Context: an optimization exercise on an open-source flow, tuned for small area, a short achievable clock period and few clock cycles. The choices shown serve that exercise and are no tape-out recipe.
Only simulation tests tie the RTL to the original design; equivalence was not proved.
Some runs may be left out. An edit can pass the tests and still lose a function that they never use.

### Register map, names as in the netlist, run 1

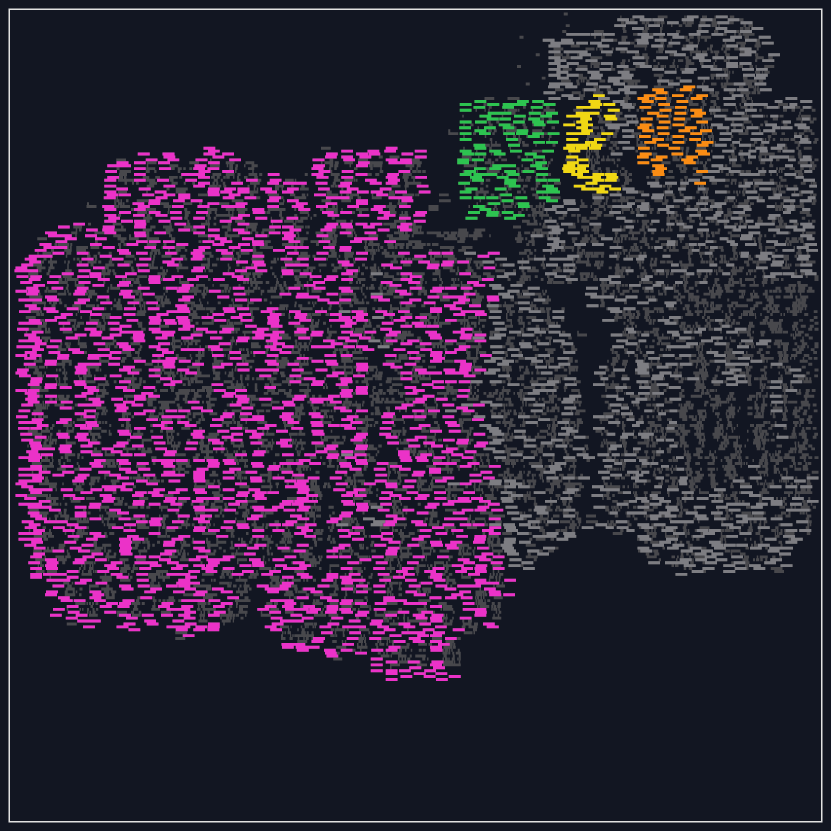
### Pin map, run 1

Pins as bars across the die edge, other pins in gray.
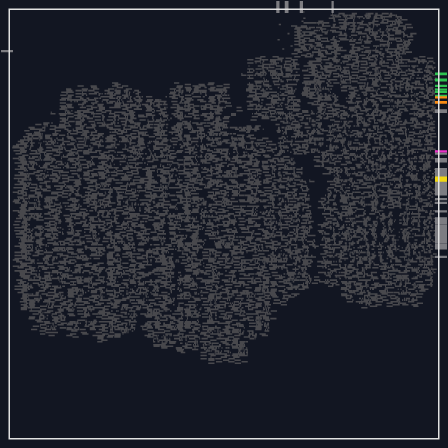
### Routing congestion, run 1

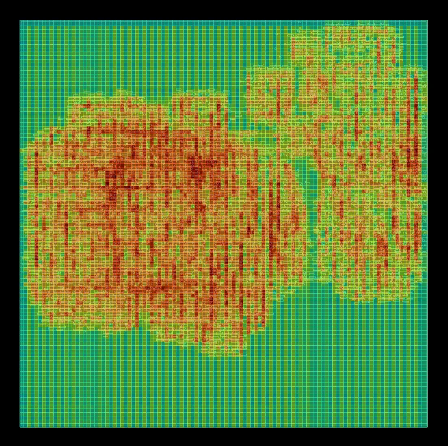
==> constraint.sdc <==
create_clock -name core_clock -period 8.0 [get_ports {ap_clk}]
set_input_delay 1.6000 -clock core_clock [delete_from_list [all_inputs] [get_ports {ap_clk}]]
set_output_delay 1.6000 -clock core_clock [all_outputs]
set_load 0.01 [all_outputs]
==> config.mk <==
export PLATFORM = sky130hd
export DESIGN_NAME = lcs
export DESIGN_NICKNAME = lcs
export VERILOG_FILES = /design/flow/design.v
export SDC_FILE = /design/flow/constraint.sdc
export NUM_CORES = 4
export LEC_CHECK = 0
export CAP_MARGIN = 20
export CORE_MARGIN = 2
export CORE_UTILIZATION = 25
export PLACE_DENSITY = 0.45
export SLEW_MARGIN = 20
==> run.sh <==
#!/bin/bash
# synth_recipe.tcl (not shown) runs the flow's synth.tcl, then flattens the netlist and writes it again
# the make line also repeats each setting of config.mk as NAME=value (left out here)
make -C /OpenROAD-flow-scripts/flow DESIGN_CONFIG=/design/flow/config.mk WORK_HOME=/design/flow/orfs CLKGATE_MAP_FILE= SYNTH_SCRIPT=/design/flow/synth_recipe.tcl finish
==> design.v <==
`timescale 1 ns / 1 ps 
module trace_back (
        ap_clk,
        ap_rst,
        ap_start,
        ap_done,
        ap_idle,
        ap_ready,
        n,
        m,
        seq0_address0,
        seq0_ce0,
        seq0_q0,
        subseq_address0,
        subseq_ce0,
        subseq_we0,
        subseq_d0,
        trace_address0,
        trace_ce0,
        trace_q0,
        ap_return
);
parameter    ap_ST_fsm_state1 = 4'd1;
parameter    ap_ST_fsm_state2 = 4'd2;
parameter    ap_ST_fsm_state3 = 4'd4;
parameter    ap_ST_fsm_state4 = 4'd8;
input   ap_clk;
input   ap_rst;
input   ap_start;
output   ap_done;
output   ap_idle;
output   ap_ready;
input  [31:0] n;
input  [31:0] m;
output  [2:0] seq0_address0;
output   seq0_ce0;
input  [7:0] seq0_q0;
output  [2:0] subseq_address0;
output   subseq_ce0;
output   subseq_we0;
output  [7:0] subseq_d0;
output  [5:0] trace_address0;
output   trace_ce0;
input  [6:0] trace_q0;
output  [31:0] ap_return;
reg ap_done;
reg ap_idle;
reg ap_ready;
reg seq0_ce0;
reg[2:0] subseq_address0;
reg subseq_ce0;
reg subseq_we0;
reg[7:0] subseq_d0;
reg trace_ce0;
(* fsm_encoding = "none" *) reg   [3:0] ap_CS_fsm;
wire    ap_CS_fsm_state1;
wire   [31:0] cnt_fu_143_p2;
reg   [31:0] j_0_load_reg_353;
wire    ap_CS_fsm_state2;
wire   [0:0] icmp_ln63_fu_169_p2;
reg   [31:0] i_0_load_reg_359;
wire   [0:0] or_ln64_fu_193_p2;
wire   [0:0] icmp_ln70_fu_236_p2;
reg   [0:0] icmp_ln70_reg_373;
wire    ap_CS_fsm_state3;
wire   [31:0] cnt_1_fu_309_p2;
wire    ap_CS_fsm_state4;
reg   [31:0] cnt_0_reg_109;
wire  signed [63:0] sext_ln68_fu_231_p1;
wire  signed [63:0] sext_ln71_fu_272_p1;
wire   [2:0] subseq_addr_1_gep_fu_100_p3;
reg   [31:0] j_0_fu_32;
wire   [31:0] j_2_fu_255_p3;
wire   [31:0] grp_fu_132_p2;
reg   [31:0] i_0_fu_36;
wire   [31:0] i_2_fu_248_p3;
wire   [31:0] grp_fu_127_p2;
reg   [31:0] len_1_fu_40;
wire   [31:0] len_fu_293_p2;
reg   [63:0] p_0_idx_fu_44;
wire   [63:0] add_ln71_1_fu_287_p2;
wire   [31:0] add_ln63_fu_137_p2;
wire   [0:0] icmp_ln64_fu_181_p2;
wire   [0:0] icmp_ln64_1_fu_187_p2;
wire   [3:0] trunc_ln68_2_fu_207_p1;
wire   [6:0] sext_ln68_2_cast_fu_211_p3;
wire   [6:0] trunc_ln68_1_fu_203_p1;
wire   [6:0] trunc_ln68_fu_199_p1;
wire   [6:0] sub_ln68_fu_219_p2;
wire   [6:0] add_ln68_fu_225_p2;
wire   [0:0] icmp_ln76_fu_242_p2;
wire  signed [31:0] sext_ln71_fu_272_p0;
reg   [3:0] ap_NS_fsm;
always @ (posedge ap_clk) begin
    if (ap_rst == 1'b1) begin
        ap_CS_fsm <= ap_ST_fsm_state1;
    end else begin
        ap_CS_fsm <= ap_NS_fsm;
    end
end
always @ (posedge ap_clk) begin
    if ((1'b1 == ap_CS_fsm_state4)) begin
        cnt_0_reg_109 <= cnt_1_fu_309_p2;
    end else if (((ap_start == 1'b1) & (1'b1 == ap_CS_fsm_state1))) begin
        cnt_0_reg_109 <= cnt_fu_143_p2;
    end
end
always @ (posedge ap_clk) begin
    if (((icmp_ln70_fu_236_p2 == 1'd1) & (1'b1 == ap_CS_fsm_state3))) begin
        i_0_fu_36 <= grp_fu_127_p2;
    end else if (((icmp_ln70_fu_236_p2 == 1'd0) & (1'b1 == ap_CS_fsm_state3))) begin
        i_0_fu_36 <= i_2_fu_248_p3;
    end else if (((ap_start == 1'b1) & (1'b1 == ap_CS_fsm_state1))) begin
        i_0_fu_36 <= n;
    end
end
always @ (posedge ap_clk) begin
    if (((icmp_ln70_fu_236_p2 == 1'd1) & (1'b1 == ap_CS_fsm_state3))) begin
        j_0_fu_32 <= grp_fu_132_p2;
    end else if (((icmp_ln70_fu_236_p2 == 1'd0) & (1'b1 == ap_CS_fsm_state3))) begin
        j_0_fu_32 <= j_2_fu_255_p3;
    end else if (((ap_start == 1'b1) & (1'b1 == ap_CS_fsm_state1))) begin
        j_0_fu_32 <= m;
    end
end
always @ (posedge ap_clk) begin
    if (((icmp_ln70_reg_373 == 1'd1) & (1'b1 == ap_CS_fsm_state4))) begin
        len_1_fu_40 <= len_fu_293_p2;
    end else if (((ap_start == 1'b1) & (1'b1 == ap_CS_fsm_state1))) begin
        len_1_fu_40 <= 32'd0;
    end
end
always @ (posedge ap_clk) begin
    if (((icmp_ln70_reg_373 == 1'd1) & (1'b1 == ap_CS_fsm_state4))) begin
        p_0_idx_fu_44 <= add_ln71_1_fu_287_p2;
    end else if (((ap_start == 1'b1) & (1'b1 == ap_CS_fsm_state1))) begin
        p_0_idx_fu_44 <= 64'd0;
    end
end
always @ (posedge ap_clk) begin
    if (((icmp_ln63_fu_169_p2 == 1'd1) & (1'b1 == ap_CS_fsm_state2))) begin
        i_0_load_reg_359 <= i_0_fu_36;
        j_0_load_reg_353 <= j_0_fu_32;
    end
end
always @ (posedge ap_clk) begin
    if ((1'b1 == ap_CS_fsm_state3)) begin
        icmp_ln70_reg_373 <= icmp_ln70_fu_236_p2;
    end
end
always @ (*) begin
    if ((((1'b1 == ap_CS_fsm_state2) & ((or_ln64_fu_193_p2 == 1'd1) | (icmp_ln63_fu_169_p2 == 1'd0))) | ((ap_start == 1'b0) & (1'b1 == ap_CS_fsm_state1)))) begin
        ap_done = 1'b1;
    end else begin
        ap_done = 1'b0;
    end
end
always @ (*) begin
    if (((ap_start == 1'b0) & (1'b1 == ap_CS_fsm_state1))) begin
        ap_idle = 1'b1;
    end else begin
        ap_idle = 1'b0;
    end
end
always @ (*) begin
    if (((1'b1 == ap_CS_fsm_state2) & ((or_ln64_fu_193_p2 == 1'd1) | (icmp_ln63_fu_169_p2 == 1'd0)))) begin
        ap_ready = 1'b1;
    end else begin
        ap_ready = 1'b0;
    end
end
always @ (*) begin
    if ((1'b1 == ap_CS_fsm_state3)) begin
        seq0_ce0 = 1'b1;
    end else begin
        seq0_ce0 = 1'b0;
    end
end
always @ (*) begin
    if ((1'b1 == ap_CS_fsm_state4)) begin
        subseq_address0 = subseq_addr_1_gep_fu_100_p3;
    end else if ((1'b1 == ap_CS_fsm_state2)) begin
        subseq_address0 = p_0_idx_fu_44;
    end else begin
        subseq_address0 = 'bx;
    end
end
always @ (*) begin
    if (((1'b1 == ap_CS_fsm_state4) | (1'b1 == ap_CS_fsm_state2))) begin
        subseq_ce0 = 1'b1;
    end else begin
        subseq_ce0 = 1'b0;
    end
end
always @ (*) begin
    if ((1'b1 == ap_CS_fsm_state4)) begin
        subseq_d0 = seq0_q0;
    end else if ((1'b1 == ap_CS_fsm_state2)) begin
        subseq_d0 = 8'd0;
    end else begin
        subseq_d0 = 'bx;
    end
end
always @ (*) begin
    if ((((icmp_ln70_reg_373 == 1'd1) & (1'b1 == ap_CS_fsm_state4)) | ((or_ln64_fu_193_p2 == 1'd1) & (icmp_ln63_fu_169_p2 == 1'd1) & (1'b1 == ap_CS_fsm_state2)))) begin
        subseq_we0 = 1'b1;
    end else begin
        subseq_we0 = 1'b0;
    end
end
always @ (*) begin
    if ((1'b1 == ap_CS_fsm_state2)) begin
        trace_ce0 = 1'b1;
    end else begin
        trace_ce0 = 1'b0;
    end
end
always @ (*) begin
    case (ap_CS_fsm)
        ap_ST_fsm_state1 : begin
            if (((ap_start == 1'b1) & (1'b1 == ap_CS_fsm_state1))) begin
                ap_NS_fsm = ap_ST_fsm_state2;
            end else begin
                ap_NS_fsm = ap_ST_fsm_state1;
            end
        end
        ap_ST_fsm_state2 : begin
            if (((1'b1 == ap_CS_fsm_state2) & ((or_ln64_fu_193_p2 == 1'd1) | (icmp_ln63_fu_169_p2 == 1'd0)))) begin
                ap_NS_fsm = ap_ST_fsm_state1;
            end else begin
                ap_NS_fsm = ap_ST_fsm_state3;
            end
        end
        ap_ST_fsm_state3 : begin
            ap_NS_fsm = ap_ST_fsm_state4;
        end
        ap_ST_fsm_state4 : begin
            ap_NS_fsm = ap_ST_fsm_state2;
        end
        default : begin
            ap_NS_fsm = 'bx;
        end
    endcase
end
assign add_ln63_fu_137_p2 = (m + 32'd1);
assign add_ln68_fu_225_p2 = (trunc_ln68_fu_199_p1 + sub_ln68_fu_219_p2);
assign add_ln71_1_fu_287_p2 = (p_0_idx_fu_44 + 64'd1);
assign ap_CS_fsm_state1 = ap_CS_fsm[32'd0];
assign ap_CS_fsm_state2 = ap_CS_fsm[32'd1];
assign ap_CS_fsm_state3 = ap_CS_fsm[32'd2];
assign ap_CS_fsm_state4 = ap_CS_fsm[32'd3];
assign ap_return = len_1_fu_40;
assign cnt_1_fu_309_p2 = ($signed(cnt_0_reg_109) + $signed(32'd4294967295));
assign cnt_fu_143_p2 = (add_ln63_fu_137_p2 + n);
assign grp_fu_127_p2 = ($signed(i_0_load_reg_359) + $signed(32'd4294967295));
assign grp_fu_132_p2 = ($signed(j_0_load_reg_353) + $signed(32'd4294967295));
assign i_2_fu_248_p3 = ((icmp_ln76_fu_242_p2[0:0] === 1'b1) ? grp_fu_127_p2 : i_0_load_reg_359);
assign icmp_ln63_fu_169_p2 = (($signed(cnt_0_reg_109) > $signed(32'd0)) ? 1'b1 : 1'b0);
assign icmp_ln64_1_fu_187_p2 = ((j_0_fu_32 == 32'd0) ? 1'b1 : 1'b0);
assign icmp_ln64_fu_181_p2 = ((i_0_fu_36 == 32'd0) ? 1'b1 : 1'b0);
assign icmp_ln70_fu_236_p2 = ((trace_q0 == 7'd68) ? 1'b1 : 1'b0);
assign icmp_ln76_fu_242_p2 = ((trace_q0 == 7'd85) ? 1'b1 : 1'b0);
assign j_2_fu_255_p3 = ((icmp_ln76_fu_242_p2[0:0] === 1'b1) ? j_0_load_reg_353 : grp_fu_132_p2);
assign len_fu_293_p2 = (len_1_fu_40 + 32'd1);
assign or_ln64_fu_193_p2 = (icmp_ln64_fu_181_p2 | icmp_ln64_1_fu_187_p2);
assign seq0_address0 = sext_ln71_fu_272_p1;
assign sext_ln68_2_cast_fu_211_p3 = {{trunc_ln68_2_fu_207_p1}, {3'd0}};
assign sext_ln68_fu_231_p1 = $signed(add_ln68_fu_225_p2);
assign sext_ln71_fu_272_p0 = grp_fu_127_p2;
assign sext_ln71_fu_272_p1 = sext_ln71_fu_272_p0;
assign sub_ln68_fu_219_p2 = (sext_ln68_2_cast_fu_211_p3 - trunc_ln68_1_fu_203_p1);
assign subseq_addr_1_gep_fu_100_p3 = p_0_idx_fu_44;
assign trace_address0 = sext_ln68_fu_231_p1;
assign trunc_ln68_1_fu_203_p1 = i_0_fu_36[6:0];
assign trunc_ln68_2_fu_207_p1 = i_0_fu_36[3:0];
assign trunc_ln68_fu_199_p1 = j_0_fu_32[6:0];
endmodule  
`timescale 1 ns / 1 ps
module lcs_alnmat_ram (addr0, ce0, d0, we0, q0, addr1, ce1, q1,  clk);
parameter DWIDTH = 32;
parameter AWIDTH = 6;
parameter MEM_SIZE = 56;
input[AWIDTH-1:0] addr0;
input ce0;
input[DWIDTH-1:0] d0;
input we0;
output reg[DWIDTH-1:0] q0;
input[AWIDTH-1:0] addr1;
input ce1;
output reg[DWIDTH-1:0] q1;
input clk;
(* ram_style = "block" *)reg [DWIDTH-1:0] ram[0:MEM_SIZE-1];
always @(posedge clk)  
begin 
    if (ce0) begin
        if (we0) 
            ram[addr0] <= d0; 
        q0 <= ram[addr0];
    end
end
always @(posedge clk)  
begin 
    if (ce1) begin
        q1 <= ram[addr1];
    end
end
endmodule
`timescale 1 ns / 1 ps
module lcs_alnmat(
    reset,
    clk,
    address0,
    ce0,
    we0,
    d0,
    q0,
    address1,
    ce1,
    q1);
parameter DataWidth = 32'd32;
parameter AddressRange = 32'd56;
parameter AddressWidth = 32'd6;
input reset;
input clk;
input[AddressWidth - 1:0] address0;
input ce0;
input we0;
input[DataWidth - 1:0] d0;
output[DataWidth - 1:0] q0;
input[AddressWidth - 1:0] address1;
input ce1;
output[DataWidth - 1:0] q1;
lcs_alnmat_ram lcs_alnmat_ram_U(
    .clk( clk ),
    .addr0( address0 ),
    .ce0( ce0 ),
    .we0( we0 ),
    .d0( d0 ),
    .q0( q0 ),
    .addr1( address1 ),
    .ce1( ce1 ),
    .q1( q1 ));
endmodule
`timescale 1 ns / 1 ps
module lcs_seq0_ram (addr0, ce0, d0, we0, q0,  clk);
parameter DWIDTH = 8;
parameter AWIDTH = 3;
parameter MEM_SIZE = 7;
input[AWIDTH-1:0] addr0;
input ce0;
input[DWIDTH-1:0] d0;
input we0;
output reg[DWIDTH-1:0] q0;
input clk;
(* ram_style = "distributed" *)reg [DWIDTH-1:0] ram[0:MEM_SIZE-1];
always @(posedge clk)  
begin 
    if (ce0) begin
        if (we0) 
            ram[addr0] <= d0; 
        q0 <= ram[addr0];
    end
end
endmodule
`timescale 1 ns / 1 ps
module lcs_seq0(
    reset,
    clk,
    address0,
    ce0,
    we0,
    d0,
    q0);
parameter DataWidth = 32'd8;
parameter AddressRange = 32'd7;
parameter AddressWidth = 32'd3;
input reset;
input clk;
input[AddressWidth - 1:0] address0;
input ce0;
input we0;
input[DataWidth - 1:0] d0;
output[DataWidth - 1:0] q0;
lcs_seq0_ram lcs_seq0_ram_U(
    .clk( clk ),
    .addr0( address0 ),
    .ce0( ce0 ),
    .we0( we0 ),
    .d0( d0 ),
    .q0( q0 ));
endmodule
`timescale 1 ns / 1 ps
module lcs_seq1_ram (addr0, ce0, d0, we0, q0,  clk);
parameter DWIDTH = 8;
parameter AWIDTH = 3;
parameter MEM_SIZE = 6;
input[AWIDTH-1:0] addr0;
input ce0;
input[DWIDTH-1:0] d0;
input we0;
output reg[DWIDTH-1:0] q0;
input clk;
(* ram_style = "distributed" *)reg [DWIDTH-1:0] ram[0:MEM_SIZE-1];
always @(posedge clk)  
begin 
    if (ce0) begin
        if (we0) 
            ram[addr0] <= d0; 
        q0 <= ram[addr0];
    end
end
endmodule
`timescale 1 ns / 1 ps
module lcs_seq1(
    reset,
    clk,
    address0,
    ce0,
    we0,
    d0,
    q0);
parameter DataWidth = 32'd8;
parameter AddressRange = 32'd6;
parameter AddressWidth = 32'd3;
input reset;
input clk;
input[AddressWidth - 1:0] address0;
input ce0;
input we0;
input[DataWidth - 1:0] d0;
output[DataWidth - 1:0] q0;
lcs_seq1_ram lcs_seq1_ram_U(
    .clk( clk ),
    .addr0( address0 ),
    .ce0( ce0 ),
    .we0( we0 ),
    .d0( d0 ),
    .q0( q0 ));
endmodule
`timescale 1 ns / 1 ps
module lcs_subseq_ram (addr0, ce0, d0, we0, q0,  clk);
parameter DWIDTH = 8;
parameter AWIDTH = 3;
parameter MEM_SIZE = 8;
input[AWIDTH-1:0] addr0;
input ce0;
input[DWIDTH-1:0] d0;
input we0;
output reg[DWIDTH-1:0] q0;
input clk;
(* ram_style = "distributed" *)reg [DWIDTH-1:0] ram[0:MEM_SIZE-1];
always @(posedge clk)  
begin 
    if (ce0) begin
        if (we0) 
            ram[addr0] <= d0; 
        q0 <= ram[addr0];
    end
end
endmodule
`timescale 1 ns / 1 ps
module lcs_subseq(
    reset,
    clk,
    address0,
    ce0,
    we0,
    d0,
    q0);
parameter DataWidth = 32'd8;
parameter AddressRange = 32'd8;
parameter AddressWidth = 32'd3;
input reset;
input clk;
input[AddressWidth - 1:0] address0;
input ce0;
input we0;
input[DataWidth - 1:0] d0;
output[DataWidth - 1:0] q0;
lcs_subseq_ram lcs_subseq_ram_U(
    .clk( clk ),
    .addr0( address0 ),
    .ce0( ce0 ),
    .we0( we0 ),
    .d0( d0 ),
    .q0( q0 ));
endmodule
`timescale 1 ns / 1 ps
module lcs_trace_ram (addr0, ce0, d0, we0, q0,  clk);
parameter DWIDTH = 7;
parameter AWIDTH = 6;
parameter MEM_SIZE = 56;
input[AWIDTH-1:0] addr0;
input ce0;
input[DWIDTH-1:0] d0;
input we0;
output reg[DWIDTH-1:0] q0;
input clk;
(* ram_style = "distributed" *)reg [DWIDTH-1:0] ram[0:MEM_SIZE-1];
always @(posedge clk)  
begin 
    if (ce0) begin
        if (we0) 
            ram[addr0] <= d0; 
        q0 <= ram[addr0];
    end
end
endmodule
`timescale 1 ns / 1 ps
module lcs_trace(
    reset,
    clk,
    address0,
    ce0,
    we0,
    d0,
    q0);
parameter DataWidth = 32'd7;
parameter AddressRange = 32'd56;
parameter AddressWidth = 32'd6;
input reset;
input clk;
input[AddressWidth - 1:0] address0;
input ce0;
input we0;
input[DataWidth - 1:0] d0;
output[DataWidth - 1:0] q0;
lcs_trace_ram lcs_trace_ram_U(
    .clk( clk ),
    .addr0( address0 ),
    .ce0( ce0 ),
    .we0( we0 ),
    .d0( d0 ),
    .q0( q0 ));
endmodule
`timescale 1 ns / 1 ps 
(* CORE_GENERATION_INFO="lcs,hls_ip_2019_2,{HLS_INPUT_TYPE=c,HLS_INPUT_FLOAT=0,HLS_INPUT_FIXED=0,HLS_INPUT_PART=xc7a75ti-ftg256-1L,HLS_INPUT_CLOCK=10.000000,HLS_INPUT_ARCH=others,HLS_SYN_CLOCK=7.359000,HLS_SYN_LAT=-1,HLS_SYN_TPT=none,HLS_SYN_MEM=2,HLS_SYN_DSP=0,HLS_SYN_FF=1215,HLS_SYN_LUT=1930,HLS_VERSION=2019_2}" *)
module lcs (
        ap_clk,
        ap_rst,
        ap_start,
        ap_done,
        ap_idle,
        ap_ready,
        data_in_address0,
        data_in_ce0,
        data_in_q0,
        data_out_address0,
        data_out_ce0,
        data_out_we0,
        data_out_d0,
        n,
        m
);
parameter    ap_ST_fsm_state1 = 22'd1;
parameter    ap_ST_fsm_state2 = 22'd2;
parameter    ap_ST_fsm_state3 = 22'd4;
parameter    ap_ST_fsm_state4 = 22'd8;
parameter    ap_ST_fsm_state5 = 22'd16;
parameter    ap_ST_fsm_state6 = 22'd32;
parameter    ap_ST_fsm_state7 = 22'd64;
parameter    ap_ST_fsm_state8 = 22'd128;
parameter    ap_ST_fsm_state9 = 22'd256;
parameter    ap_ST_fsm_state10 = 22'd512;
parameter    ap_ST_fsm_state11 = 22'd1024;
parameter    ap_ST_fsm_state12 = 22'd2048;
parameter    ap_ST_fsm_state13 = 22'd4096;
parameter    ap_ST_fsm_state14 = 22'd8192;
parameter    ap_ST_fsm_state15 = 22'd16384;
parameter    ap_ST_fsm_state16 = 22'd32768;
parameter    ap_ST_fsm_state17 = 22'd65536;
parameter    ap_ST_fsm_state18 = 22'd131072;
parameter    ap_ST_fsm_state19 = 22'd262144;
parameter    ap_ST_fsm_state20 = 22'd524288;
parameter    ap_ST_fsm_state21 = 22'd1048576;
parameter    ap_ST_fsm_state22 = 22'd2097152;
input   ap_clk;
input   ap_rst;
input   ap_start;
output   ap_done;
output   ap_idle;
output   ap_ready;
output  [3:0] data_in_address0;
output   data_in_ce0;
input  [7:0] data_in_q0;
output  [2:0] data_out_address0;
output   data_out_ce0;
output   data_out_we0;
output  [7:0] data_out_d0;
input  [31:0] n;
input  [31:0] m;
reg ap_done;
reg ap_idle;
reg ap_ready;
reg[3:0] data_in_address0;
reg data_in_ce0;
reg[2:0] data_out_address0;
reg data_out_ce0;
reg data_out_we0;
reg[7:0] data_out_d0;
(* fsm_encoding = "none" *) reg   [21:0] ap_CS_fsm;
wire    ap_CS_fsm_state1;
reg   [5:0] trace_address0;
reg    trace_ce0;
reg    trace_we0;
wire   [6:0] trace_q0;
wire   [30:0] i_fu_345_p2;
reg   [30:0] i_reg_709;
wire    ap_CS_fsm_state2;
wire   [63:0] zext_ln10_fu_351_p1;
reg   [63:0] zext_ln10_reg_714;
wire   [0:0] icmp_ln9_fu_340_p2;
wire   [30:0] i_4_fu_365_p2;
reg   [30:0] i_4_reg_727;
wire    ap_CS_fsm_state4;
wire   [0:0] icmp_ln13_fu_360_p2;
wire   [31:0] i_5_fu_391_p2;
reg   [31:0] i_5_reg_740;
wire    ap_CS_fsm_state6;
wire   [6:0] sub_ln24_fu_413_p2;
reg   [6:0] sub_ln24_reg_745;
wire   [0:0] icmp_ln22_fu_386_p2;
wire   [31:0] j_fu_424_p2;
wire    ap_CS_fsm_state7;
wire   [31:0] add_ln30_fu_449_p2;
reg   [31:0] add_ln30_reg_761;
wire    ap_CS_fsm_state8;
wire   [0:0] icmp_ln28_fu_444_p2;
wire   [6:0] trunc_ln30_fu_480_p1;
reg   [6:0] trunc_ln30_reg_772;
wire    ap_CS_fsm_state9;
wire  signed [36:0] sext_ln30_fu_484_p1;
reg  signed [36:0] sext_ln30_reg_777;
wire   [35:0] sub_ln36_fu_504_p2;
reg   [35:0] sub_ln36_reg_782;
wire   [6:0] trunc_ln36_fu_510_p1;
reg   [6:0] trunc_ln36_reg_787;
wire   [7:0] seq0_q0;
reg   [7:0] seq0_load_reg_792;
wire  signed [35:0] add_ln30_3_fu_538_p2;
reg  signed [35:0] add_ln30_3_reg_800;
wire    ap_CS_fsm_state10;
wire   [0:0] icmp_ln29_fu_514_p2;
reg   [5:0] alnmat_addr_4_reg_806;
wire   [31:0] i_7_fu_553_p2;
wire  signed [36:0] add_ln30_2_fu_563_p2;
reg  signed [36:0] add_ln30_2_reg_821;
wire    ap_CS_fsm_state11;
wire   [0:0] icmp_ln31_fu_577_p2;
reg   [0:0] icmp_ln31_reg_836;
wire   [31:0] alnmat_q0;
reg   [31:0] alnmat_load_1_reg_840;
wire    ap_CS_fsm_state12;
wire   [31:0] alnmat_q1;
reg   [31:0] alnmat_load_3_reg_845;
wire   [36:0] select_ln87_fu_591_p3;
reg   [36:0] select_ln87_reg_850;
wire    ap_CS_fsm_state13;
reg   [5:0] trace_addr_reg_860;
wire    ap_CS_fsm_state14;
reg   [5:0] alnmat_addr_3_reg_865;
reg   [31:0] alnmat_load_4_reg_871;
wire   [31:0] add_ln32_1_fu_617_p2;
reg   [31:0] add_ln32_1_reg_877;
wire    ap_CS_fsm_state15;
wire   [6:0] select_ln37_fu_644_p3;
wire    ap_CS_fsm_state18;
wire   [0:0] icmp_ln35_fu_634_p2;
wire   [31:0] j_4_fu_652_p2;
reg   [31:0] j_4_reg_891;
wire   [31:0] grp_trace_back_fu_326_ap_return;
reg  signed [31:0] len_reg_896;
wire    ap_CS_fsm_state20;
wire    grp_trace_back_fu_326_ap_ready;
wire    grp_trace_back_fu_326_ap_done;
wire   [31:0] i_6_fu_663_p2;
reg   [31:0] i_6_reg_902;
wire    ap_CS_fsm_state21;
wire   [31:0] j_3_fu_675_p2;
reg   [31:0] j_3_reg_910;
wire   [0:0] icmp_ln49_fu_669_p2;
reg   [2:0] seq0_address0;
reg    seq0_ce0;
reg    seq0_we0;
reg   [2:0] seq1_address0;
reg    seq1_ce0;
reg    seq1_we0;
wire   [7:0] seq1_q0;
reg   [2:0] subseq_address0;
reg    subseq_ce0;
reg    subseq_we0;
wire   [7:0] subseq_q0;
reg   [5:0] alnmat_address0;
reg    alnmat_ce0;
reg    alnmat_we0;
reg   [31:0] alnmat_d0;
reg   [5:0] alnmat_address1;
reg    alnmat_ce1;
wire    grp_trace_back_fu_326_ap_start;
wire    grp_trace_back_fu_326_ap_idle;
wire   [2:0] grp_trace_back_fu_326_seq0_address0;
wire    grp_trace_back_fu_326_seq0_ce0;
wire   [2:0] grp_trace_back_fu_326_subseq_address0;
wire    grp_trace_back_fu_326_subseq_ce0;
wire    grp_trace_back_fu_326_subseq_we0;
wire   [7:0] grp_trace_back_fu_326_subseq_d0;
wire   [5:0] grp_trace_back_fu_326_trace_address0;
wire    grp_trace_back_fu_326_trace_ce0;
reg   [30:0] i_0_reg_236;
wire    ap_CS_fsm_state3;
reg   [30:0] i_1_reg_247;
wire    ap_CS_fsm_state5;
reg   [31:0] i_2_reg_259;
wire   [0:0] icmp_ln23_fu_419_p2;
reg   [31:0] j_0_reg_270;
reg  signed [31:0] i_3_reg_281;
reg  signed [31:0] j_1_reg_293;
wire    ap_CS_fsm_state19;
reg   [6:0] storemerge_reg_305;
reg   [31:0] i_4_in_reg_317;
wire    ap_CS_fsm_state22;
reg    grp_trace_back_fu_326_ap_start_reg;
wire  signed [63:0] sext_ln14_fu_376_p1;
wire   [63:0] zext_ln14_fu_381_p1;
wire  signed [63:0] sext_ln24_fu_439_p1;
wire   [63:0] zext_ln30_fu_455_p1;
wire  signed [63:0] sext_ln32_fu_548_p1;
wire   [63:0] zext_ln30_1_fu_525_p1;
wire  signed [63:0] sext_ln30_1_fu_568_p1;
wire  signed [63:0] sext_ln30_3_fu_573_p1;
wire  signed [63:0] sext_ln87_fu_598_p1;
wire  signed [63:0] sext_ln36_3_fu_611_p1;
wire  signed [63:0] sext_ln48_fu_658_p1;
wire   [63:0] zext_ln51_fu_680_p1;
wire  signed [63:0] sext_ln51_fu_685_p1;
wire    ap_CS_fsm_state16;
wire   [31:0] select_ln87_1_fu_627_p3;
wire    ap_CS_fsm_state17;
wire   [31:0] zext_ln9_fu_336_p1;
wire   [31:0] zext_ln13_fu_356_p1;
wire   [31:0] add_ln14_fu_371_p2;
wire   [3:0] trunc_ln24_1_fu_401_p1;
wire   [6:0] sext_ln24_2_cast_fu_405_p3;
wire   [6:0] trunc_ln24_fu_397_p1;
wire   [6:0] trunc_ln24_2_fu_430_p1;
wire   [6:0] add_ln24_fu_434_p2;
wire   [34:0] tmp_1_fu_463_p3;
wire   [35:0] zext_ln30_3_fu_470_p1;
wire   [35:0] zext_ln30_2_fu_460_p1;
wire  signed [35:0] sub_ln30_fu_474_p2;
wire   [34:0] tmp_2_fu_492_p3;
wire  signed [35:0] sext_ln36_1_fu_500_p1;
wire  signed [35:0] sext_ln36_fu_488_p1;
wire   [31:0] add_ln30_1_fu_519_p2;
wire   [35:0] zext_ln30_4_fu_534_p1;
wire   [6:0] trunc_ln30_1_fu_530_p1;
wire   [6:0] add_ln32_fu_543_p2;
wire  signed [36:0] sext_ln36_2_fu_559_p1;
wire   [0:0] icmp_ln87_fu_585_p2;
wire  signed [36:0] sext_ln30_2_fu_582_p1;
wire   [6:0] trunc_ln36_1_fu_602_p1;
wire   [6:0] add_ln36_fu_606_p2;
wire   [0:0] icmp_ln87_1_fu_623_p2;
wire   [0:0] icmp_ln37_fu_639_p2;
wire  signed [31:0] sext_ln48_fu_658_p0;
reg   [21:0] ap_NS_fsm;
lcs_trace #(
    .DataWidth( 7 ),
    .AddressRange( 56 ),
    .AddressWidth( 6 ))
trace_U(
    .clk(ap_clk),
    .reset(ap_rst),
    .address0(trace_address0),
    .ce0(trace_ce0),
    .we0(trace_we0),
    .d0(storemerge_reg_305),
    .q0(trace_q0)
);
lcs_seq0 #(
    .DataWidth( 8 ),
    .AddressRange( 7 ),
    .AddressWidth( 3 ))
seq0_U(
    .clk(ap_clk),
    .reset(ap_rst),
    .address0(seq0_address0),
    .ce0(seq0_ce0),
    .we0(seq0_we0),
    .d0(data_in_q0),
    .q0(seq0_q0)
);
lcs_seq1 #(
    .DataWidth( 8 ),
    .AddressRange( 6 ),
    .AddressWidth( 3 ))
seq1_U(
    .clk(ap_clk),
    .reset(ap_rst),
    .address0(seq1_address0),
    .ce0(seq1_ce0),
    .we0(seq1_we0),
    .d0(data_in_q0),
    .q0(seq1_q0)
);
lcs_subseq #(
    .DataWidth( 8 ),
    .AddressRange( 8 ),
    .AddressWidth( 3 ))
subseq_U(
    .clk(ap_clk),
    .reset(ap_rst),
    .address0(subseq_address0),
    .ce0(subseq_ce0),
    .we0(subseq_we0),
    .d0(grp_trace_back_fu_326_subseq_d0),
    .q0(subseq_q0)
);
lcs_alnmat #(
    .DataWidth( 32 ),
    .AddressRange( 56 ),
    .AddressWidth( 6 ))
alnmat_U(
    .clk(ap_clk),
    .reset(ap_rst),
    .address0(alnmat_address0),
    .ce0(alnmat_ce0),
    .we0(alnmat_we0),
    .d0(alnmat_d0),
    .q0(alnmat_q0),
    .address1(alnmat_address1),
    .ce1(alnmat_ce1),
    .q1(alnmat_q1)
);
trace_back grp_trace_back_fu_326(
    .ap_clk(ap_clk),
    .ap_rst(ap_rst),
    .ap_start(grp_trace_back_fu_326_ap_start),
    .ap_done(grp_trace_back_fu_326_ap_done),
    .ap_idle(grp_trace_back_fu_326_ap_idle),
    .ap_ready(grp_trace_back_fu_326_ap_ready),
    .n(n),
    .m(m),
    .seq0_address0(grp_trace_back_fu_326_seq0_address0),
    .seq0_ce0(grp_trace_back_fu_326_seq0_ce0),
    .seq0_q0(seq0_q0),
    .subseq_address0(grp_trace_back_fu_326_subseq_address0),
    .subseq_ce0(grp_trace_back_fu_326_subseq_ce0),
    .subseq_we0(grp_trace_back_fu_326_subseq_we0),
    .subseq_d0(grp_trace_back_fu_326_subseq_d0),
    .trace_address0(grp_trace_back_fu_326_trace_address0),
    .trace_ce0(grp_trace_back_fu_326_trace_ce0),
    .trace_q0(trace_q0),
    .ap_return(grp_trace_back_fu_326_ap_return)
);
always @ (posedge ap_clk) begin
    if (ap_rst == 1'b1) begin
        ap_CS_fsm <= ap_ST_fsm_state1;
    end else begin
        ap_CS_fsm <= ap_NS_fsm;
    end
end
always @ (posedge ap_clk) begin
    if (ap_rst == 1'b1) begin
        grp_trace_back_fu_326_ap_start_reg <= 1'b0;
    end else begin
        if (((icmp_ln28_fu_444_p2 == 1'd1) & (1'b1 == ap_CS_fsm_state8))) begin
            grp_trace_back_fu_326_ap_start_reg <= 1'b1;
        end else if ((grp_trace_back_fu_326_ap_ready == 1'b1)) begin
            grp_trace_back_fu_326_ap_start_reg <= 1'b0;
        end
    end
end
always @ (posedge ap_clk) begin
    if ((1'b1 == ap_CS_fsm_state3)) begin
        i_0_reg_236 <= i_reg_709;
    end else if (((ap_start == 1'b1) & (1'b1 == ap_CS_fsm_state1))) begin
        i_0_reg_236 <= 31'd0;
    end
end
always @ (posedge ap_clk) begin
    if (((icmp_ln9_fu_340_p2 == 1'd0) & (1'b1 == ap_CS_fsm_state2))) begin
        i_1_reg_247 <= 31'd0;
    end else if ((1'b1 == ap_CS_fsm_state5)) begin
        i_1_reg_247 <= i_4_reg_727;
    end
end
always @ (posedge ap_clk) begin
    if (((icmp_ln13_fu_360_p2 == 1'd0) & (1'b1 == ap_CS_fsm_state4))) begin
        i_2_reg_259 <= 32'd0;
    end else if (((icmp_ln23_fu_419_p2 == 1'd1) & (1'b1 == ap_CS_fsm_state7))) begin
        i_2_reg_259 <= i_5_reg_740;
    end
end
always @ (posedge ap_clk) begin
    if (((icmp_ln22_fu_386_p2 == 1'd1) & (1'b1 == ap_CS_fsm_state6))) begin
        i_3_reg_281 <= 32'd1;
    end else if (((icmp_ln29_fu_514_p2 == 1'd1) & (1'b1 == ap_CS_fsm_state10))) begin
        i_3_reg_281 <= i_7_fu_553_p2;
    end
end
always @ (posedge ap_clk) begin
    if ((1'b1 == ap_CS_fsm_state22)) begin
        i_4_in_reg_317 <= i_6_reg_902;
    end else if (((grp_trace_back_fu_326_ap_done == 1'b1) & (1'b1 == ap_CS_fsm_state20))) begin
        i_4_in_reg_317 <= grp_trace_back_fu_326_ap_return;
    end
end
always @ (posedge ap_clk) begin
    if (((1'b1 == ap_CS_fsm_state6) & (icmp_ln22_fu_386_p2 == 1'd0))) begin
        j_0_reg_270 <= 32'd0;
    end else if (((1'b1 == ap_CS_fsm_state7) & (icmp_ln23_fu_419_p2 == 1'd0))) begin
        j_0_reg_270 <= j_fu_424_p2;
    end
end
always @ (posedge ap_clk) begin
    if ((1'b1 == ap_CS_fsm_state9)) begin
        j_1_reg_293 <= 32'd1;
    end else if ((1'b1 == ap_CS_fsm_state19)) begin
        j_1_reg_293 <= j_4_reg_891;
    end
end
always @ (posedge ap_clk) begin
    if ((1'b1 == ap_CS_fsm_state18)) begin
        if ((icmp_ln35_fu_634_p2 == 1'd1)) begin
                        storemerge_reg_305[0] <= 1'b1;
            storemerge_reg_305[3] <= 1'b0;
            storemerge_reg_305[4] <= 1'b1;
        end else if ((icmp_ln35_fu_634_p2 == 1'd0)) begin
                        storemerge_reg_305[0] <= select_ln37_fu_644_p3[0];
            storemerge_reg_305[4 : 3] <= select_ln37_fu_644_p3[4 : 3];
        end
    end
end
always @ (posedge ap_clk) begin
    if ((1'b1 == ap_CS_fsm_state11)) begin
        add_ln30_2_reg_821 <= add_ln30_2_fu_563_p2;
        icmp_ln31_reg_836 <= icmp_ln31_fu_577_p2;
    end
end
always @ (posedge ap_clk) begin
    if (((1'b1 == ap_CS_fsm_state10) & (icmp_ln29_fu_514_p2 == 1'd0))) begin
        add_ln30_3_reg_800 <= add_ln30_3_fu_538_p2;
        alnmat_addr_4_reg_806 <= sext_ln32_fu_548_p1;
    end
end
always @ (posedge ap_clk) begin
    if (((1'b1 == ap_CS_fsm_state8) & (icmp_ln28_fu_444_p2 == 1'd0))) begin
        add_ln30_reg_761 <= add_ln30_fu_449_p2;
    end
end
always @ (posedge ap_clk) begin
    if ((1'b1 == ap_CS_fsm_state15)) begin
        add_ln32_1_reg_877 <= add_ln32_1_fu_617_p2;
    end
end
always @ (posedge ap_clk) begin
    if ((1'b1 == ap_CS_fsm_state14)) begin
        alnmat_addr_3_reg_865 <= sext_ln36_3_fu_611_p1;
        alnmat_load_4_reg_871 <= alnmat_q1;
        trace_addr_reg_860 <= sext_ln36_3_fu_611_p1;
    end
end
always @ (posedge ap_clk) begin
    if ((1'b1 == ap_CS_fsm_state12)) begin
        alnmat_load_1_reg_840 <= alnmat_q0;
        alnmat_load_3_reg_845 <= alnmat_q1;
        select_ln87_reg_850 <= select_ln87_fu_591_p3;
    end
end
always @ (posedge ap_clk) begin
    if ((1'b1 == ap_CS_fsm_state4)) begin
        i_4_reg_727 <= i_4_fu_365_p2;
    end
end
always @ (posedge ap_clk) begin
    if ((1'b1 == ap_CS_fsm_state6)) begin
        i_5_reg_740 <= i_5_fu_391_p2;
    end
end
always @ (posedge ap_clk) begin
    if ((1'b1 == ap_CS_fsm_state21)) begin
        i_6_reg_902 <= i_6_fu_663_p2;
    end
end
always @ (posedge ap_clk) begin
    if ((1'b1 == ap_CS_fsm_state2)) begin
        i_reg_709 <= i_fu_345_p2;
    end
end
always @ (posedge ap_clk) begin
    if (((icmp_ln49_fu_669_p2 == 1'd1) & (1'b1 == ap_CS_fsm_state21))) begin
        j_3_reg_910 <= j_3_fu_675_p2;
    end
end
always @ (posedge ap_clk) begin
    if ((1'b1 == ap_CS_fsm_state18)) begin
        j_4_reg_891 <= j_4_fu_652_p2;
    end
end
always @ (posedge ap_clk) begin
    if (((grp_trace_back_fu_326_ap_done == 1'b1) & (1'b1 == ap_CS_fsm_state20))) begin
        len_reg_896 <= grp_trace_back_fu_326_ap_return;
    end
end
always @ (posedge ap_clk) begin
    if ((1'b1 == ap_CS_fsm_state9)) begin
        seq0_load_reg_792 <= seq0_q0;
        sext_ln30_reg_777 <= sext_ln30_fu_484_p1;
        sub_ln36_reg_782 <= sub_ln36_fu_504_p2;
        trunc_ln30_reg_772 <= trunc_ln30_fu_480_p1;
        trunc_ln36_reg_787 <= trunc_ln36_fu_510_p1;
    end
end
always @ (posedge ap_clk) begin
    if (((1'b1 == ap_CS_fsm_state6) & (icmp_ln22_fu_386_p2 == 1'd0))) begin
        sub_ln24_reg_745 <= sub_ln24_fu_413_p2;
    end
end
always @ (posedge ap_clk) begin
    if (((icmp_ln9_fu_340_p2 == 1'd1) & (1'b1 == ap_CS_fsm_state2))) begin
        zext_ln10_reg_714[30 : 0] <= zext_ln10_fu_351_p1[30 : 0];
    end
end
always @ (*) begin
    if ((1'b1 == ap_CS_fsm_state16)) begin
        alnmat_address0 = alnmat_addr_3_reg_865;
    end else if ((1'b1 == ap_CS_fsm_state14)) begin
        alnmat_address0 = sext_ln36_3_fu_611_p1;
    end else if ((1'b1 == ap_CS_fsm_state11)) begin
        alnmat_address0 = sext_ln30_1_fu_568_p1;
    end else if ((1'b1 == ap_CS_fsm_state7)) begin
        alnmat_address0 = sext_ln24_fu_439_p1;
    end else begin
        alnmat_address0 = 'bx;
    end
end
always @ (*) begin
    if ((1'b1 == ap_CS_fsm_state17)) begin
        alnmat_address1 = alnmat_addr_3_reg_865;
    end else if ((1'b1 == ap_CS_fsm_state14)) begin
        alnmat_address1 = alnmat_addr_4_reg_806;
    end else if ((1'b1 == ap_CS_fsm_state13)) begin
        alnmat_address1 = sext_ln87_fu_598_p1;
    end else if ((1'b1 == ap_CS_fsm_state11)) begin
        alnmat_address1 = sext_ln30_3_fu_573_p1;
    end else begin
        alnmat_address1 = 'bx;
    end
end
always @ (*) begin
    if (((1'b1 == ap_CS_fsm_state16) | (1'b1 == ap_CS_fsm_state14) | (1'b1 == ap_CS_fsm_state11) | (1'b1 == ap_CS_fsm_state7))) begin
        alnmat_ce0 = 1'b1;
    end else begin
        alnmat_ce0 = 1'b0;
    end
end
always @ (*) begin
    if (((1'b1 == ap_CS_fsm_state17) | (1'b1 == ap_CS_fsm_state14) | (1'b1 == ap_CS_fsm_state13) | (1'b1 == ap_CS_fsm_state11))) begin
        alnmat_ce1 = 1'b1;
    end else begin
        alnmat_ce1 = 1'b0;
    end
end
always @ (*) begin
    if ((1'b1 == ap_CS_fsm_state16)) begin
        alnmat_d0 = select_ln87_1_fu_627_p3;
    end else if ((1'b1 == ap_CS_fsm_state14)) begin
        alnmat_d0 = alnmat_q1;
    end else if ((1'b1 == ap_CS_fsm_state7)) begin
        alnmat_d0 = 32'd0;
    end else begin
        alnmat_d0 = 'bx;
    end
end
always @ (*) begin
    if (((1'b1 == ap_CS_fsm_state14) | ((icmp_ln31_reg_836 == 1'd1) & (1'b1 == ap_CS_fsm_state16)) | ((1'b1 == ap_CS_fsm_state7) & (icmp_ln23_fu_419_p2 == 1'd0)))) begin
        alnmat_we0 = 1'b1;
    end else begin
        alnmat_we0 = 1'b0;
    end
end
always @ (*) begin
    if (((1'b1 == ap_CS_fsm_state21) & (icmp_ln49_fu_669_p2 == 1'd0))) begin
        ap_done = 1'b1;
    end else begin
        ap_done = 1'b0;
    end
end
always @ (*) begin
    if (((ap_start == 1'b0) & (1'b1 == ap_CS_fsm_state1))) begin
        ap_idle = 1'b1;
    end else begin
        ap_idle = 1'b0;
    end
end
always @ (*) begin
    if (((1'b1 == ap_CS_fsm_state21) & (icmp_ln49_fu_669_p2 == 1'd0))) begin
        ap_ready = 1'b1;
    end else begin
        ap_ready = 1'b0;
    end
end
always @ (*) begin
    if ((1'b1 == ap_CS_fsm_state4)) begin
        data_in_address0 = sext_ln14_fu_376_p1;
    end else if ((1'b1 == ap_CS_fsm_state2)) begin
        data_in_address0 = zext_ln10_fu_351_p1;
    end else begin
        data_in_address0 = 'bx;
    end
end
always @ (*) begin
    if (((1'b1 == ap_CS_fsm_state4) | (1'b1 == ap_CS_fsm_state2))) begin
        data_in_ce0 = 1'b1;
    end else begin
        data_in_ce0 = 1'b0;
    end
end
always @ (*) begin
    if ((1'b1 == ap_CS_fsm_state22)) begin
        data_out_address0 = sext_ln51_fu_685_p1;
    end else if ((1'b1 == ap_CS_fsm_state20)) begin
        data_out_address0 = sext_ln48_fu_658_p1;
    end else begin
        data_out_address0 = 'bx;
    end
end
always @ (*) begin
    if (((1'b1 == ap_CS_fsm_state22) | ((grp_trace_back_fu_326_ap_done == 1'b1) & (1'b1 == ap_CS_fsm_state20)))) begin
        data_out_ce0 = 1'b1;
    end else begin
        data_out_ce0 = 1'b0;
    end
end
always @ (*) begin
    if ((1'b1 == ap_CS_fsm_state22)) begin
        data_out_d0 = subseq_q0;
    end else if ((1'b1 == ap_CS_fsm_state20)) begin
        data_out_d0 = 8'd0;
    end else begin
        data_out_d0 = 'bx;
    end
end
always @ (*) begin
    if (((1'b1 == ap_CS_fsm_state22) | ((grp_trace_back_fu_326_ap_done == 1'b1) & (1'b1 == ap_CS_fsm_state20)))) begin
        data_out_we0 = 1'b1;
    end else begin
        data_out_we0 = 1'b0;
    end
end
always @ (*) begin
    if (((1'b1 == ap_CS_fsm_state8) & (icmp_ln28_fu_444_p2 == 1'd0))) begin
        seq0_address0 = zext_ln30_fu_455_p1;
    end else if ((1'b1 == ap_CS_fsm_state3)) begin
        seq0_address0 = zext_ln10_reg_714;
    end else if ((1'b1 == ap_CS_fsm_state20)) begin
        seq0_address0 = grp_trace_back_fu_326_seq0_address0;
    end else begin
        seq0_address0 = 'bx;
    end
end
always @ (*) begin
    if (((1'b1 == ap_CS_fsm_state3) | ((1'b1 == ap_CS_fsm_state8) & (icmp_ln28_fu_444_p2 == 1'd0)))) begin
        seq0_ce0 = 1'b1;
    end else if ((1'b1 == ap_CS_fsm_state20)) begin
        seq0_ce0 = grp_trace_back_fu_326_seq0_ce0;
    end else begin
        seq0_ce0 = 1'b0;
    end
end
always @ (*) begin
    if ((1'b1 == ap_CS_fsm_state3)) begin
        seq0_we0 = 1'b1;
    end else begin
        seq0_we0 = 1'b0;
    end
end
always @ (*) begin
    if ((1'b1 == ap_CS_fsm_state10)) begin
        seq1_address0 = zext_ln30_1_fu_525_p1;
    end else if ((1'b1 == ap_CS_fsm_state5)) begin
        seq1_address0 = zext_ln14_fu_381_p1;
    end else begin
        seq1_address0 = 'bx;
    end
end
always @ (*) begin
    if (((1'b1 == ap_CS_fsm_state5) | (1'b1 == ap_CS_fsm_state10))) begin
        seq1_ce0 = 1'b1;
    end else begin
        seq1_ce0 = 1'b0;
    end
end
always @ (*) begin
    if ((1'b1 == ap_CS_fsm_state5)) begin
        seq1_we0 = 1'b1;
    end else begin
        seq1_we0 = 1'b0;
    end
end
always @ (*) begin
    if ((1'b1 == ap_CS_fsm_state21)) begin
        subseq_address0 = zext_ln51_fu_680_p1;
    end else if ((1'b1 == ap_CS_fsm_state20)) begin
        subseq_address0 = grp_trace_back_fu_326_subseq_address0;
    end else begin
        subseq_address0 = 'bx;
    end
end
always @ (*) begin
    if ((1'b1 == ap_CS_fsm_state21)) begin
        subseq_ce0 = 1'b1;
    end else if ((1'b1 == ap_CS_fsm_state20)) begin
        subseq_ce0 = grp_trace_back_fu_326_subseq_ce0;
    end else begin
        subseq_ce0 = 1'b0;
    end
end
always @ (*) begin
    if ((1'b1 == ap_CS_fsm_state20)) begin
        subseq_we0 = grp_trace_back_fu_326_subseq_we0;
    end else begin
        subseq_we0 = 1'b0;
    end
end
always @ (*) begin
    if ((1'b1 == ap_CS_fsm_state19)) begin
        trace_address0 = trace_addr_reg_860;
    end else if ((1'b1 == ap_CS_fsm_state20)) begin
        trace_address0 = grp_trace_back_fu_326_trace_address0;
    end else begin
        trace_address0 = 'bx;
    end
end
always @ (*) begin
    if ((1'b1 == ap_CS_fsm_state19)) begin
        trace_ce0 = 1'b1;
    end else if ((1'b1 == ap_CS_fsm_state20)) begin
        trace_ce0 = grp_trace_back_fu_326_trace_ce0;
    end else begin
        trace_ce0 = 1'b0;
    end
end
always @ (*) begin
    if ((1'b1 == ap_CS_fsm_state19)) begin
        trace_we0 = 1'b1;
    end else begin
        trace_we0 = 1'b0;
    end
end
always @ (*) begin
    case (ap_CS_fsm)
        ap_ST_fsm_state1 : begin
            if (((ap_start == 1'b1) & (1'b1 == ap_CS_fsm_state1))) begin
                ap_NS_fsm = ap_ST_fsm_state2;
            end else begin
                ap_NS_fsm = ap_ST_fsm_state1;
            end
        end
        ap_ST_fsm_state2 : begin
            if (((icmp_ln9_fu_340_p2 == 1'd0) & (1'b1 == ap_CS_fsm_state2))) begin
                ap_NS_fsm = ap_ST_fsm_state4;
            end else begin
                ap_NS_fsm = ap_ST_fsm_state3;
            end
        end
        ap_ST_fsm_state3 : begin
            ap_NS_fsm = ap_ST_fsm_state2;
        end
        ap_ST_fsm_state4 : begin
            if (((icmp_ln13_fu_360_p2 == 1'd0) & (1'b1 == ap_CS_fsm_state4))) begin
                ap_NS_fsm = ap_ST_fsm_state6;
            end else begin
                ap_NS_fsm = ap_ST_fsm_state5;
            end
        end
        ap_ST_fsm_state5 : begin
            ap_NS_fsm = ap_ST_fsm_state4;
        end
        ap_ST_fsm_state6 : begin
            if (((icmp_ln22_fu_386_p2 == 1'd1) & (1'b1 == ap_CS_fsm_state6))) begin
                ap_NS_fsm = ap_ST_fsm_state8;
            end else begin
                ap_NS_fsm = ap_ST_fsm_state7;
            end
        end
        ap_ST_fsm_state7 : begin
            if (((icmp_ln23_fu_419_p2 == 1'd1) & (1'b1 == ap_CS_fsm_state7))) begin
                ap_NS_fsm = ap_ST_fsm_state6;
            end else begin
                ap_NS_fsm = ap_ST_fsm_state7;
            end
        end
        ap_ST_fsm_state8 : begin
            if (((icmp_ln28_fu_444_p2 == 1'd1) & (1'b1 == ap_CS_fsm_state8))) begin
                ap_NS_fsm = ap_ST_fsm_state20;
            end else begin
                ap_NS_fsm = ap_ST_fsm_state9;
            end
        end
        ap_ST_fsm_state9 : begin
            ap_NS_fsm = ap_ST_fsm_state10;
        end
        ap_ST_fsm_state10 : begin
            if (((icmp_ln29_fu_514_p2 == 1'd1) & (1'b1 == ap_CS_fsm_state10))) begin
                ap_NS_fsm = ap_ST_fsm_state8;
            end else begin
                ap_NS_fsm = ap_ST_fsm_state11;
            end
        end
        ap_ST_fsm_state11 : begin
            ap_NS_fsm = ap_ST_fsm_state12;
        end
        ap_ST_fsm_state12 : begin
            ap_NS_fsm = ap_ST_fsm_state13;
        end
        ap_ST_fsm_state13 : begin
            ap_NS_fsm = ap_ST_fsm_state14;
        end
        ap_ST_fsm_state14 : begin
            if (((1'b1 == ap_CS_fsm_state14) & (icmp_ln31_reg_836 == 1'd0))) begin
                ap_NS_fsm = ap_ST_fsm_state16;
            end else begin
                ap_NS_fsm = ap_ST_fsm_state15;
            end
        end
        ap_ST_fsm_state15 : begin
            ap_NS_fsm = ap_ST_fsm_state16;
        end
        ap_ST_fsm_state16 : begin
            ap_NS_fsm = ap_ST_fsm_state17;
        end
        ap_ST_fsm_state17 : begin
            ap_NS_fsm = ap_ST_fsm_state18;
        end
        ap_ST_fsm_state18 : begin
            ap_NS_fsm = ap_ST_fsm_state19;
        end
        ap_ST_fsm_state19 : begin
            ap_NS_fsm = ap_ST_fsm_state10;
        end
        ap_ST_fsm_state20 : begin
            if (((grp_trace_back_fu_326_ap_done == 1'b1) & (1'b1 == ap_CS_fsm_state20))) begin
                ap_NS_fsm = ap_ST_fsm_state21;
            end else begin
                ap_NS_fsm = ap_ST_fsm_state20;
            end
        end
        ap_ST_fsm_state21 : begin
            if (((1'b1 == ap_CS_fsm_state21) & (icmp_ln49_fu_669_p2 == 1'd0))) begin
                ap_NS_fsm = ap_ST_fsm_state1;
            end else begin
                ap_NS_fsm = ap_ST_fsm_state22;
            end
        end
        ap_ST_fsm_state22 : begin
            ap_NS_fsm = ap_ST_fsm_state21;
        end
        default : begin
            ap_NS_fsm = 'bx;
        end
    endcase
end
assign add_ln14_fu_371_p2 = (zext_ln13_fu_356_p1 + n);
assign add_ln24_fu_434_p2 = (sub_ln24_reg_745 + trunc_ln24_2_fu_430_p1);
assign add_ln30_1_fu_519_p2 = ($signed(32'd4294967295) + $signed(j_1_reg_293));
assign add_ln30_2_fu_563_p2 = ($signed(sext_ln30_reg_777) + $signed(sext_ln36_2_fu_559_p1));
assign add_ln30_3_fu_538_p2 = (sub_ln36_reg_782 + zext_ln30_4_fu_534_p1);
assign add_ln30_fu_449_p2 = ($signed(32'd4294967295) + $signed(i_3_reg_281));
assign add_ln32_1_fu_617_p2 = (alnmat_q1 + 32'd1);
assign add_ln32_fu_543_p2 = (trunc_ln30_reg_772 + trunc_ln30_1_fu_530_p1);
assign add_ln36_fu_606_p2 = (trunc_ln36_reg_787 + trunc_ln36_1_fu_602_p1);
assign ap_CS_fsm_state1 = ap_CS_fsm[32'd0];
assign ap_CS_fsm_state10 = ap_CS_fsm[32'd9];
assign ap_CS_fsm_state11 = ap_CS_fsm[32'd10];
assign ap_CS_fsm_state12 = ap_CS_fsm[32'd11];
assign ap_CS_fsm_state13 = ap_CS_fsm[32'd12];
assign ap_CS_fsm_state14 = ap_CS_fsm[32'd13];
assign ap_CS_fsm_state15 = ap_CS_fsm[32'd14];
assign ap_CS_fsm_state16 = ap_CS_fsm[32'd15];
assign ap_CS_fsm_state17 = ap_CS_fsm[32'd16];
assign ap_CS_fsm_state18 = ap_CS_fsm[32'd17];
assign ap_CS_fsm_state19 = ap_CS_fsm[32'd18];
assign ap_CS_fsm_state2 = ap_CS_fsm[32'd1];
assign ap_CS_fsm_state20 = ap_CS_fsm[32'd19];
assign ap_CS_fsm_state21 = ap_CS_fsm[32'd20];
assign ap_CS_fsm_state22 = ap_CS_fsm[32'd21];
assign ap_CS_fsm_state3 = ap_CS_fsm[32'd2];
assign ap_CS_fsm_state4 = ap_CS_fsm[32'd3];
assign ap_CS_fsm_state5 = ap_CS_fsm[32'd4];
assign ap_CS_fsm_state6 = ap_CS_fsm[32'd5];
assign ap_CS_fsm_state7 = ap_CS_fsm[32'd6];
assign ap_CS_fsm_state8 = ap_CS_fsm[32'd7];
assign ap_CS_fsm_state9 = ap_CS_fsm[32'd8];
assign grp_trace_back_fu_326_ap_start = grp_trace_back_fu_326_ap_start_reg;
assign i_4_fu_365_p2 = (i_1_reg_247 + 31'd1);
assign i_5_fu_391_p2 = (i_2_reg_259 + 32'd1);
assign i_6_fu_663_p2 = ($signed(i_4_in_reg_317) + $signed(32'd4294967295));
assign i_7_fu_553_p2 = ($signed(i_3_reg_281) + $signed(32'd1));
assign i_fu_345_p2 = (i_0_reg_236 + 31'd1);
assign icmp_ln13_fu_360_p2 = (($signed(zext_ln13_fu_356_p1) < $signed(m)) ? 1'b1 : 1'b0);
assign icmp_ln22_fu_386_p2 = (($signed(i_2_reg_259) > $signed(n)) ? 1'b1 : 1'b0);
assign icmp_ln23_fu_419_p2 = (($signed(j_0_reg_270) > $signed(m)) ? 1'b1 : 1'b0);
assign icmp_ln28_fu_444_p2 = (($signed(i_3_reg_281) > $signed(n)) ? 1'b1 : 1'b0);
assign icmp_ln29_fu_514_p2 = (($signed(j_1_reg_293) > $signed(m)) ? 1'b1 : 1'b0);
assign icmp_ln31_fu_577_p2 = ((seq0_load_reg_792 == seq1_q0) ? 1'b1 : 1'b0);
assign icmp_ln35_fu_634_p2 = ((alnmat_q1 == alnmat_load_1_reg_840) ? 1'b1 : 1'b0);
assign icmp_ln37_fu_639_p2 = ((alnmat_q1 == alnmat_load_3_reg_845) ? 1'b1 : 1'b0);
assign icmp_ln49_fu_669_p2 = (($signed(i_4_in_reg_317) > $signed(32'd0)) ? 1'b1 : 1'b0);
assign icmp_ln87_1_fu_623_p2 = (($signed(alnmat_load_4_reg_871) > $signed(add_ln32_1_reg_877)) ? 1'b1 : 1'b0);
assign icmp_ln87_fu_585_p2 = (($signed(alnmat_q0) > $signed(alnmat_q1)) ? 1'b1 : 1'b0);
assign icmp_ln9_fu_340_p2 = (($signed(zext_ln9_fu_336_p1) < $signed(n)) ? 1'b1 : 1'b0);
assign j_3_fu_675_p2 = ($signed(len_reg_896) - $signed(i_4_in_reg_317));
assign j_4_fu_652_p2 = ($signed(j_1_reg_293) + $signed(32'd1));
assign j_fu_424_p2 = (j_0_reg_270 + 32'd1);
assign select_ln37_fu_644_p3 = ((icmp_ln37_fu_639_p2[0:0] === 1'b1) ? 7'd76 : 7'd68);
assign select_ln87_1_fu_627_p3 = ((icmp_ln87_1_fu_623_p2[0:0] === 1'b1) ? alnmat_load_4_reg_871 : add_ln32_1_reg_877);
assign select_ln87_fu_591_p3 = ((icmp_ln87_fu_585_p2[0:0] === 1'b1) ? add_ln30_2_reg_821 : sext_ln30_2_fu_582_p1);
assign sext_ln14_fu_376_p1 = $signed(add_ln14_fu_371_p2);
assign sext_ln24_2_cast_fu_405_p3 = {{trunc_ln24_1_fu_401_p1}, {3'd0}};
assign sext_ln24_fu_439_p1 = $signed(add_ln24_fu_434_p2);
assign sext_ln30_1_fu_568_p1 = add_ln30_2_fu_563_p2;
assign sext_ln30_2_fu_582_p1 = add_ln30_3_reg_800;
assign sext_ln30_3_fu_573_p1 = add_ln30_3_reg_800;
assign sext_ln30_fu_484_p1 = sub_ln30_fu_474_p2;
assign sext_ln32_fu_548_p1 = $signed(add_ln32_fu_543_p2);
assign sext_ln36_1_fu_500_p1 = $signed(tmp_2_fu_492_p3);
assign sext_ln36_2_fu_559_p1 = j_1_reg_293;
assign sext_ln36_3_fu_611_p1 = $signed(add_ln36_fu_606_p2);
assign sext_ln36_fu_488_p1 = i_3_reg_281;
assign sext_ln48_fu_658_p0 = grp_trace_back_fu_326_ap_return;
assign sext_ln48_fu_658_p1 = sext_ln48_fu_658_p0;
assign sext_ln51_fu_685_p1 = $signed(j_3_reg_910);
assign sext_ln87_fu_598_p1 = $signed(select_ln87_reg_850);
assign sub_ln24_fu_413_p2 = (sext_ln24_2_cast_fu_405_p3 - trunc_ln24_fu_397_p1);
assign sub_ln30_fu_474_p2 = (zext_ln30_3_fu_470_p1 - zext_ln30_2_fu_460_p1);
assign sub_ln36_fu_504_p2 = ($signed(sext_ln36_1_fu_500_p1) - $signed(sext_ln36_fu_488_p1));
assign tmp_1_fu_463_p3 = {{add_ln30_reg_761}, {3'd0}};
assign tmp_2_fu_492_p3 = {{i_3_reg_281}, {3'd0}};
assign trunc_ln24_1_fu_401_p1 = i_2_reg_259[3:0];
assign trunc_ln24_2_fu_430_p1 = j_0_reg_270[6:0];
assign trunc_ln24_fu_397_p1 = i_2_reg_259[6:0];
assign trunc_ln30_1_fu_530_p1 = add_ln30_1_fu_519_p2[6:0];
assign trunc_ln30_fu_480_p1 = sub_ln30_fu_474_p2[6:0];
assign trunc_ln36_1_fu_602_p1 = j_1_reg_293[6:0];
assign trunc_ln36_fu_510_p1 = sub_ln36_fu_504_p2[6:0];
assign zext_ln10_fu_351_p1 = i_0_reg_236;
assign zext_ln13_fu_356_p1 = i_1_reg_247;
assign zext_ln14_fu_381_p1 = i_1_reg_247;
assign zext_ln30_1_fu_525_p1 = add_ln30_1_fu_519_p2;
assign zext_ln30_2_fu_460_p1 = add_ln30_reg_761;
assign zext_ln30_3_fu_470_p1 = tmp_1_fu_463_p3;
assign zext_ln30_4_fu_534_p1 = add_ln30_1_fu_519_p2;
assign zext_ln30_fu_455_p1 = add_ln30_fu_449_p2;
assign zext_ln51_fu_680_p1 = i_6_fu_663_p2;
assign zext_ln9_fu_336_p1 = i_0_reg_236;
always @ (posedge ap_clk) begin
    zext_ln10_reg_714[63:31] <= 33'b000000000000000000000000000000000;
    storemerge_reg_305[2:1] <= 2'b10;
    storemerge_reg_305[6:5] <= 2'b10;
end
endmodule  
==> run notes, run 1 <==
* Run status: no timing/DRC/antenna violations
* DP HPWL at 371,000 um
* Multi-input gate share of total cell area at 31.2%
* Antenna cells at 16
* Layout cells sized above 1 at 14.9%
* Fraction of synthesized area in multiplexers at 9.76%
* WHS Path Cells at 0
* First-pass GRT wire length at 768,000 um
* Crit-path leading delay family: simple AND/OR/NAND/NOR gates
* Fraction of area in registers at 52.9%
* Die Y-Extent at 756 um
* Number of global-route vias before repair at 94,200
* Design area at 165,000 um2
* R2r setup slk at 1.90 ns
* Slowest stage delay, CP at 0.94 ns
* CP dominant cell by count: or4_4
* Synth warnings at 7
* Startpoint class of the critical path: flip-flop
* Io pins at 96
* Synth Register Bits at 2,967
* Max Freq at 144 MHz
* Req. time, crit path at 6.40 ns
* Crit Path Max Fanout at 34
* Synth Area in Adders at 3.19%
* # fillers at 57,000
* CP Capture Point: data_out_ce0
* Remaining antenna violation count at 0
* Final sequential cell count at 2,967
* Largest Register: alnmat_U.lcs_alnmat_ram_U.ram
* Area after DPL at 154,000 um2
* Largest family of logic cells by synthesized area: simple AND/OR/NAND/NOR gates
* R2r worst-path depth at 12
* Die W at 756 um
* CORE AREA at 564,000 um2
* Layout Nets at 11,300
* Largest net degree at the start of global routing at 76
* Num CTS Buffers at 337
* Hold WS at 0.451 ns
* Distinct cells, synth at 113
* Starting Density at 25.1%
* Clk_buf instances at 428
* Synth area leaders: edfxtp_1 (59%), mux4_2 (7.3%), nand2_1 (3.6%)
* Synthesized cell area at 141,000 um2
* Post-CTS setup buffer count at 0
* CP Launch Point: grp_trace_back_fu_326.cnt_0_reg_109[23]
* Crit path DAT at 5.35 ns
* Cell class ranked first by area: flip-flops and latches
* Fin. max-slew vios at 0
* DR vias/cell at 5.25
* DR pass1 iterations at 7
* Drt drc at 0
* H-tree levels at 5
* Rel. slew slack at 13.9%
* Kind of critical path: flip-flop to output pin
* Slowest stage cell, crit path: nor4_2
* Initial antenna violation count at 41
* P&R area growth vs syn at 16.8%
* HP Start: grp_trace_back_fu_326.i_0_fu_36[12]
Testbench counts for the RTL of run 1, summed over its fixed seeds: cycles 806,144.
Notes on 'Register map, names as in the netlist' above:
seq0_U.lcs_seq0_ram_U.ram -> yellow  # flops 56
trace_U.lcs_trace_ram_U.ram -> green  # flops 112, where top center
subseq_U.lcs_subseq_ram_U.ram -> orange  # flops 64, where upper right
alnmat_U.lcs_alnmat_ram_U.ram -> magenta  # flops 1,792
not colored = 943

Notes on 'Pin map' above:
ap_ready -> magenta  # pins 1, direction output, edge right
data_out_d0 -> green  # pins 8, direction output, edge right
data_in_address0 -> yellow  # pins 4, direction output, edge right
data_out_address0 -> orange  # pins 3, direction output, edge right

Notes on 'Routing congestion' above:
met2 GRT Util: 29.1%
global-route usage over all layers: 18.8%
final core occ: 29.3%
met3 Use GR: 4.61%
DR WL/cell: 29.9 um

run 1: through the flow:
step | util (%)
after floorplan | -
after global placement | 27.3
after detailed placement | 27.3
after CTS | 29.2
after global routing | 29.3
final | 29.3
run 1: placed cells by master (no fill, tap or decap), types with 128 or more instances in the layout:
cell and count:
a21oi_1 639, a22oi_1 281, and2_1 128, buf_4 348
clkbuf_16 344, dfxtp_1 170, edfxtp_1 2781, ha_1 343
inv_1 227, mux2i_1 270, mux4_2 461, nand2_1 1341
nand3_1 300, nand4_1 160, nor2_1 560, nor4_1 133
o21ai_0 194, xnor2_1 271, xor2_1 232
run 1: Yosys cell counts (all sizes together) (51+ instances only):
master     n
a211oi   106
a21o     103
a21oi    652
a221oi    86
a22o      53
a22oi    283
a31oi    119
and2     131
and3      76
buf      329
clkbuf   304
dfxtp    186
edfxtp  2781
ha       343
inv      228
mux2      57
mux2i    275
mux4     461
nand2   1348
nand2b    51
nand3    305
nand4    160
nor2     622
nor3     117
nor4     139
o21ai    230
o22ai    129
xnor2    271
xor2     232
### Local utilization, run 1

The die is cut into 38 by 38 equal tiles; white is low, dark blue is high, 0 to 100% covered.
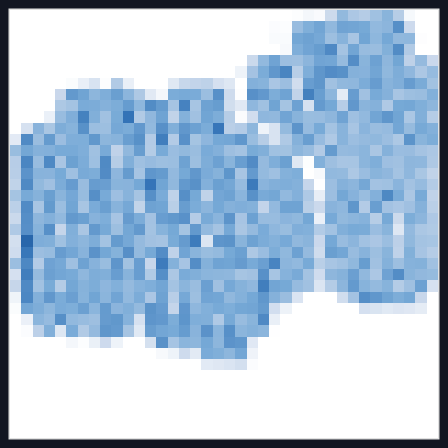

--- run 2 (changed files replaced; the others as in run 1) ---
==> design.v <==
`timescale 1 ns / 1 ps
module lcs (
        ap_clk,
        ap_rst,
        ap_start,
        ap_done,
        ap_idle,
        ap_ready,
        data_in_address0,
        data_in_ce0,
        data_in_q0,
        data_out_address0,
        data_out_ce0,
        data_out_we0,
        data_out_d0,
        n,
        m
);
input   ap_clk;
input   ap_rst;
input   ap_start;
output   ap_done;
output   ap_idle;
output   ap_ready;
output  [3:0] data_in_address0;
output   data_in_ce0;
input  [7:0] data_in_q0;
output  [2:0] data_out_address0;
output   data_out_ce0;
output   data_out_we0;
output  [7:0] data_out_d0;
input  [31:0] n;
input  [31:0] m;
localparam ST_IDLE = 2'd0, ST_RD = 2'd1, ST_WT = 2'd2, ST_OUT = 2'd3;
reg  [1:0] st;
reg  [3:0] ra;       
reg        ph;       
reg        dsh;      
reg        drow;     
reg  [2:0] oa;       
reg  [7:0] sr0, sr1, sr2, sr3, sr4, sr5;    
reg  [5:0] V;        
reg  [0:0] S0;       
reg  [1:0] S1;
reg  [2:0] S2;
reg  [3:0] S3;
reg  [4:0] S4;
reg  [5:0] S5;
wire [2:0] n3 = n[2:0];
wire [2:0] m3 = m[2:0];
wire       idle = (st == ST_IDLE);
wire       nz = (n3 != 3'd0) && (m3 != 3'd0);
wire       iss = idle ? (ap_start && nz) : (st == ST_RD);
wire [3:0] caddr = idle ? {1'b0, n3} : ra;
wire       cph = idle ? 1'b1 : ph;
wire [3:0] last1 = {1'b0, n3} + {1'b0, m3} - 4'd1;
wire       end1 = (caddr == last1);
wire       end0 = (caddr[2:0] == n3 - 3'd1);
assign data_in_ce0 = iss;
assign data_in_address0 = caddr;
wire [5:0] valid = {m3 >= 3'd1, m3 >= 3'd2, m3 >= 3'd3,
                    m3 >= 3'd4, m3 >= 3'd5, m3 >= 3'd6};
wire [7:0] c = data_in_q0;
wire [5:0] M = valid & {sr5 == c, sr4 == c, sr3 == c, sr2 == c, sr1 == c, sr0 == c};
wire [5:0] y = V & M;
wire [6:0] sum = {1'b0, V} + {1'b0, y};
wire [5:0] Vn = sum[5:0] | (V & ~M);
wire [6:0] cx = {1'b0, V} ^ {1'b0, y} ^ sum;
wire [5:0] U = ~cx[6:1];       
wire [5:0] L = Vn;             
wire [0:0] T0 = U[0] ? S0 : (L[0] ? 1'b0 : 1'b1);
wire [1:0] T1 = U[1] ? S1 : (L[1] ? {1'b0, T0} : {1'b1, S0});
wire [2:0] T2 = U[2] ? S2 : (L[2] ? {1'b0, T1} : {1'b1, S1});
wire [3:0] T3 = U[3] ? S3 : (L[3] ? {1'b0, T2} : {1'b1, S2});
wire [4:0] T4 = U[4] ? S4 : (L[4] ? {1'b0, T3} : {1'b1, S3});
wire [5:0] T5 = U[5] ? S5 : (L[5] ? {1'b0, T4} : {1'b1, S4});
wire [5:0] low = S5 & (~S5 + 6'd1);
wire [7:0] ch = ({8{low[0]}} & sr0) | ({8{low[1]}} & sr1) | ({8{low[2]}} & sr2) |
                ({8{low[3]}} & sr3) | ({8{low[4]}} & sr4) | ({8{low[5]}} & sr5);
wire       outp = (st == ST_OUT);
wire       fin = outp && (S5 == 6'd0);
assign data_out_ce0 = outp;
assign data_out_we0 = outp;
assign data_out_address0 = oa;
assign data_out_d0 = ch;
assign ap_done = fin;
assign ap_ready = fin;
assign ap_idle = idle && !ap_start;
always @(posedge ap_clk) begin
    if (ap_rst) begin
        st <= ST_IDLE;
        dsh <= 1'b0;
        drow <= 1'b0;
    end else begin
        dsh <= iss && cph;
        drow <= iss && !cph;
        case (st)
        ST_IDLE: if (ap_start) st <= nz ? ST_RD : ST_OUT;
        ST_RD:   if (!ph && end0) st <= ST_WT;
        ST_WT:   st <= ST_OUT;
        ST_OUT:  if (fin) st <= ST_IDLE;
        endcase
    end
end
always @(posedge ap_clk) begin
    if (iss) begin
        ph <= cph && !end1;
        ra <= (cph && end1) ? 4'd0 : caddr + 4'd1;
    end
    if (dsh) begin
        sr0 <= sr1; sr1 <= sr2; sr2 <= sr3; sr3 <= sr4; sr4 <= sr5; sr5 <= c;
    end
    if (idle) begin
        V <= 6'b111111;
        S0 <= 0; S1 <= 0; S2 <= 0; S3 <= 0; S4 <= 0; S5 <= 0;
        oa <= 3'd0;
    end else if (drow) begin
        V <= Vn;
        S0 <= T0; S1 <= T1; S2 <= T2; S3 <= T3; S4 <= T4; S5 <= T5;
    end else if (outp) begin
        S5 <= S5 & ~low;
        oa <= oa + 3'd1;
    end
end
endmodule
### Local utilization, run 2

The die is cut into 15 by 15 equal tiles; white is low, dark blue is high, 0 to 100% covered.
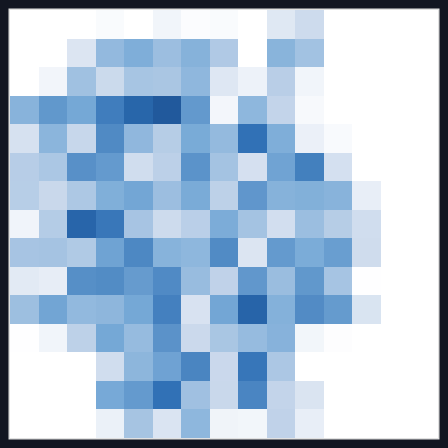
tiles over 75% full = 1.8%
mean over tiles = 26%
fullest tile = 83%

### Sizing map, run 2

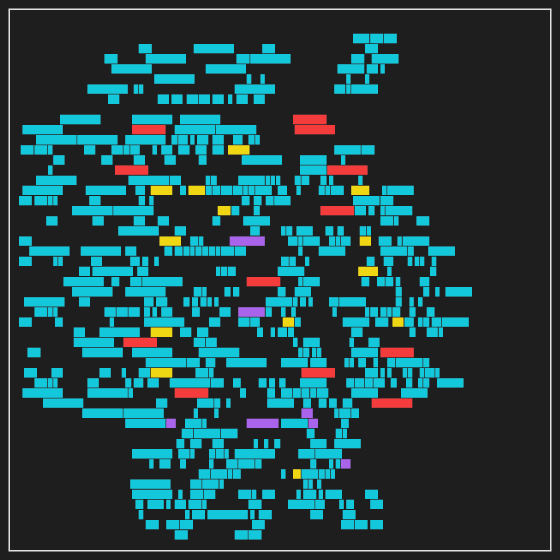
drive 2 -> yellow  # cells 13, share 2.5%
drive 3 to 4 -> purple  # cells 7, share 1.3%
drive 6 and up -> red  # cells 12, share 2.3%
drive 1 or less -> cyan  # cells 489, share 94%

==> run 2 against run 1 <==
  * Die area is 96% lower
  * First-iteration DRC count is 98% lower
  * Still clean on timing, DRC and antenna
  * Cell area is 96% lower
  * Highest routed layer is now met4
==> run notes, run 2 <==
* Port buffer count at 37
* Run status: no timing/DRC/antenna violations
* WHS Path Cells at 1
* Setup total negative slack at 0 ns
* Num CTS Buffers at 9
* First-pass GRT wire length at 19,400 um
* Fin. max-slew vios at 0
* Design area at 5850 um2
* DR pass1 iterations at 5
* Post-Syn Instances at 495
* Final sequential cell count at 87
* Terminus of the critical flop-to-flop path: S5[3]
* Max Freq at 179 MHz
* Max Used Layer: met4
* CORE AREA at 19,500 um2
* Largest net degree at the start of global routing at 49
* P&R area growth vs syn at 17.8%
* Post_cts resized at 0
* Synth Register Bits at 87
* Antenna cells at 0
* Remaining antenna violation count at 0
* Avg Cell Area, Syn at 10.0 um2
* Row count at 51
* Final worst slack at 2.40 ns
* Kind of critical path: primary input to flip-flop
* Register area share after synthesis at 45.7%
* Largest family of logic cells by synthesized area: simple AND/OR/NAND/NOR gates
* Synth area leaders: edfxtp_1 (32%), dfxtp_1 (14%), xor2_1 (6.3%)
* R2r worst-path depth at 15
* Inverters at 28
* Io pins at 96
* EDFF count, synth at 53
* HP Start: ph
* Starting Density at 25.5%
* Fraction of area in registers at 38.9%
* Post-synth top cells: nand2_1 (58), edfxtp_1 (53), nor2_1 (36), xor2_1 (36), dfxtp_1 (34)
* Req. time, crit path at 8.23 ns
* Met2 WL post-DR at 5650 um
* Met1 WL at 5840 um
* Commonest cells after routing, fill and taps aside: nand2_1 (58), edfxtp_1 (53), clkdlybuf4s50_1 (37)
* H-tree levels at 3
* Rel. slew slack at 34.9%
* Synth Area in Adders at 5.44%
* Worst Tran Pin Value at 0.972 ns
* DR vias/cell at 4.53
* Area after DPL at 5520 um2
* Tmin final at 5.60 ns
* Clock Sinks at 87
* DP HPWL at 8900 um
* Die area at 21,000 um2
* Global-route usage over all layers at 11.8%
* Hold WC Path Type: flip-flop to flip-flop
* Final core occ at 30.1%
* Number of cells on the critical path at 16
* Met3 Use GR at 2.86%
* Slowest stage cell, crit path: clkdlybuf4s50_1
* Synthesized cell area at 4970 um2
* Layout cells sized above 1 at 6.14%
* DR WL/cell at 15.5 um
* Most common cell after layout, fill and taps aside: nand2_1
* Clock-cell share at 5.73%
* Async S/R FF share, synth at 0%
* Crit path buffers/inverters at 2
* GP Congestion at 0.828
* Inst Count DP at 771
* Slowest stage delay, CP at 0.60 ns
* Crit path DAT at 5.83 ns
* Startpoint class of the critical path: primary input
* #MultiIn Comb at 352
* Fraction of synthesized area in multiplexers at 2.69%
* Post-synthesis xor/xnor area fraction at 11.3%
* NonClk Buf Share at 6.58%
* Number of global-route vias before repair at 3,444
* Clock buffer depth at 2
* Die W at 145 um
* CP dominant cell by count: ha_1
* Endpoint of the worst hold-timing path: drow
* Vias at 3,562
* Multi-input gate share of total cell area at 41.4%
* Met3 Wirelength at 503 um
* # fillers at 2,005
* Synth warnings at 1
* Drt drc at 0
* Area occupied by multi-input gates at 2420 um2
* R2r setup slk at 3.94 ns
* Crit Path Max Fanout at 7
* Hold WS at 0.439 ns
* Met2 GRT Util at 18.2%
* Most numerous cell in the Yosys netlist: nand2_1
* Distinct cells, synth at 60
* Clk_buf instances at 9
* Clock latency on the worst-skew pair at 0.35 ns
* Cts-stage hold buffer count at 0
* Buffers, non-clock at 39
* CTS tree: done
* Tapcells at 265
* Complex-gate fraction of the synthesized area at 12.8%
* Met1 Track Usage GR at 16.2%
* Crit-path leading delay family: simple AND/OR/NAND/NOR gates
* Layout Nets at 613
* Cell class ranked first by area: multi-input gates
* Max-cap violations at 0
* Post-CTS setup buffer count at 0
* Synth Net Count at 591
* Initial antenna violation count at 0
* Die Y-Extent at 145 um
Testbench counts for the RTL of run 2, summed over its fixed seeds: cycles 38,422.
## run 2: cell types whose count changed after synthesis, moves of 196 or more
cell	change
a22oi_1	-273
xor2_1	-196
inv_1	-200
xnor2_1	-252
edfxtp_1	-2728
nand3_1	-296
mux2i_1	-261
clkbuf_1	-289
buf_2	-225
ha_1	-323
mux4_2	-461
a21oi_1	-627
nor2_1	-584
nand2_1	-1286
## run 2: how the worst max path moves through the flow
stage / from / end / slack (ns)
global route: data_in_q0[5] / S5[3] / 2.06
detailed placement: data_in_q0[4] / S5[3] / 2.09
CTS: data_in_q0[4] / S5[3] / 2.42
floorplan: data_in_q0[0] / S5[2] / 3.23
finish: data_in_q0[4] / S5[3] / 2.40
global placement: data_in_q0[4] / S5[3] / 2.11
### Pin map, run 2

Pins as bars across the die edge, other pins in gray.
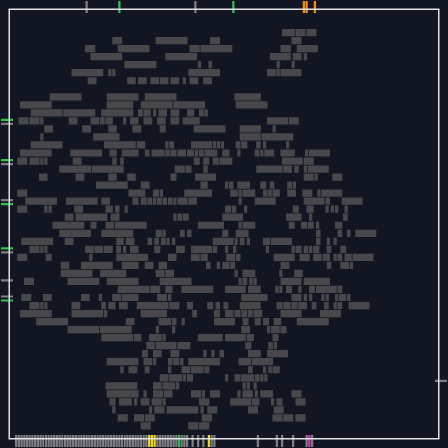

==> run 3: a larger rewrite; changed files in full <==
removed: run.sh
==> design.v <==
`timescale 1 ns / 1 ps
module lcs (
        ap_clk,
        ap_rst,
        ap_start,
        ap_done,
        ap_idle,
        ap_ready,
        data_in_address0,
        data_in_ce0,
        data_in_q0,
        data_out_address0,
        data_out_ce0,
        data_out_we0,
        data_out_d0,
        n,
        m
);
input   ap_clk;
input   ap_rst;
input   ap_start;
output   ap_done;
output   ap_idle;
output   ap_ready;
output  [3:0] data_in_address0;
output   data_in_ce0;
input  [7:0] data_in_q0;
output  [2:0] data_out_address0;
output   data_out_ce0;
output   data_out_we0;
output  [7:0] data_out_d0;
input  [31:0] n;
input  [31:0] m;
localparam ST_IDLE = 3'd0, ST_RD = 3'd1, ST_W1 = 3'd2, ST_TRM = 3'd3, ST_OUT = 3'd4;
reg  [2:0] st;
reg  [3:0] ra;       
reg        ph;       
reg        dsh;      
reg        drow;     
reg        mrow;     
reg  [5:0] Mr;       
reg        incr;     
reg  [2:0] oa;       
reg  [5:0] hs;       
reg  [7:0] sr0, sr1, sr2, sr3, sr4, sr5;    
reg  [5:0] V;        
reg  [0:0] S0;       
reg  [1:0] S1;
reg  [2:0] S2;
reg  [3:0] S3;
reg  [4:0] S4;
reg  [5:0] S5;       
wire [2:0] n3 = n[2:0];
wire [2:0] m3 = m[2:0];
wire       idle = (st == ST_IDLE);
wire       w1 = (st == ST_W1);
wire       trm = (st == ST_TRM);
wire       outp = (st == ST_OUT);
wire       nz = (n3 != 3'd0) && (m3 != 3'd0);
wire       iss = idle ? ap_start : (st == ST_RD);
wire [3:0] caddr = idle ? {1'b0, n3} : ra;
wire       cph = idle ? 1'b1 : ph;
wire [3:0] last1 = {1'b0, n3} + {1'b0, m3} - 4'd1;
wire       end1 = (caddr == last1);
wire       end0 = (caddr[2:0] == n3 - 3'd1);
assign data_in_ce0 = !idle || ap_start;    
assign data_in_address0 = caddr;
wire [5:0] valid = {m3 >= 3'd1, m3 >= 3'd2, m3 >= 3'd3,
                    m3 >= 3'd4, m3 >= 3'd5, m3 >= 3'd6};
wire [7:0] c = data_in_q0;
wire [5:0] M = {sr5 == c, sr4 == c, sr3 == c, sr2 == c, sr1 == c, sr0 == c};
wire [6:0] cy;                 
assign cy[0] = 1'b0;
genvar g;
generate for (g = 0; g < 6; g = g + 1) begin : carry
    assign cy[g+1] = V[g] & (Mr[g] | cy[g]);
end endgenerate
wire [5:0] Vn = (V & ~Mr) | cy[5:0];
wire [0:0] T0 = cy[1] ? 1'b1 : S0;
wire [1:0] T1 = cy[2] ? (cy[1] ? {1'b0, T0} : {1'b1, S0}) : S1;
wire [2:0] T2 = cy[3] ? (cy[2] ? {1'b0, T1} : {1'b1, S1}) : S2;
wire [3:0] T3 = cy[4] ? (cy[3] ? {1'b0, T2} : {1'b1, S2}) : S3;
wire [4:0] T4 = cy[5] ? (cy[4] ? {1'b0, T3} : {1'b1, S3}) : S4;
wire [5:0] T5 = cy[6] ? (cy[5] ? {1'b0, T4} : {1'b1, S4}) : S5;
wire [5:0] Vc = mrow ? Vn : V;
wire [6:0] cc6;
assign cc6[0] = 1'b0;
generate for (g = 0; g < 6; g = g + 1) begin : carryc
    assign cc6[g+1] = Vc[g] & (M[g] | cc6[g]);
end endgenerate
wire       cc = cc6[6];
wire [5:0] X = (outp ? S5 : T5) & ~hs;      
wire [5:0] lx = {X[5] & ~|X[4:0], X[4] & ~|X[3:0], X[3] & ~|X[2:0],
                 X[2] & ~|X[1:0], X[1] & ~X[0], X[0]};    
wire [7:0] ch = ({8{hs[0]}} & sr0) | ({8{hs[1]}} & sr1) | ({8{hs[2]}} & sr2) |
                ({8{hs[3]}} & sr3) | ({8{hs[4]}} & sr4) | ({8{hs[5]}} & sr5);
wire       fin = (trm && !incr && (oa[2:1] == 2'd0)) || (outp && (S5 == 6'd0));
assign data_out_ce0 = w1 || trm || outp;
assign data_out_we0 = w1 || trm || outp;
assign data_out_address0 = incr ? oa + 3'd1 : (trm ? 3'd0 : oa);
assign data_out_d0 = ch;
assign ap_done = fin;
assign ap_ready = fin;
assign ap_idle = idle && !ap_start;
always @(posedge ap_clk) begin
    if (ap_rst) begin
        st <= ST_IDLE;
        dsh <= 1'b0;
        drow <= 1'b0;
        mrow <= 1'b0;
    end else begin
        dsh <= iss && cph && nz;
        drow <= iss && !cph && nz;
        mrow <= drow;
        case (st)
        ST_IDLE: if (ap_start) st <= nz ? ST_RD : ST_TRM;
        ST_RD:   if (!ph && end0) st <= ST_W1;
        ST_W1:   st <= ST_TRM;
        default: st <= fin ? ST_IDLE : ST_OUT;
        endcase
    end
end
always @(posedge ap_clk) begin
    if (iss) begin
        ph <= cph && !end1;
        ra <= (cph && end1) ? 4'd0 : caddr + 4'd1;
    end
    Mr <= M & {6{drow}};
    incr <= drow && cc;
    if (dsh) begin
        sr0 <= sr1; sr1 <= sr2; sr2 <= sr3; sr3 <= sr4; sr4 <= sr5; sr5 <= c;
    end
    if (w1)
        hs <= cc ? 6'd0 : lx;
    else if (trm || outp)
        hs <= lx;
    else
        hs <= 6'd0;
    if (idle) begin
        V <= valid;
        S0 <= 0; S1 <= 0; S2 <= 0; S3 <= 0; S4 <= 0; S5 <= 0;
        oa <= 3'd0;
    end else begin
        V <= Vn;
        S0 <= T0; S1 <= T1; S2 <= T2; S3 <= T3; S4 <= T4;
        S5 <= (trm || outp) ? X & ~lx : T5;
        oa <= trm ? {2'b00, !incr} : (outp ? oa + 3'd1 : oa + {2'b00, incr});
    end
end
endmodule
==> flow/run.sh <==
#!/bin/bash
# Own layout flow: the standard ORFS flow (standard.sh), with smaller
# port buffers and a clock tree of mid-size buffers without dummy loads.
set -uo pipefail
bash standard.sh \
  "BUFFER_PORTS_ARGS=-buffer_cell sky130_fd_sc_hd__buf_2" \
  "CTS_ARGS=-sink_clustering_enable -repair_clock_nets -buf_list sky130_fd_sc_hd__clkbuf_8 -dont_use_dummy_load" \
  finish > flow.log 2>&1
==> standard.sh <==
#!/bin/bash
# synth_recipe.tcl (not shown) runs the flow's synth.tcl, then flattens the netlist and writes it again
# the make line also repeats each setting of config.mk as NAME=value (left out here)
make -C /OpenROAD-flow-scripts/flow DESIGN_CONFIG=/design/flow/config.mk WORK_HOME=/design/flow/orfs CLKGATE_MAP_FILE= SYNTH_SCRIPT=/design/flow/synth_recipe.tcl "${@:-finish}"
==> config.mk <==
export PLATFORM = sky130hd
export DESIGN_NAME = lcs
export DESIGN_NICKNAME = lcs
export VERILOG_FILES = /design/flow/design.v
export SDC_FILE = /design/flow/constraint.sdc
export NUM_CORES = 4
export LEC_CHECK = 0
export CAP_MARGIN = 20
export CORE_MARGIN = 2
export CORE_UTILIZATION = 40
export PLACE_DENSITY = 0.6
export SETUP_SLACK_MARGIN = 4.5
export SLEW_MARGIN = 20
### Pin map, run 3

Pins as bars across the die edge, other pins in gray.
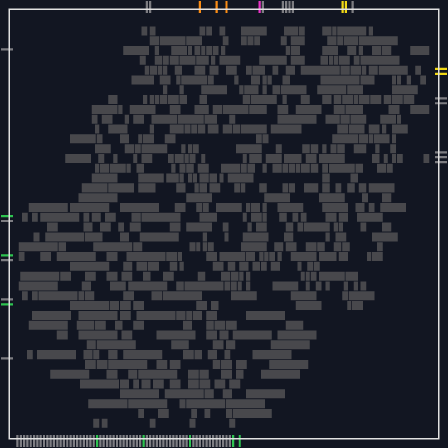
data_out_d0 -> green  # pins 8, direction output, edge 5 bottom, 3 left
data_in_address0 -> yellow  # pins 4, direction output, edge 2 top, 2 right
data_out_address0 -> orange  # pins 3, direction output, edge top
ap_ready -> magenta  # pins 1, direction output, edge top
all pins by edge = 67 bottom, 14 top, 8 left, 7 right

### Sizing map, run 3

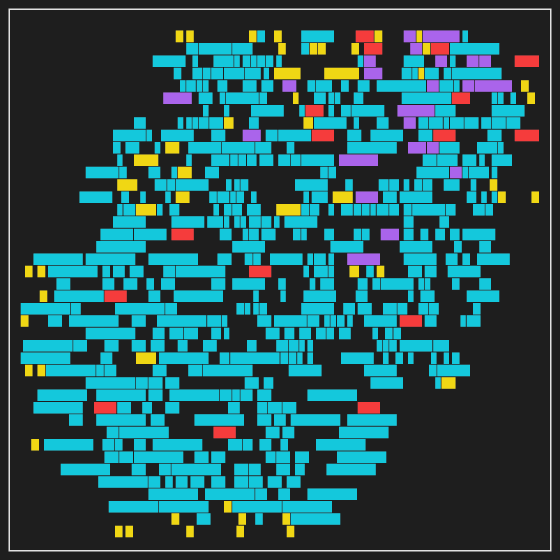
drive 3 to 4 -> purple  # cells 23, share 4.3%
drive 6 and up -> red  # cells 16, share 3.0%
drive 2 -> yellow  # cells 50, share 9.2%
drive 1 or less -> cyan  # cells 452, share 84%

==> run 3 against run 2 <==
  * Largest cell class is now flip-flops and latches
  * Clock skew rose by 0.026 ns
  * Critical endpoint is now data_in_address0[0]
  * Still clean on timing, DRC and antenna
  * Clock-buffer cell count stayed put
  * Final cell count is 9.3% lower
  * Sequential share of layout area increased by 5.2 points
==> run notes, run 3 <==
* Io pins at 96
* Clock buffer depth at 2
* Clock Skew at 0.0314 ns
* Post-Syn Instances at 514
* Hold WC Path Type: flip-flop to flip-flop
* Most common cell after layout, fill and taps aside: edfxtp_1
* Synth area leaders: edfxtp_1 (30%), dfxtp_1 (19%), xnor2_1 (6.5%)
* DP HPWL at 8710 um
* Met2 WL post-DR at 5580 um
* Synthesized cell area at 5260 um2
* Vias at 4,075
* Drt drc at 0
* Met2 GRT Util at 26.7%
* Global-route usage over all layers at 18.2%
* Fin. max-slew vios at 0
* DR vias/cell at 5.72
* Max-cap violations at 0
* RSZ-0062 raised after global routing: yes
* CTS tree: done
* Max Used Layer: met4
* Setup total negative slack at 0 ns
* GR peak layer: met2
* Kind of critical path: primary input to output pin
* Req. time, crit path at 6.40 ns
* Run status: no timing/DRC/antenna violations
* Clock latency on the worst-skew pair at 0.39 ns
* Most numerous cell in the Yosys netlist: edfxtp_1
* Final Hold Vio Count at 0
* Distinct cells, synth at 63
* Post-synth top cells: edfxtp_1 (53), dfxtp_1 (49), nor2_1 (44)
* Synth Net Count at 600
* Tmin final at 3.63 ns
* Startpoint class of the critical path: primary input
* Slowest stage delay, CP at 0.15 ns
* Max Freq at 275 MHz
* Met1 Track Usage GR at 25.9%
* Final worst slack at 4.37 ns
* Avg Cell Area, Syn at 10.2 um2
* Post-synth top area cell: edfxtp_1
* Num CTS Buffers at 9
* Pre-CTS setup slack at 4.18 ns
* Row count at 41
* Cts-stage hold buffer count at 0
* Crit Path Max Fanout at 2
* Initial antenna violation count at 0
* Share of the synthesized area in the top cell type at 30.2%
* DR WL/cell at 17.7 um
* Met3 Use GR at 4.25%
* DR pass1 iterations at 5
* CORE AREA at 12,700 um2
* Post_cts resized at 16
* Total grt overflow at 0
* Async S/R FF share, synth at 0%
* R2r setup slk at 5.18 ns
* Crit path buffers/inverters at 3
* Number of global-route vias before repair at 3,868
* Met3 Wirelength at 548 um
* EDFF count, synth at 53
* Inst Count DP at 692
* Layout Nets at 629
* Clock Sinks at 102
* Worst Tran Pin Value at 0.814 ns
* Die W at 119 um
* Commonest cells after routing, fill and taps aside: edfxtp_1 (53), dfxtp_1 (47), nor2_1 (40)
* Die Y-Extent at 119 um
* Register area share after synthesis at 48.9%
* Setup violators final at 0
* GP Congestion at 0.844
* Rel. slew slack at 45.5%
* P&R area growth vs syn at 11.2%
* Fin cells at 713
* First-pass GRT wire length at 20,100 um
* Crit share post-route at 45.4%
* Crit-path leading delay family: buffers and inverters
* Worst-path cell chain: buf_8 -> mux2i_4 -> inv_2 -> buf_6
* Synth warnings at 1
* DR iter-0 viols at 369
* Met1 WL at 6250 um
* Setup crit end kind: output pin
* Largest net degree at the start of global routing at 49
* Most used DFF post-synth: edfxtp_1
* Clock transition at path regs at 0.07 ns
* Antenna cells at 0
* Final wirelength at 12,600 um
* Die area at 14,100 um2
* Starting Density at 41.4%
* Synth Register Bits at 102
* Crit path DAT at 2.03 ns
* Layout cells sized above 1 at 16.5%
* Slowest stage cell, crit path: mux2i_4
* Post-CTS setup buffer count at 7
* Remaining antenna violation count at 0
* Port buffer count at 37
* H-tree levels at 3
* CTS root buffer: clkbuf_8
Testbench counts for the RTL of run 3, summed over its fixed seeds: cycles 36,565.
[run 3: final cells by class]
class	count	area, um2
Fill cell	1244	6870
Multi-Input combinational cell	357	2520
Clock buffer	9	124
Inverter	23	86.3
Sequential cell	102	2580
Timing Repair Buffer	50	329
Tap cell	172	215
[run 3: stage by stage]
step,utilization [%],hold slack (ns),area [um2]
after floorplan,-,0.424,5290
after global placement,43.5,0.446,5540
after detailed placement,43.5,0.450,5540
after CTS,45.4,0.466,5780
after global routing,46.0,0.505,5850
final,46.0,0.459,5850
[run 3: worst paths after layout]
kind         start                   to  depth (start not counted)
max           n[0]  data_in_address0[0]                          4
min             S0                   S0                          2
max reg2reg   V[1]                S5[5]                          8
min reg2reg     S0                   S0                          2
[run 3: kinds of logic (layout without fill, tap and decap cells)]
group	count (synthesis)	count (layout)	share of synthesized area, %
compound gates	127	127	17.5
xor+xnor	60	60	9.99
fa+ha+maj	11	11	2.76
buf+inv	55	82	4.76
flops	102	102	48.9
mux	7	7	1.33
simple gates	152	152	14.7
### Local utilization, run 3

The die is cut into 12 by 12 equal tiles; white is low, dark blue is high, 0 to 100% covered.
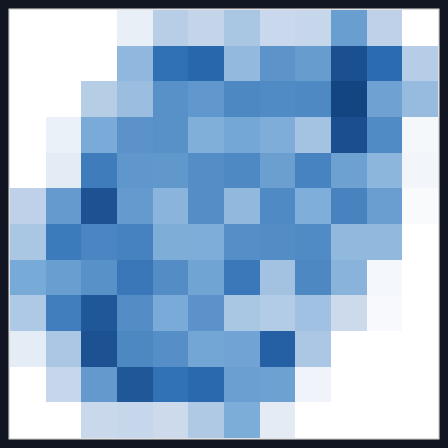

## Run 4: what changed since run 3
--- a/design.v
+++ b/design.v
@@ -38,6 +38,4 @@
 reg        dsh;      
 reg        drow;     
-reg        mrow;     
-reg  [5:0] Mr;       
 reg        incr;     
 reg  [2:0] oa;       
@@ -59,36 +57,29 @@
 wire       nz = (n3 != 3'd0) && (m3 != 3'd0);
 wire       iss = idle ? ap_start : (st == ST_RD);
-wire [3:0] caddr = idle ? {1'b0, n3} : ra;
 wire       cph = idle ? 1'b1 : ph;
 wire [3:0] last1 = {1'b0, n3} + {1'b0, m3} - 4'd1;
-wire       end1 = (caddr == last1);
-wire       end0 = (caddr[2:0] == n3 - 3'd1);
+wire       end1 = idle ? (m3 == 3'd1) : (ra == last1);
+wire       end0 = (ra[2:0] == n3 - 3'd1);
+wire [3:0] nra = idle ? {1'b0, n3} + 4'd1 : ra + 4'd1;
 assign data_in_ce0 = !idle || ap_start;    
-assign data_in_address0 = caddr;
+assign data_in_address0 = idle ? {1'b0, n3} : ra;
 wire [5:0] valid = {m3 >= 3'd1, m3 >= 3'd2, m3 >= 3'd3,
                     m3 >= 3'd4, m3 >= 3'd5, m3 >= 3'd6};
 wire [7:0] c = data_in_q0;
-wire [5:0] M = {sr5 == c, sr4 == c, sr3 == c, sr2 == c, sr1 == c, sr0 == c};
+wire [5:0] M = {sr5 == c, sr4 == c, sr3 == c, sr2 == c, sr1 == c, sr0 == c} & {6{drow}};
 wire [6:0] cy;                 
 assign cy[0] = 1'b0;
 genvar g;
 generate for (g = 0; g < 6; g = g + 1) begin : carry
-    assign cy[g+1] = V[g] & (Mr[g] | cy[g]);
+    assign cy[g+1] = V[g] & (M[g] | cy[g]);
 end endgenerate
-wire [5:0] Vn = (V & ~Mr) | cy[5:0];
+wire [5:0] Vn = (V & ~M) | cy[5:0];
 wire [0:0] T0 = cy[1] ? 1'b1 : S0;
-wire [1:0] T1 = cy[2] ? (cy[1] ? {1'b0, T0} : {1'b1, S0}) : S1;
-wire [2:0] T2 = cy[3] ? (cy[2] ? {1'b0, T1} : {1'b1, S1}) : S2;
-wire [3:0] T3 = cy[4] ? (cy[3] ? {1'b0, T2} : {1'b1, S2}) : S3;
-wire [4:0] T4 = cy[5] ? (cy[4] ? {1'b0, T3} : {1'b1, S3}) : S4;
-wire [5:0] T5 = cy[6] ? (cy[5] ? {1'b0, T4} : {1'b1, S4}) : S5;
-wire [5:0] Vc = mrow ? Vn : V;
-wire [6:0] cc6;
-assign cc6[0] = 1'b0;
-generate for (g = 0; g < 6; g = g + 1) begin : carryc
-    assign cc6[g+1] = Vc[g] & (M[g] | cc6[g]);
-end endgenerate
-wire       cc = cc6[6];
-wire [5:0] X = (outp ? S5 : T5) & ~hs;      
+wire [1:0] T1 = cy[2] ? {~cy[1], T0} : S1;
+wire [2:0] T2 = cy[3] ? {~cy[2], T1} : S2;
+wire [3:0] T3 = cy[4] ? {~cy[3], T2} : S3;
+wire [4:0] T4 = cy[5] ? {~cy[4], T3} : S4;
+wire [5:0] T5 = cy[6] ? {~cy[5], T4} : S5;
+wire [5:0] X = S5 & ~hs;       
 wire [5:0] lx = {X[5] & ~|X[4:0], X[4] & ~|X[3:0], X[3] & ~|X[2:0],
                  X[2] & ~|X[1:0], X[1] & ~X[0], X[0]};    
@@ -98,5 +89,5 @@
 assign data_out_ce0 = w1 || trm || outp;
 assign data_out_we0 = w1 || trm || outp;
-assign data_out_address0 = incr ? oa + 3'd1 : (trm ? 3'd0 : oa);
+assign data_out_address0 = (trm && !incr) ? 3'd0 : oa;
 assign data_out_d0 = ch;
 assign ap_done = fin;
@@ -108,9 +99,7 @@
         dsh <= 1'b0;
         drow <= 1'b0;
-        mrow <= 1'b0;
     end else begin
         dsh <= iss && cph && nz;
         drow <= iss && !cph && nz;
-        mrow <= drow;
         case (st)
         ST_IDLE: if (ap_start) st <= nz ? ST_RD : ST_TRM;
@@ -124,15 +113,12 @@
     if (iss) begin
         ph <= cph && !end1;
-        ra <= (cph && end1) ? 4'd0 : caddr + 4'd1;
+        ra <= (cph && end1) ? 4'd0 : nra;
     end
-    Mr <= M & {6{drow}};
-    incr <= drow && cc;
+    incr <= cy[6];
     if (dsh) begin
         sr0 <= sr1; sr1 <= sr2; sr2 <= sr3; sr3 <= sr4; sr4 <= sr5; sr5 <= c;
     end
-    if (w1)
-        hs <= cc ? 6'd0 : lx;
-    else if (trm || outp)
-        hs <= lx;
+    if (w1 || trm || outp)
+        hs <= (w1 && cy[6]) ? 6'd0 : lx;
     else
         hs <= 6'd0;
@@ -145,5 +131,5 @@
         S0 <= T0; S1 <= T1; S2 <= T2; S3 <= T3; S4 <= T4;
         S5 <= (trm || outp) ? X & ~lx : T5;
-        oa <= trm ? {2'b00, !incr} : (outp ? oa + 3'd1 : oa + {2'b00, incr});
+        oa <= trm ? {2'b00, !incr} : (outp ? oa + 3'd1 : oa + {2'b00, cy[6]});
     end
 end
### Local utilization, run 4

The die is cut into 11 by 11 equal tiles; white is low, dark blue is high, 0 to 100% covered.
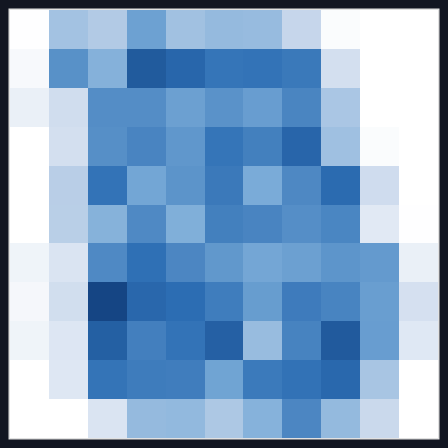
emptiest ninth of the die = upper right
mean over tiles = 43%
fullest tile = 91%
tiles over 75% full = 9.1%

==> run 4 against run 3 <==
  * Worst hold slack improved by 0.0020 ns
  * Final cell count fell by 12%
  * Global-route usage fell by 0.17 points
  * Non-clock buffer count rose by 2
  * First-iteration DRC count fell by 38%
  * Die area fell by 8.9%
  * Core utilization rose by 3.1 points
  * Clock-buffer cell count did not move
  * Critical path type unchanged
==> run notes, run 4 <==
* Run status: no timing/DRC/antenna violations
* DP HPWL at 7700 um
* Final wirelength at 11,200 um
* Synth Register Bits at 95
* Worst Tran Pin Value at 0.619 ns
* Endpoint of the worst hold-timing path: S0
* Die W at 113 um
* Most common cell after layout, fill and taps aside: edfxtp_1
* Antenna cells at 0
* Terminus of the critical flop-to-flop path: S5[2]
* Die Y-Extent at 113 um
* Port buffer count at 37
* Clock latency on the worst-skew pair at 0.38 ns
* Synth area leaders: edfxtp_1 (33%), dfxtp_1 (18%), xnor2_1 (8.4%)
* CP Capture Point: data_in_address0[2]
* Distinct cells, synth at 63
* Crit Path Max Fanout at 2
* Crit-path leading delay family: buffers and inverters
* Post-Syn Instances at 445
* HP Start: S0
* Die area at 12,800 um2
* Initial antenna violation count at 0
* Crit share post-route at 45.4%
* Largest net degree at the start of global routing at 49
* Clock buffer depth at 2
* DR iter-0 viols at 229
* Async S/R FF share, synth at 0%
* Remaining antenna violation count at 0
* Setup crit end kind: output pin
* CTS tree: done
* CP Launch Point: n[2]
* Avg Cell Area, Syn at 10.7 um2
* Global-route usage over all layers at 18.0%
* WHS Path Cells at 2
* Num CTS Buffers at 9
* Layout cells sized above 1 at 24.7%
* Slowest stage cell, crit path: mux2i_4
* Design area at 5650 um2
* Clock transition at path regs at 0.07 ns
* Cts-stage hold buffer count at 0
* Clock Skew at 0.0263 ns
* Final worst slack at 4.37 ns
* Reg2Reg Launch Point: sr1[1]
* Req. time, crit path at 6.40 ns
* Final Hold Vio Count at 0
* Pre-CTS setup slack at 3.58 ns
* RSZ-0062 raised after global routing: yes
* Tmin final at 3.63 ns
* Crit path DAT at 2.03 ns
* Area after DPL at 5080 um2
* Crit path buffers/inverters at 3
* EDFF count, synth at 53
* Most used DFF post-synth: edfxtp_1
* Worst-path cell chain: buf_8 -> mux2i_4 -> inv_2 -> buf_6
* Most numerous cell in the Yosys netlist: edfxtp_1
* Post-synth top area cell: edfxtp_1
* Vias at 3,451
* Number of global-route vias before repair at 3,428
* Synth warnings at 1
* CORE AREA at 11,500 um2
* Total grt overflow at 0
* Max Freq at 276 MHz
* R2r setup slk at 5.41 ns
* Setup violators final at 0
* Hold WS at 0.461 ns
* Starting Density at 41.5%
* DR WL/cell at 18.0 um
* Commonest cells after routing, fill and taps aside: edfxtp_1 (53), xnor2_1 (40), dfxtp_1 (39)
* Rel. slew slack at 58.8%
* Synth Net Count at 530
* R2r worst-path depth at 8
* GP Congestion at 0.845
* P&R area growth vs syn at 18.4%
* Row count at 39
* Register area share after synthesis at 50.9%
* Startpoint class of the critical path: primary input
* Fin cells at 624
* Number of cells on the critical path at 4
* Io pins at 96
* Fin. max-slew vios at 0
* CTS root buffer: clkbuf_8
* Clock Sinks at 95
* Drt drc at 0
* Hold WC Path Type: flip-flop to flip-flop
* Post-synth top cells: edfxtp_1 (53), xnor2_1 (46), dfxtp_1 (42)
* Share of the synthesized area in the top cell type at 33.3%
* Synthesized cell area at 4770 um2
* First-pass GRT wire length at 17,700 um
* Max-cap violations at 0
* Inst Count DP at 601
* H-tree levels at 3
* Final core occ at 49.1%
* Kind of critical path: primary input to output pin
* DR pass1 iterations at 16
* DR vias/cell at 5.53
* Setup total negative slack at 0 ns
* Layout Nets at 568
* Slowest stage delay, CP at 0.15 ns
Testbench counts for the RTL of run 4, summed over its fixed seeds: cycles 36,565.
### Wires at chosen ports, followed through buffers, run 4

The bar under the picture is 20 um long.
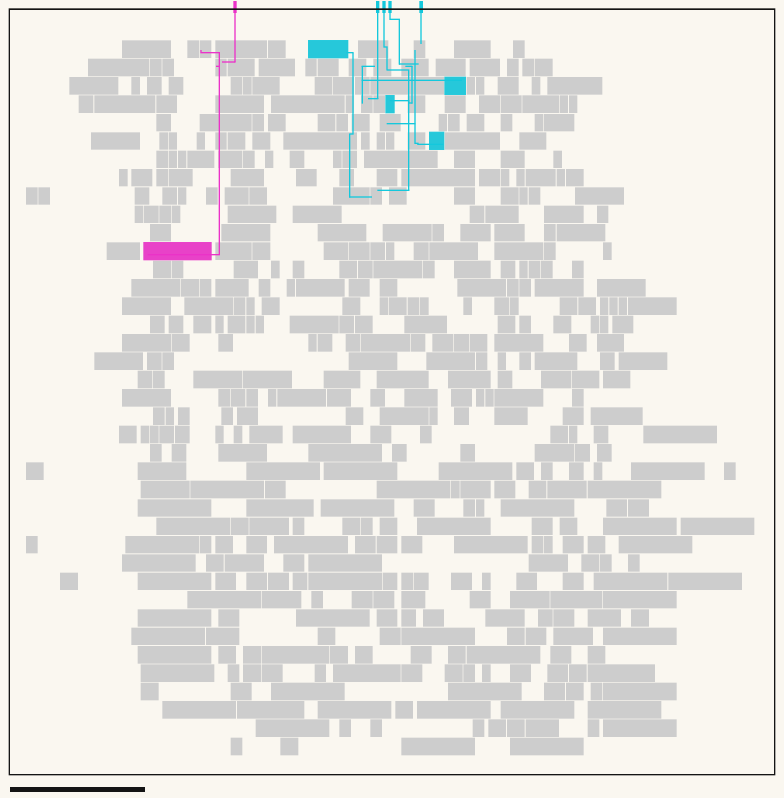
data_in_address0 -> cyan  # bits 4, direction output, end cells 4, wire 146 um
ap_ready -> magenta  # bits 1, direction output, end cells 1, wire 53.3 um

run 4: cell count changes after synthesis, moves of 5 or more:
cell / delta
dfxtp_1: -7
o21ai_0: -5
xnor2_1: +7
nor4_1: -5
nand3_1: +6
buf_2: -12
nand4_1: -6
nor2_1: -15
nand2_1: -9
mux2i_1: -5
xor2_1: -10
nand2b_1: +6
run 4: what timing repair did:
| action | in CTS | in global routing |
|---|---|---|
| gates resized for setup | 25 | 44 |
| pin swaps | 5 | 8 |
| setup buffers | 11 | 3 |
| endpoints found under the setup margin | 22 | 23 |
run 4: per-layer routing:
layer,global-route usage (%),share of wire [%]
met1,25.0,45
met2,27.1,47
met3,3.43,5.6
met4,8.62,2.4
met5,0,0
run 4: final cells by class:
cell class                 count  area, um2
fill                        1040       5860
timing repair buffer          52        367
clock buffer                   9        124
tap                          143        179
inverter                      21       83.8
sequential                    95       2440
multi-input combinational    304       2460
run 4: logic make-up after synthesis:
group / Yosys count / synth area share, %
compound gates: 97 / 14.3
xor+xnor: 59 / 11.1
flops: 95 / 50.9
buf+inv: 46 / 4.82
fa+ha+maj: 10 / 2.78
mux: 3 / 0.655
simple gates: 135 / 15.3
### Pin map, run 4

Pins as bars across the die edge, other pins in gray.
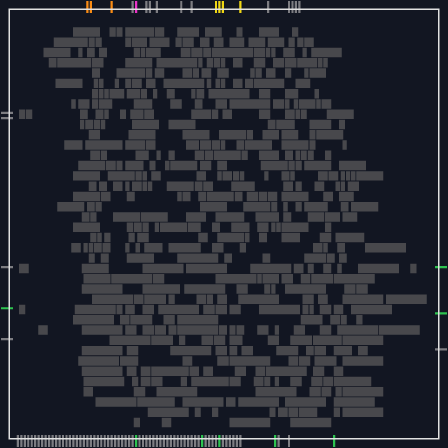

## Run 5: what changed since run 4
--- a/config.mk
+++ b/config.mk
@@ -12,2 +12,3 @@
 export SETUP_SLACK_MARGIN = 4.5
 export SLEW_MARGIN = 20
+export TNS_END_PERCENT = 2
### Pin map, run 5

Pins as bars across the die edge, other pins in gray.
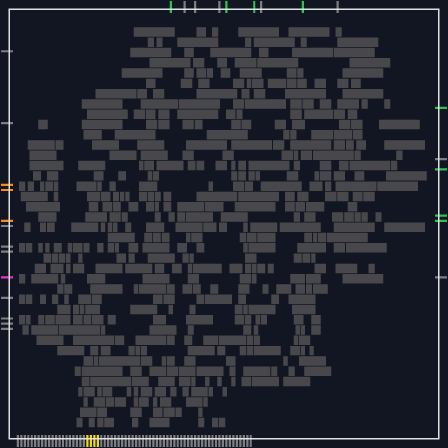
data_out_d0 -> green  # pins 8, direction output, edge 4 top, 4 right
data_in_address0 -> yellow  # pins 4, direction output, edge bottom
data_out_address0 -> orange  # pins 3, direction output, edge left
ap_ready -> magenta  # pins 1, direction output, edge left

### Wires at chosen ports, followed through buffers, run 5

The bar under the picture is 20 um long.
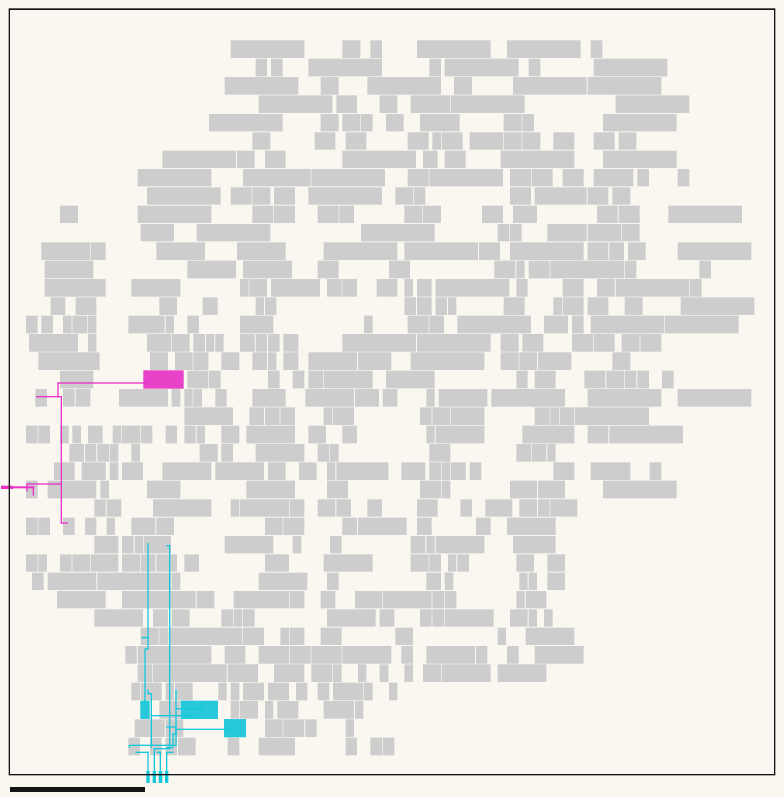
ap_ready -> magenta  # bits 1, direction output, end cells 1, wire 48.9 um
data_in_address0 -> cyan  # bits 4, direction output, end cells 4, wire 123 um

==> run 5 against run 4 <==
  * Still clean on timing, DRC and antenna
  * Cell area decreased by 4.5%
  * Largest cell class is now flip-flops and latches
  * First-iteration DRC count down 13%
  * Setup slack got worse by 0.028 ns
  * Via count is 0.72% lower
  * Register-to-register slack worse by 0.04 ns
  * Clock-buffer cell count is the same
==> run notes, run 5 <==
* Run status: no timing/DRC/antenna violations
* Kind of critical path: primary input to output pin
* Max Freq at 273 MHz
* DR vias/cell at 5.51
* NonClk Buf Share at 5.77%
* Num CTS Buffers at 9
* Layout Nets at 566
* Clock Skew at 0.0212 ns
* Number of global-route vias before repair at 3,381
* Fin. max-slew vios at 0
* Rel. slew slack at 55.9%
* Synth warnings at 1
* Tmin final at 3.66 ns
* Clock-cell share at 2.29%
* Async S/R FF share, synth at 0%
* # fillers at 1,113
* Port buffer count at 37
* Synthesized cell area at 4770 um2
* Req. time, crit path at 6.40 ns
* Setup total negative slack at 0 ns
* Post-Syn Instances at 445
* EDFF count, synth at 53
* Final core occ at 46.9%
* Area occupied by multi-input gates at 2270 um2
* Hold WC Path Type: flip-flop to flip-flop
* Final worst slack at 4.34 ns
* H-tree levels at 3
* Drt drc at 0
* Total grt overflow at 0
* Crit share post-route at 45.7%
* Worst Tran Pin Value at 0.662 ns
* Clock latency on the worst-skew pair at 0.36 ns
* Final wirelength at 10,900 um
* Tapcells at 143
* Die Y-Extent at 113 um
* Io pins at 96
* GP Congestion at 0.820
* Setup violators final at 0
* DR iter-0 viols at 199
* Initial antenna violation count at 0
* Post_cts resized at 20
* Storage element area at 2440 um2
* Max Used Layer: met4
* CORE AREA at 11,500 um2
* Met1 Track Usage GR at 23.8%
* Antenna cells at 0
* Inst Count DP at 601
* Met3 Use GR at 3.64%
* Distinct cells, synth at 63
* GR peak layer: met2
* Met1 WL at 4990 um
* Post-CTS setup buffer count at 7
* Commonest cells after routing, fill and taps aside: edfxtp_1 (53), xnor2_1 (44), dfxtp_1 (41)
* Layout cells sized above 1 at 20.7%
* P&R area growth vs syn at 13.1%
* #MultiIn Comb at 304
* Slowest stage cell, crit path: mux2i_4
* Final Hold Vio Count at 0
* Remaining antenna violation count at 0
* Die W at 113 um
* First-pass GRT wire length at 17,700 um
* Row count at 39
* Inverters at 21
* Avg Cell Area, Syn at 10.7 um2
* Synth Net Count at 530
* Synth Register Bits at 95
* Setup crit end kind: output pin
* DR WL/cell at 17.5 um
* Post-synth top cells: edfxtp_1 (53), xnor2_1 (46), dfxtp_1 (42)
* Multi-input gate share of total cell area at 42.0%
* Fraction of area in registers at 45.1%
* CTS root buffer: clkbuf_8
* DR pass1 iterations at 16
* Startpoint class of the critical path: primary input
* Final sequential cell count at 95
* Synth area leaders: edfxtp_1 (33%), dfxtp_1 (18%), xnor2_1 (8.4%)
* Crit path DAT at 2.06 ns
* Met2 WL post-DR at 5280 um
[run 5: cell counts after synthesis]
Identical to the previous run, type by type.
[run 5: worst min-delay path, cell delays in order, from the launching register on]
cell and delay (ns):
dfxtp_1 0.32, nor2_1 0.05, nor2_1 0.07
[run 5: cell families after synthesis]
family,count (synthesis),synth area share (%)
adder cells (fa/ha/maj),10,2.78
AND/OR/NAND/NOR,135,15.3
flip-flops,95,50.9
multiplexers,3,0.655
AO/OA/AOI/OAI,97,14.3
XOR/XNOR,59,11.1
buffers and inverters,46,4.82
[run 5: per-stage QoR]
step                hold slack [ns]  area, um2
floorplan                     0.428       4840
global placement              0.440       5050
detailed placement            0.450       5050
CTS                           0.469       5310
global route                  0.510       5400
finish                        0.469       5400
[run 5: final timing paths]
check / from / depth (start not counted) / to / slack (ns)
worst min register to register: S0 / 2 / S0 / 0.47
worst min-delay path: S0 / 2 / S0 / 0.47
worst max register to register: sr1[5] / 10 / oa[0] / 5.37
worst max-delay path: n[2] / 4 / data_in_address0[2] / 4.34
### Routing congestion, run 5

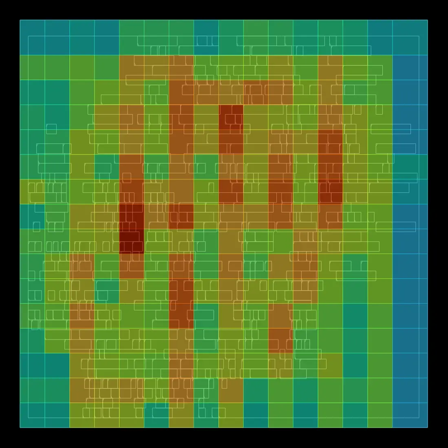

## Run 6: what changed since run 5
--- a/design.v
+++ b/design.v
@@ -63,5 +63,5 @@
 wire [3:0] nra = idle ? {1'b0, n3} + 4'd1 : ra + 4'd1;
 assign data_in_ce0 = !idle || ap_start;    
-assign data_in_address0 = idle ? {1'b0, n3} : ra;
+assign data_in_address0 = ra | {1'b0, n3 & {3{idle}}};
 wire [5:0] valid = {m3 >= 3'd1, m3 >= 3'd2, m3 >= 3'd3,
                     m3 >= 3'd4, m3 >= 3'd5, m3 >= 3'd6};
@@ -111,8 +111,10 @@
 end
 always @(posedge ap_clk) begin
-    if (iss) begin
+    if (ap_rst)
+        ra <= 4'd0;
+    else if (iss)
+        ra <= (cph ? end1 : end0) || !nz ? 4'd0 : nra;
+    if (iss)
         ph <= cph && !end1;
-        ra <= (cph && end1) ? 4'd0 : nra;
-    end
     incr <= cy[6];
     if (dsh) begin
--- a/config.mk
+++ b/config.mk
@@ -12,3 +12,2 @@
 export SETUP_SLACK_MARGIN = 4.5
 export SLEW_MARGIN = 20
-export TNS_END_PERCENT = 2
### Routing congestion, run 6

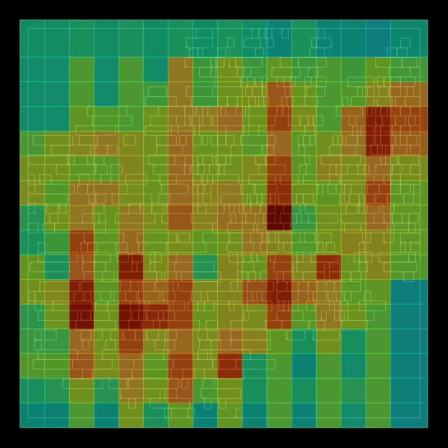
final core occ: 48.9%
met3 Use GR: 3.51%
GR peak layer: met2
met1 Track Usage GR: 23.7%

### Pin map, run 6

Pins as bars across the die edge, other pins in gray.
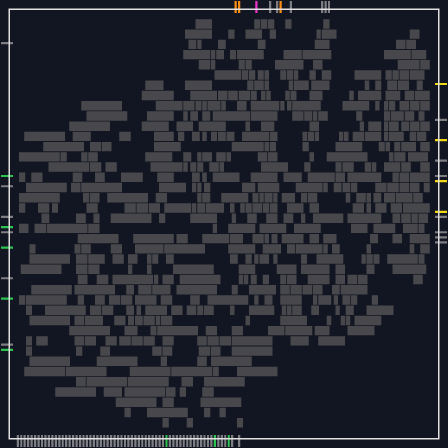
data_out_address0 -> orange  # pins 3, direction output, edge top
ap_ready -> magenta  # pins 1, direction output, edge top
data_out_d0 -> green  # pins 8, direction output, edge 5 left, 3 bottom
data_in_address0 -> yellow  # pins 4, direction output, edge right
all pins by edge = 64 bottom, 11 left, 11 right, 10 top

==> run 6 against run 5 <==
  * Still clean on timing, DRC and antenna
  * Sequential cell count unchanged
  * Die area up 1.1%
  * Critical path depth shrank 1
  * Clock-buffer cell count unchanged
  * Worst hold slack improved by 0.0099 ns
==> run notes, run 6 <==
* Run status: no timing/DRC/antenna violations
* Post-Syn Instances at 464
* Crit Path Max Fanout at 3
* Largest net degree at the start of global routing at 49
* Setup violators final at 0
* H-tree levels at 3
* Final Hold Vio Count at 0
* Area after DPL at 5100 um2
* Crit path DAT at 1.98 ns
* Die Y-Extent at 114 um
* Clock transition at path regs at 0.07 ns
* Clock latency on the worst-skew pair at 0.38 ns
* Fin cells at 671
* First-pass GRT wire length at 18,300 um
* Most numerous cell in the Yosys netlist: edfxtp_1
* Reg2Reg Launch Point: st[2]
* CTS root buffer: clkbuf_8
* Avg Cell Area, Syn at 10.4 um2
* Commonest cells after routing, fill and taps aside: edfxtp_1 (49), dfxtp_1 (42), nor2_1 (41)
* DP HPWL at 7510 um
* Starting Density at 40.5%
* Vias at 3,628
* Storage element area at 2400 um2
* DR pass1 iterations at 4
* Clock buffer depth at 2
* Hold WS at 0.478 ns
* CP Launch Point: ap_start
* Share of the synthesized area in the top cell type at 30.5%
* Complex-gate fraction of the synthesized area at 15.0%
* Largest family of logic cells by synthesized area: simple AND/OR/NAND/NOR gates
* P&R area growth vs syn at 20.7%
* Max Freq at 279 MHz
* Met2 WL post-DR at 5640 um
* Hold WC Path Type: flip-flop to flip-flop
* EDFF count, synth at 49
* Port buffer count at 37
* Final worst slack at 4.42 ns
* Worst Tran Pin Value at 0.774 ns
* Terminus of the critical flop-to-flop path: ra[3]
* Fraction of synthesized area in multiplexers at 1.04%
* CP Capture Point: data_in_ce0
* Setup crit end kind: output pin
* CTS tree: done
* DR WL/cell at 17.3 um
* # fillers at 1,100
* Crit share post-route at 44.7%
* Fin. max-slew vios at 0
* Area occupied by multi-input gates at 2440 um2
* DR vias/cell at 5.41
* Post-synth top area cell: edfxtp_1
* Kind of critical path: primary input to output pin
* Req. time, crit path at 6.40 ns
* Post-synthesis xor/xnor area fraction at 10.2%
* Distinct cells, synth at 62
* Tmin final at 3.58 ns
* Drt drc at 0
* Row count at 40
* Layout Nets at 611
* Post-synth top cells: edfxtp_1 (49), dfxtp_1 (46), xnor2_1 (42)
* Number of global-route vias before repair at 3,612
* Met3 Wirelength at 407 um
* Clock Skew at 0.0179 ns
* CORE AREA at 11,900 um2
* Synth Area in Adders at 2.75%
* Most used DFF post-synth: edfxtp_1
* Inst Count DP at 622
* Layout cells sized above 1 at 27.5%
* DR iter-0 viols at 280
Testbench counts for the RTL of run 6, summed over its fixed seeds: cycles 36,565.
-- run 6: timing repair --
item	CTS	global route
gates resized for setup	22	40
buffers inserted	31	9
pin swaps	2	28
endpoints found under the setup margin	26	20
-- run 6: cells by family after synthesis --
family | Yosys count
adder cells (fa/ha/maj) | 10
AO/OA/AOI/OAI | 104
flip-flops | 95
AND/OR/NAND/NOR | 140
XOR/XNOR | 56
buffers and inverters | 54
multiplexers | 5
-- run 6: layout make-up --
type                       count  area share, %
clock buffer                   9           2.13
inverter                      27           2.00
multi-input combinational    315           41.8
sequential                    95           41.2
tap                          147           3.16
timing repair buffer          78           9.75
-- run 6: worst min path at each step --
| stage | startpoint | slack, ns | end | cells past startpoint |
|---|---|---|---|---|
| 2_1_floorplan | S0 | 0.43 | S0 | 2 |
| 3_3_place_gp | S0 | 0.46 | S0 | 2 |
| 3_5_place_dp | S4[4] | 0.47 | S4[4] | 2 |
| 4_1_cts | S0 | 0.48 | S0 | 2 |
| 5_1_grt | sr2[6] | 0.51 | sr1[6] | 0 |
| 6_report | S4[4] | 0.48 | S4[4] | 2 |
-- run 6: critical path: stages --
cell and delay (ns):
buf_6 0.09, nand2b_4 0.14, buf_2 0.14

==> notes/layouts.md <==
Pictures saved along the way, in no particular order.

Routing congestion.
shot_01.png
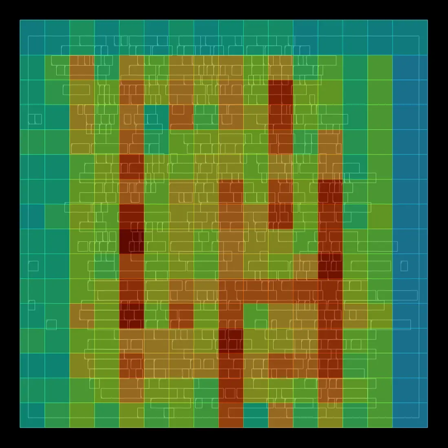
shot_02.png
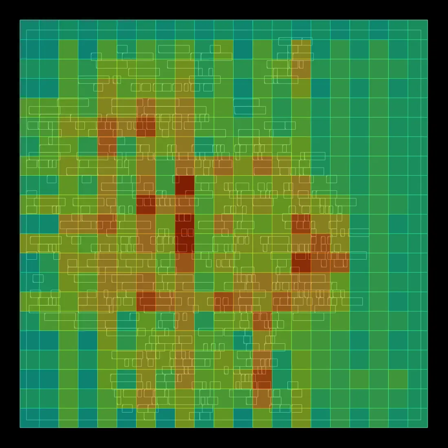
shot_03.png
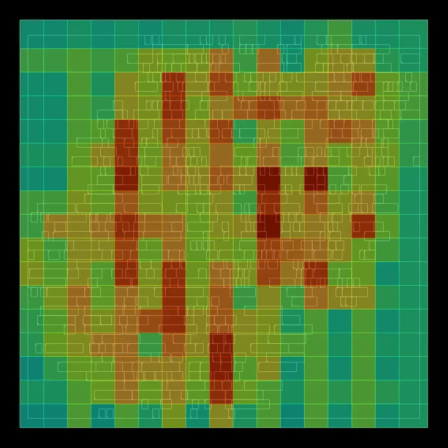
shot_02.png comes from run 2.
shot_03.png comes from run 3.
shot_01.png comes from run 4.
- lowest track usage: shot_02.png
- lowest utilization: shot_02.png


==> gallery <==
Sizing map.
panel A
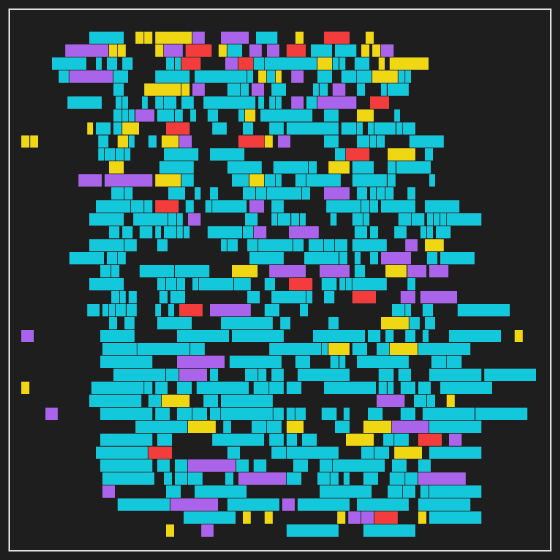
panel B
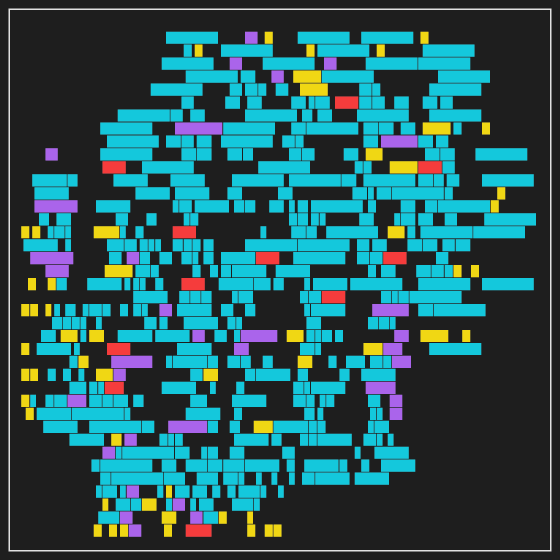
panel C
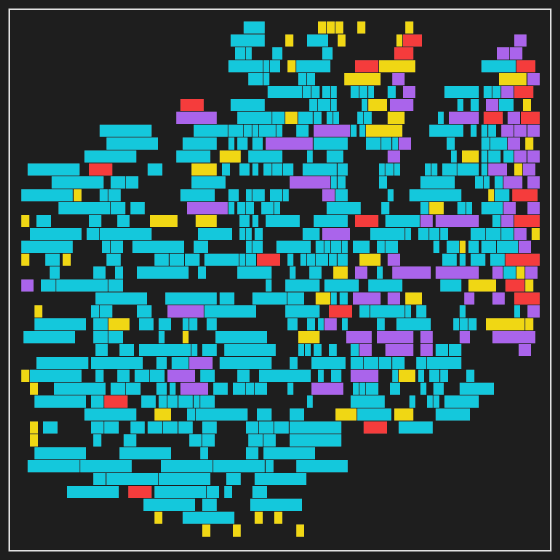
run 5: panel B
run 4: panel A
run 6: panel C

Key to panel C:
drive 2 -> yellow  # cells 59, share 11%
drive 3 to 4 -> purple  # cells 65, share 12%
drive 6 and up -> red  # cells 20, share 3.8%
drive 1 or less -> cyan  # cells 380, share 73%

[separate check: timing with driven ports]
In the flow no input, the clock included, has a driving cell. The finished layouts below were timed again as built, in two steps. Step 1 sets driving cells, clkbuf_16 on the clock port and buf_2 on the other inputs (assumed; they add their load-dependent delay and slew). Step 2 moves the port delays by t, midway between the first and last clock arrival at a register: inputs arrive t later, outputs are due t later. That takes back most of the time a late clock gives input paths. Three values: ideal ports, drivers, drivers and shift; two values: the first two.
run	t (ns)	setup WS [ns]	cell pins on the clock port's net
run 1	1.092	1.055 / 0.938 / 1.417	1
run 2	0.385	2.402 / 2.421 / 2.036	1
run 3	0.410	4.369 / 4.329 / 4.229	1
run 4	0.397	4.371 / 4.332 / 4.133	1
run 5	0.381	4.343 / 4.306 / 4.053	1
run 6	0.407	4.421 / 4.388 / 4.051	1
After both steps every run listed still meets setup and hold. For run 6, which loses most, drivers alone change the setup slack by -0.033 ns; drivers and shift together by -0.370 ns.
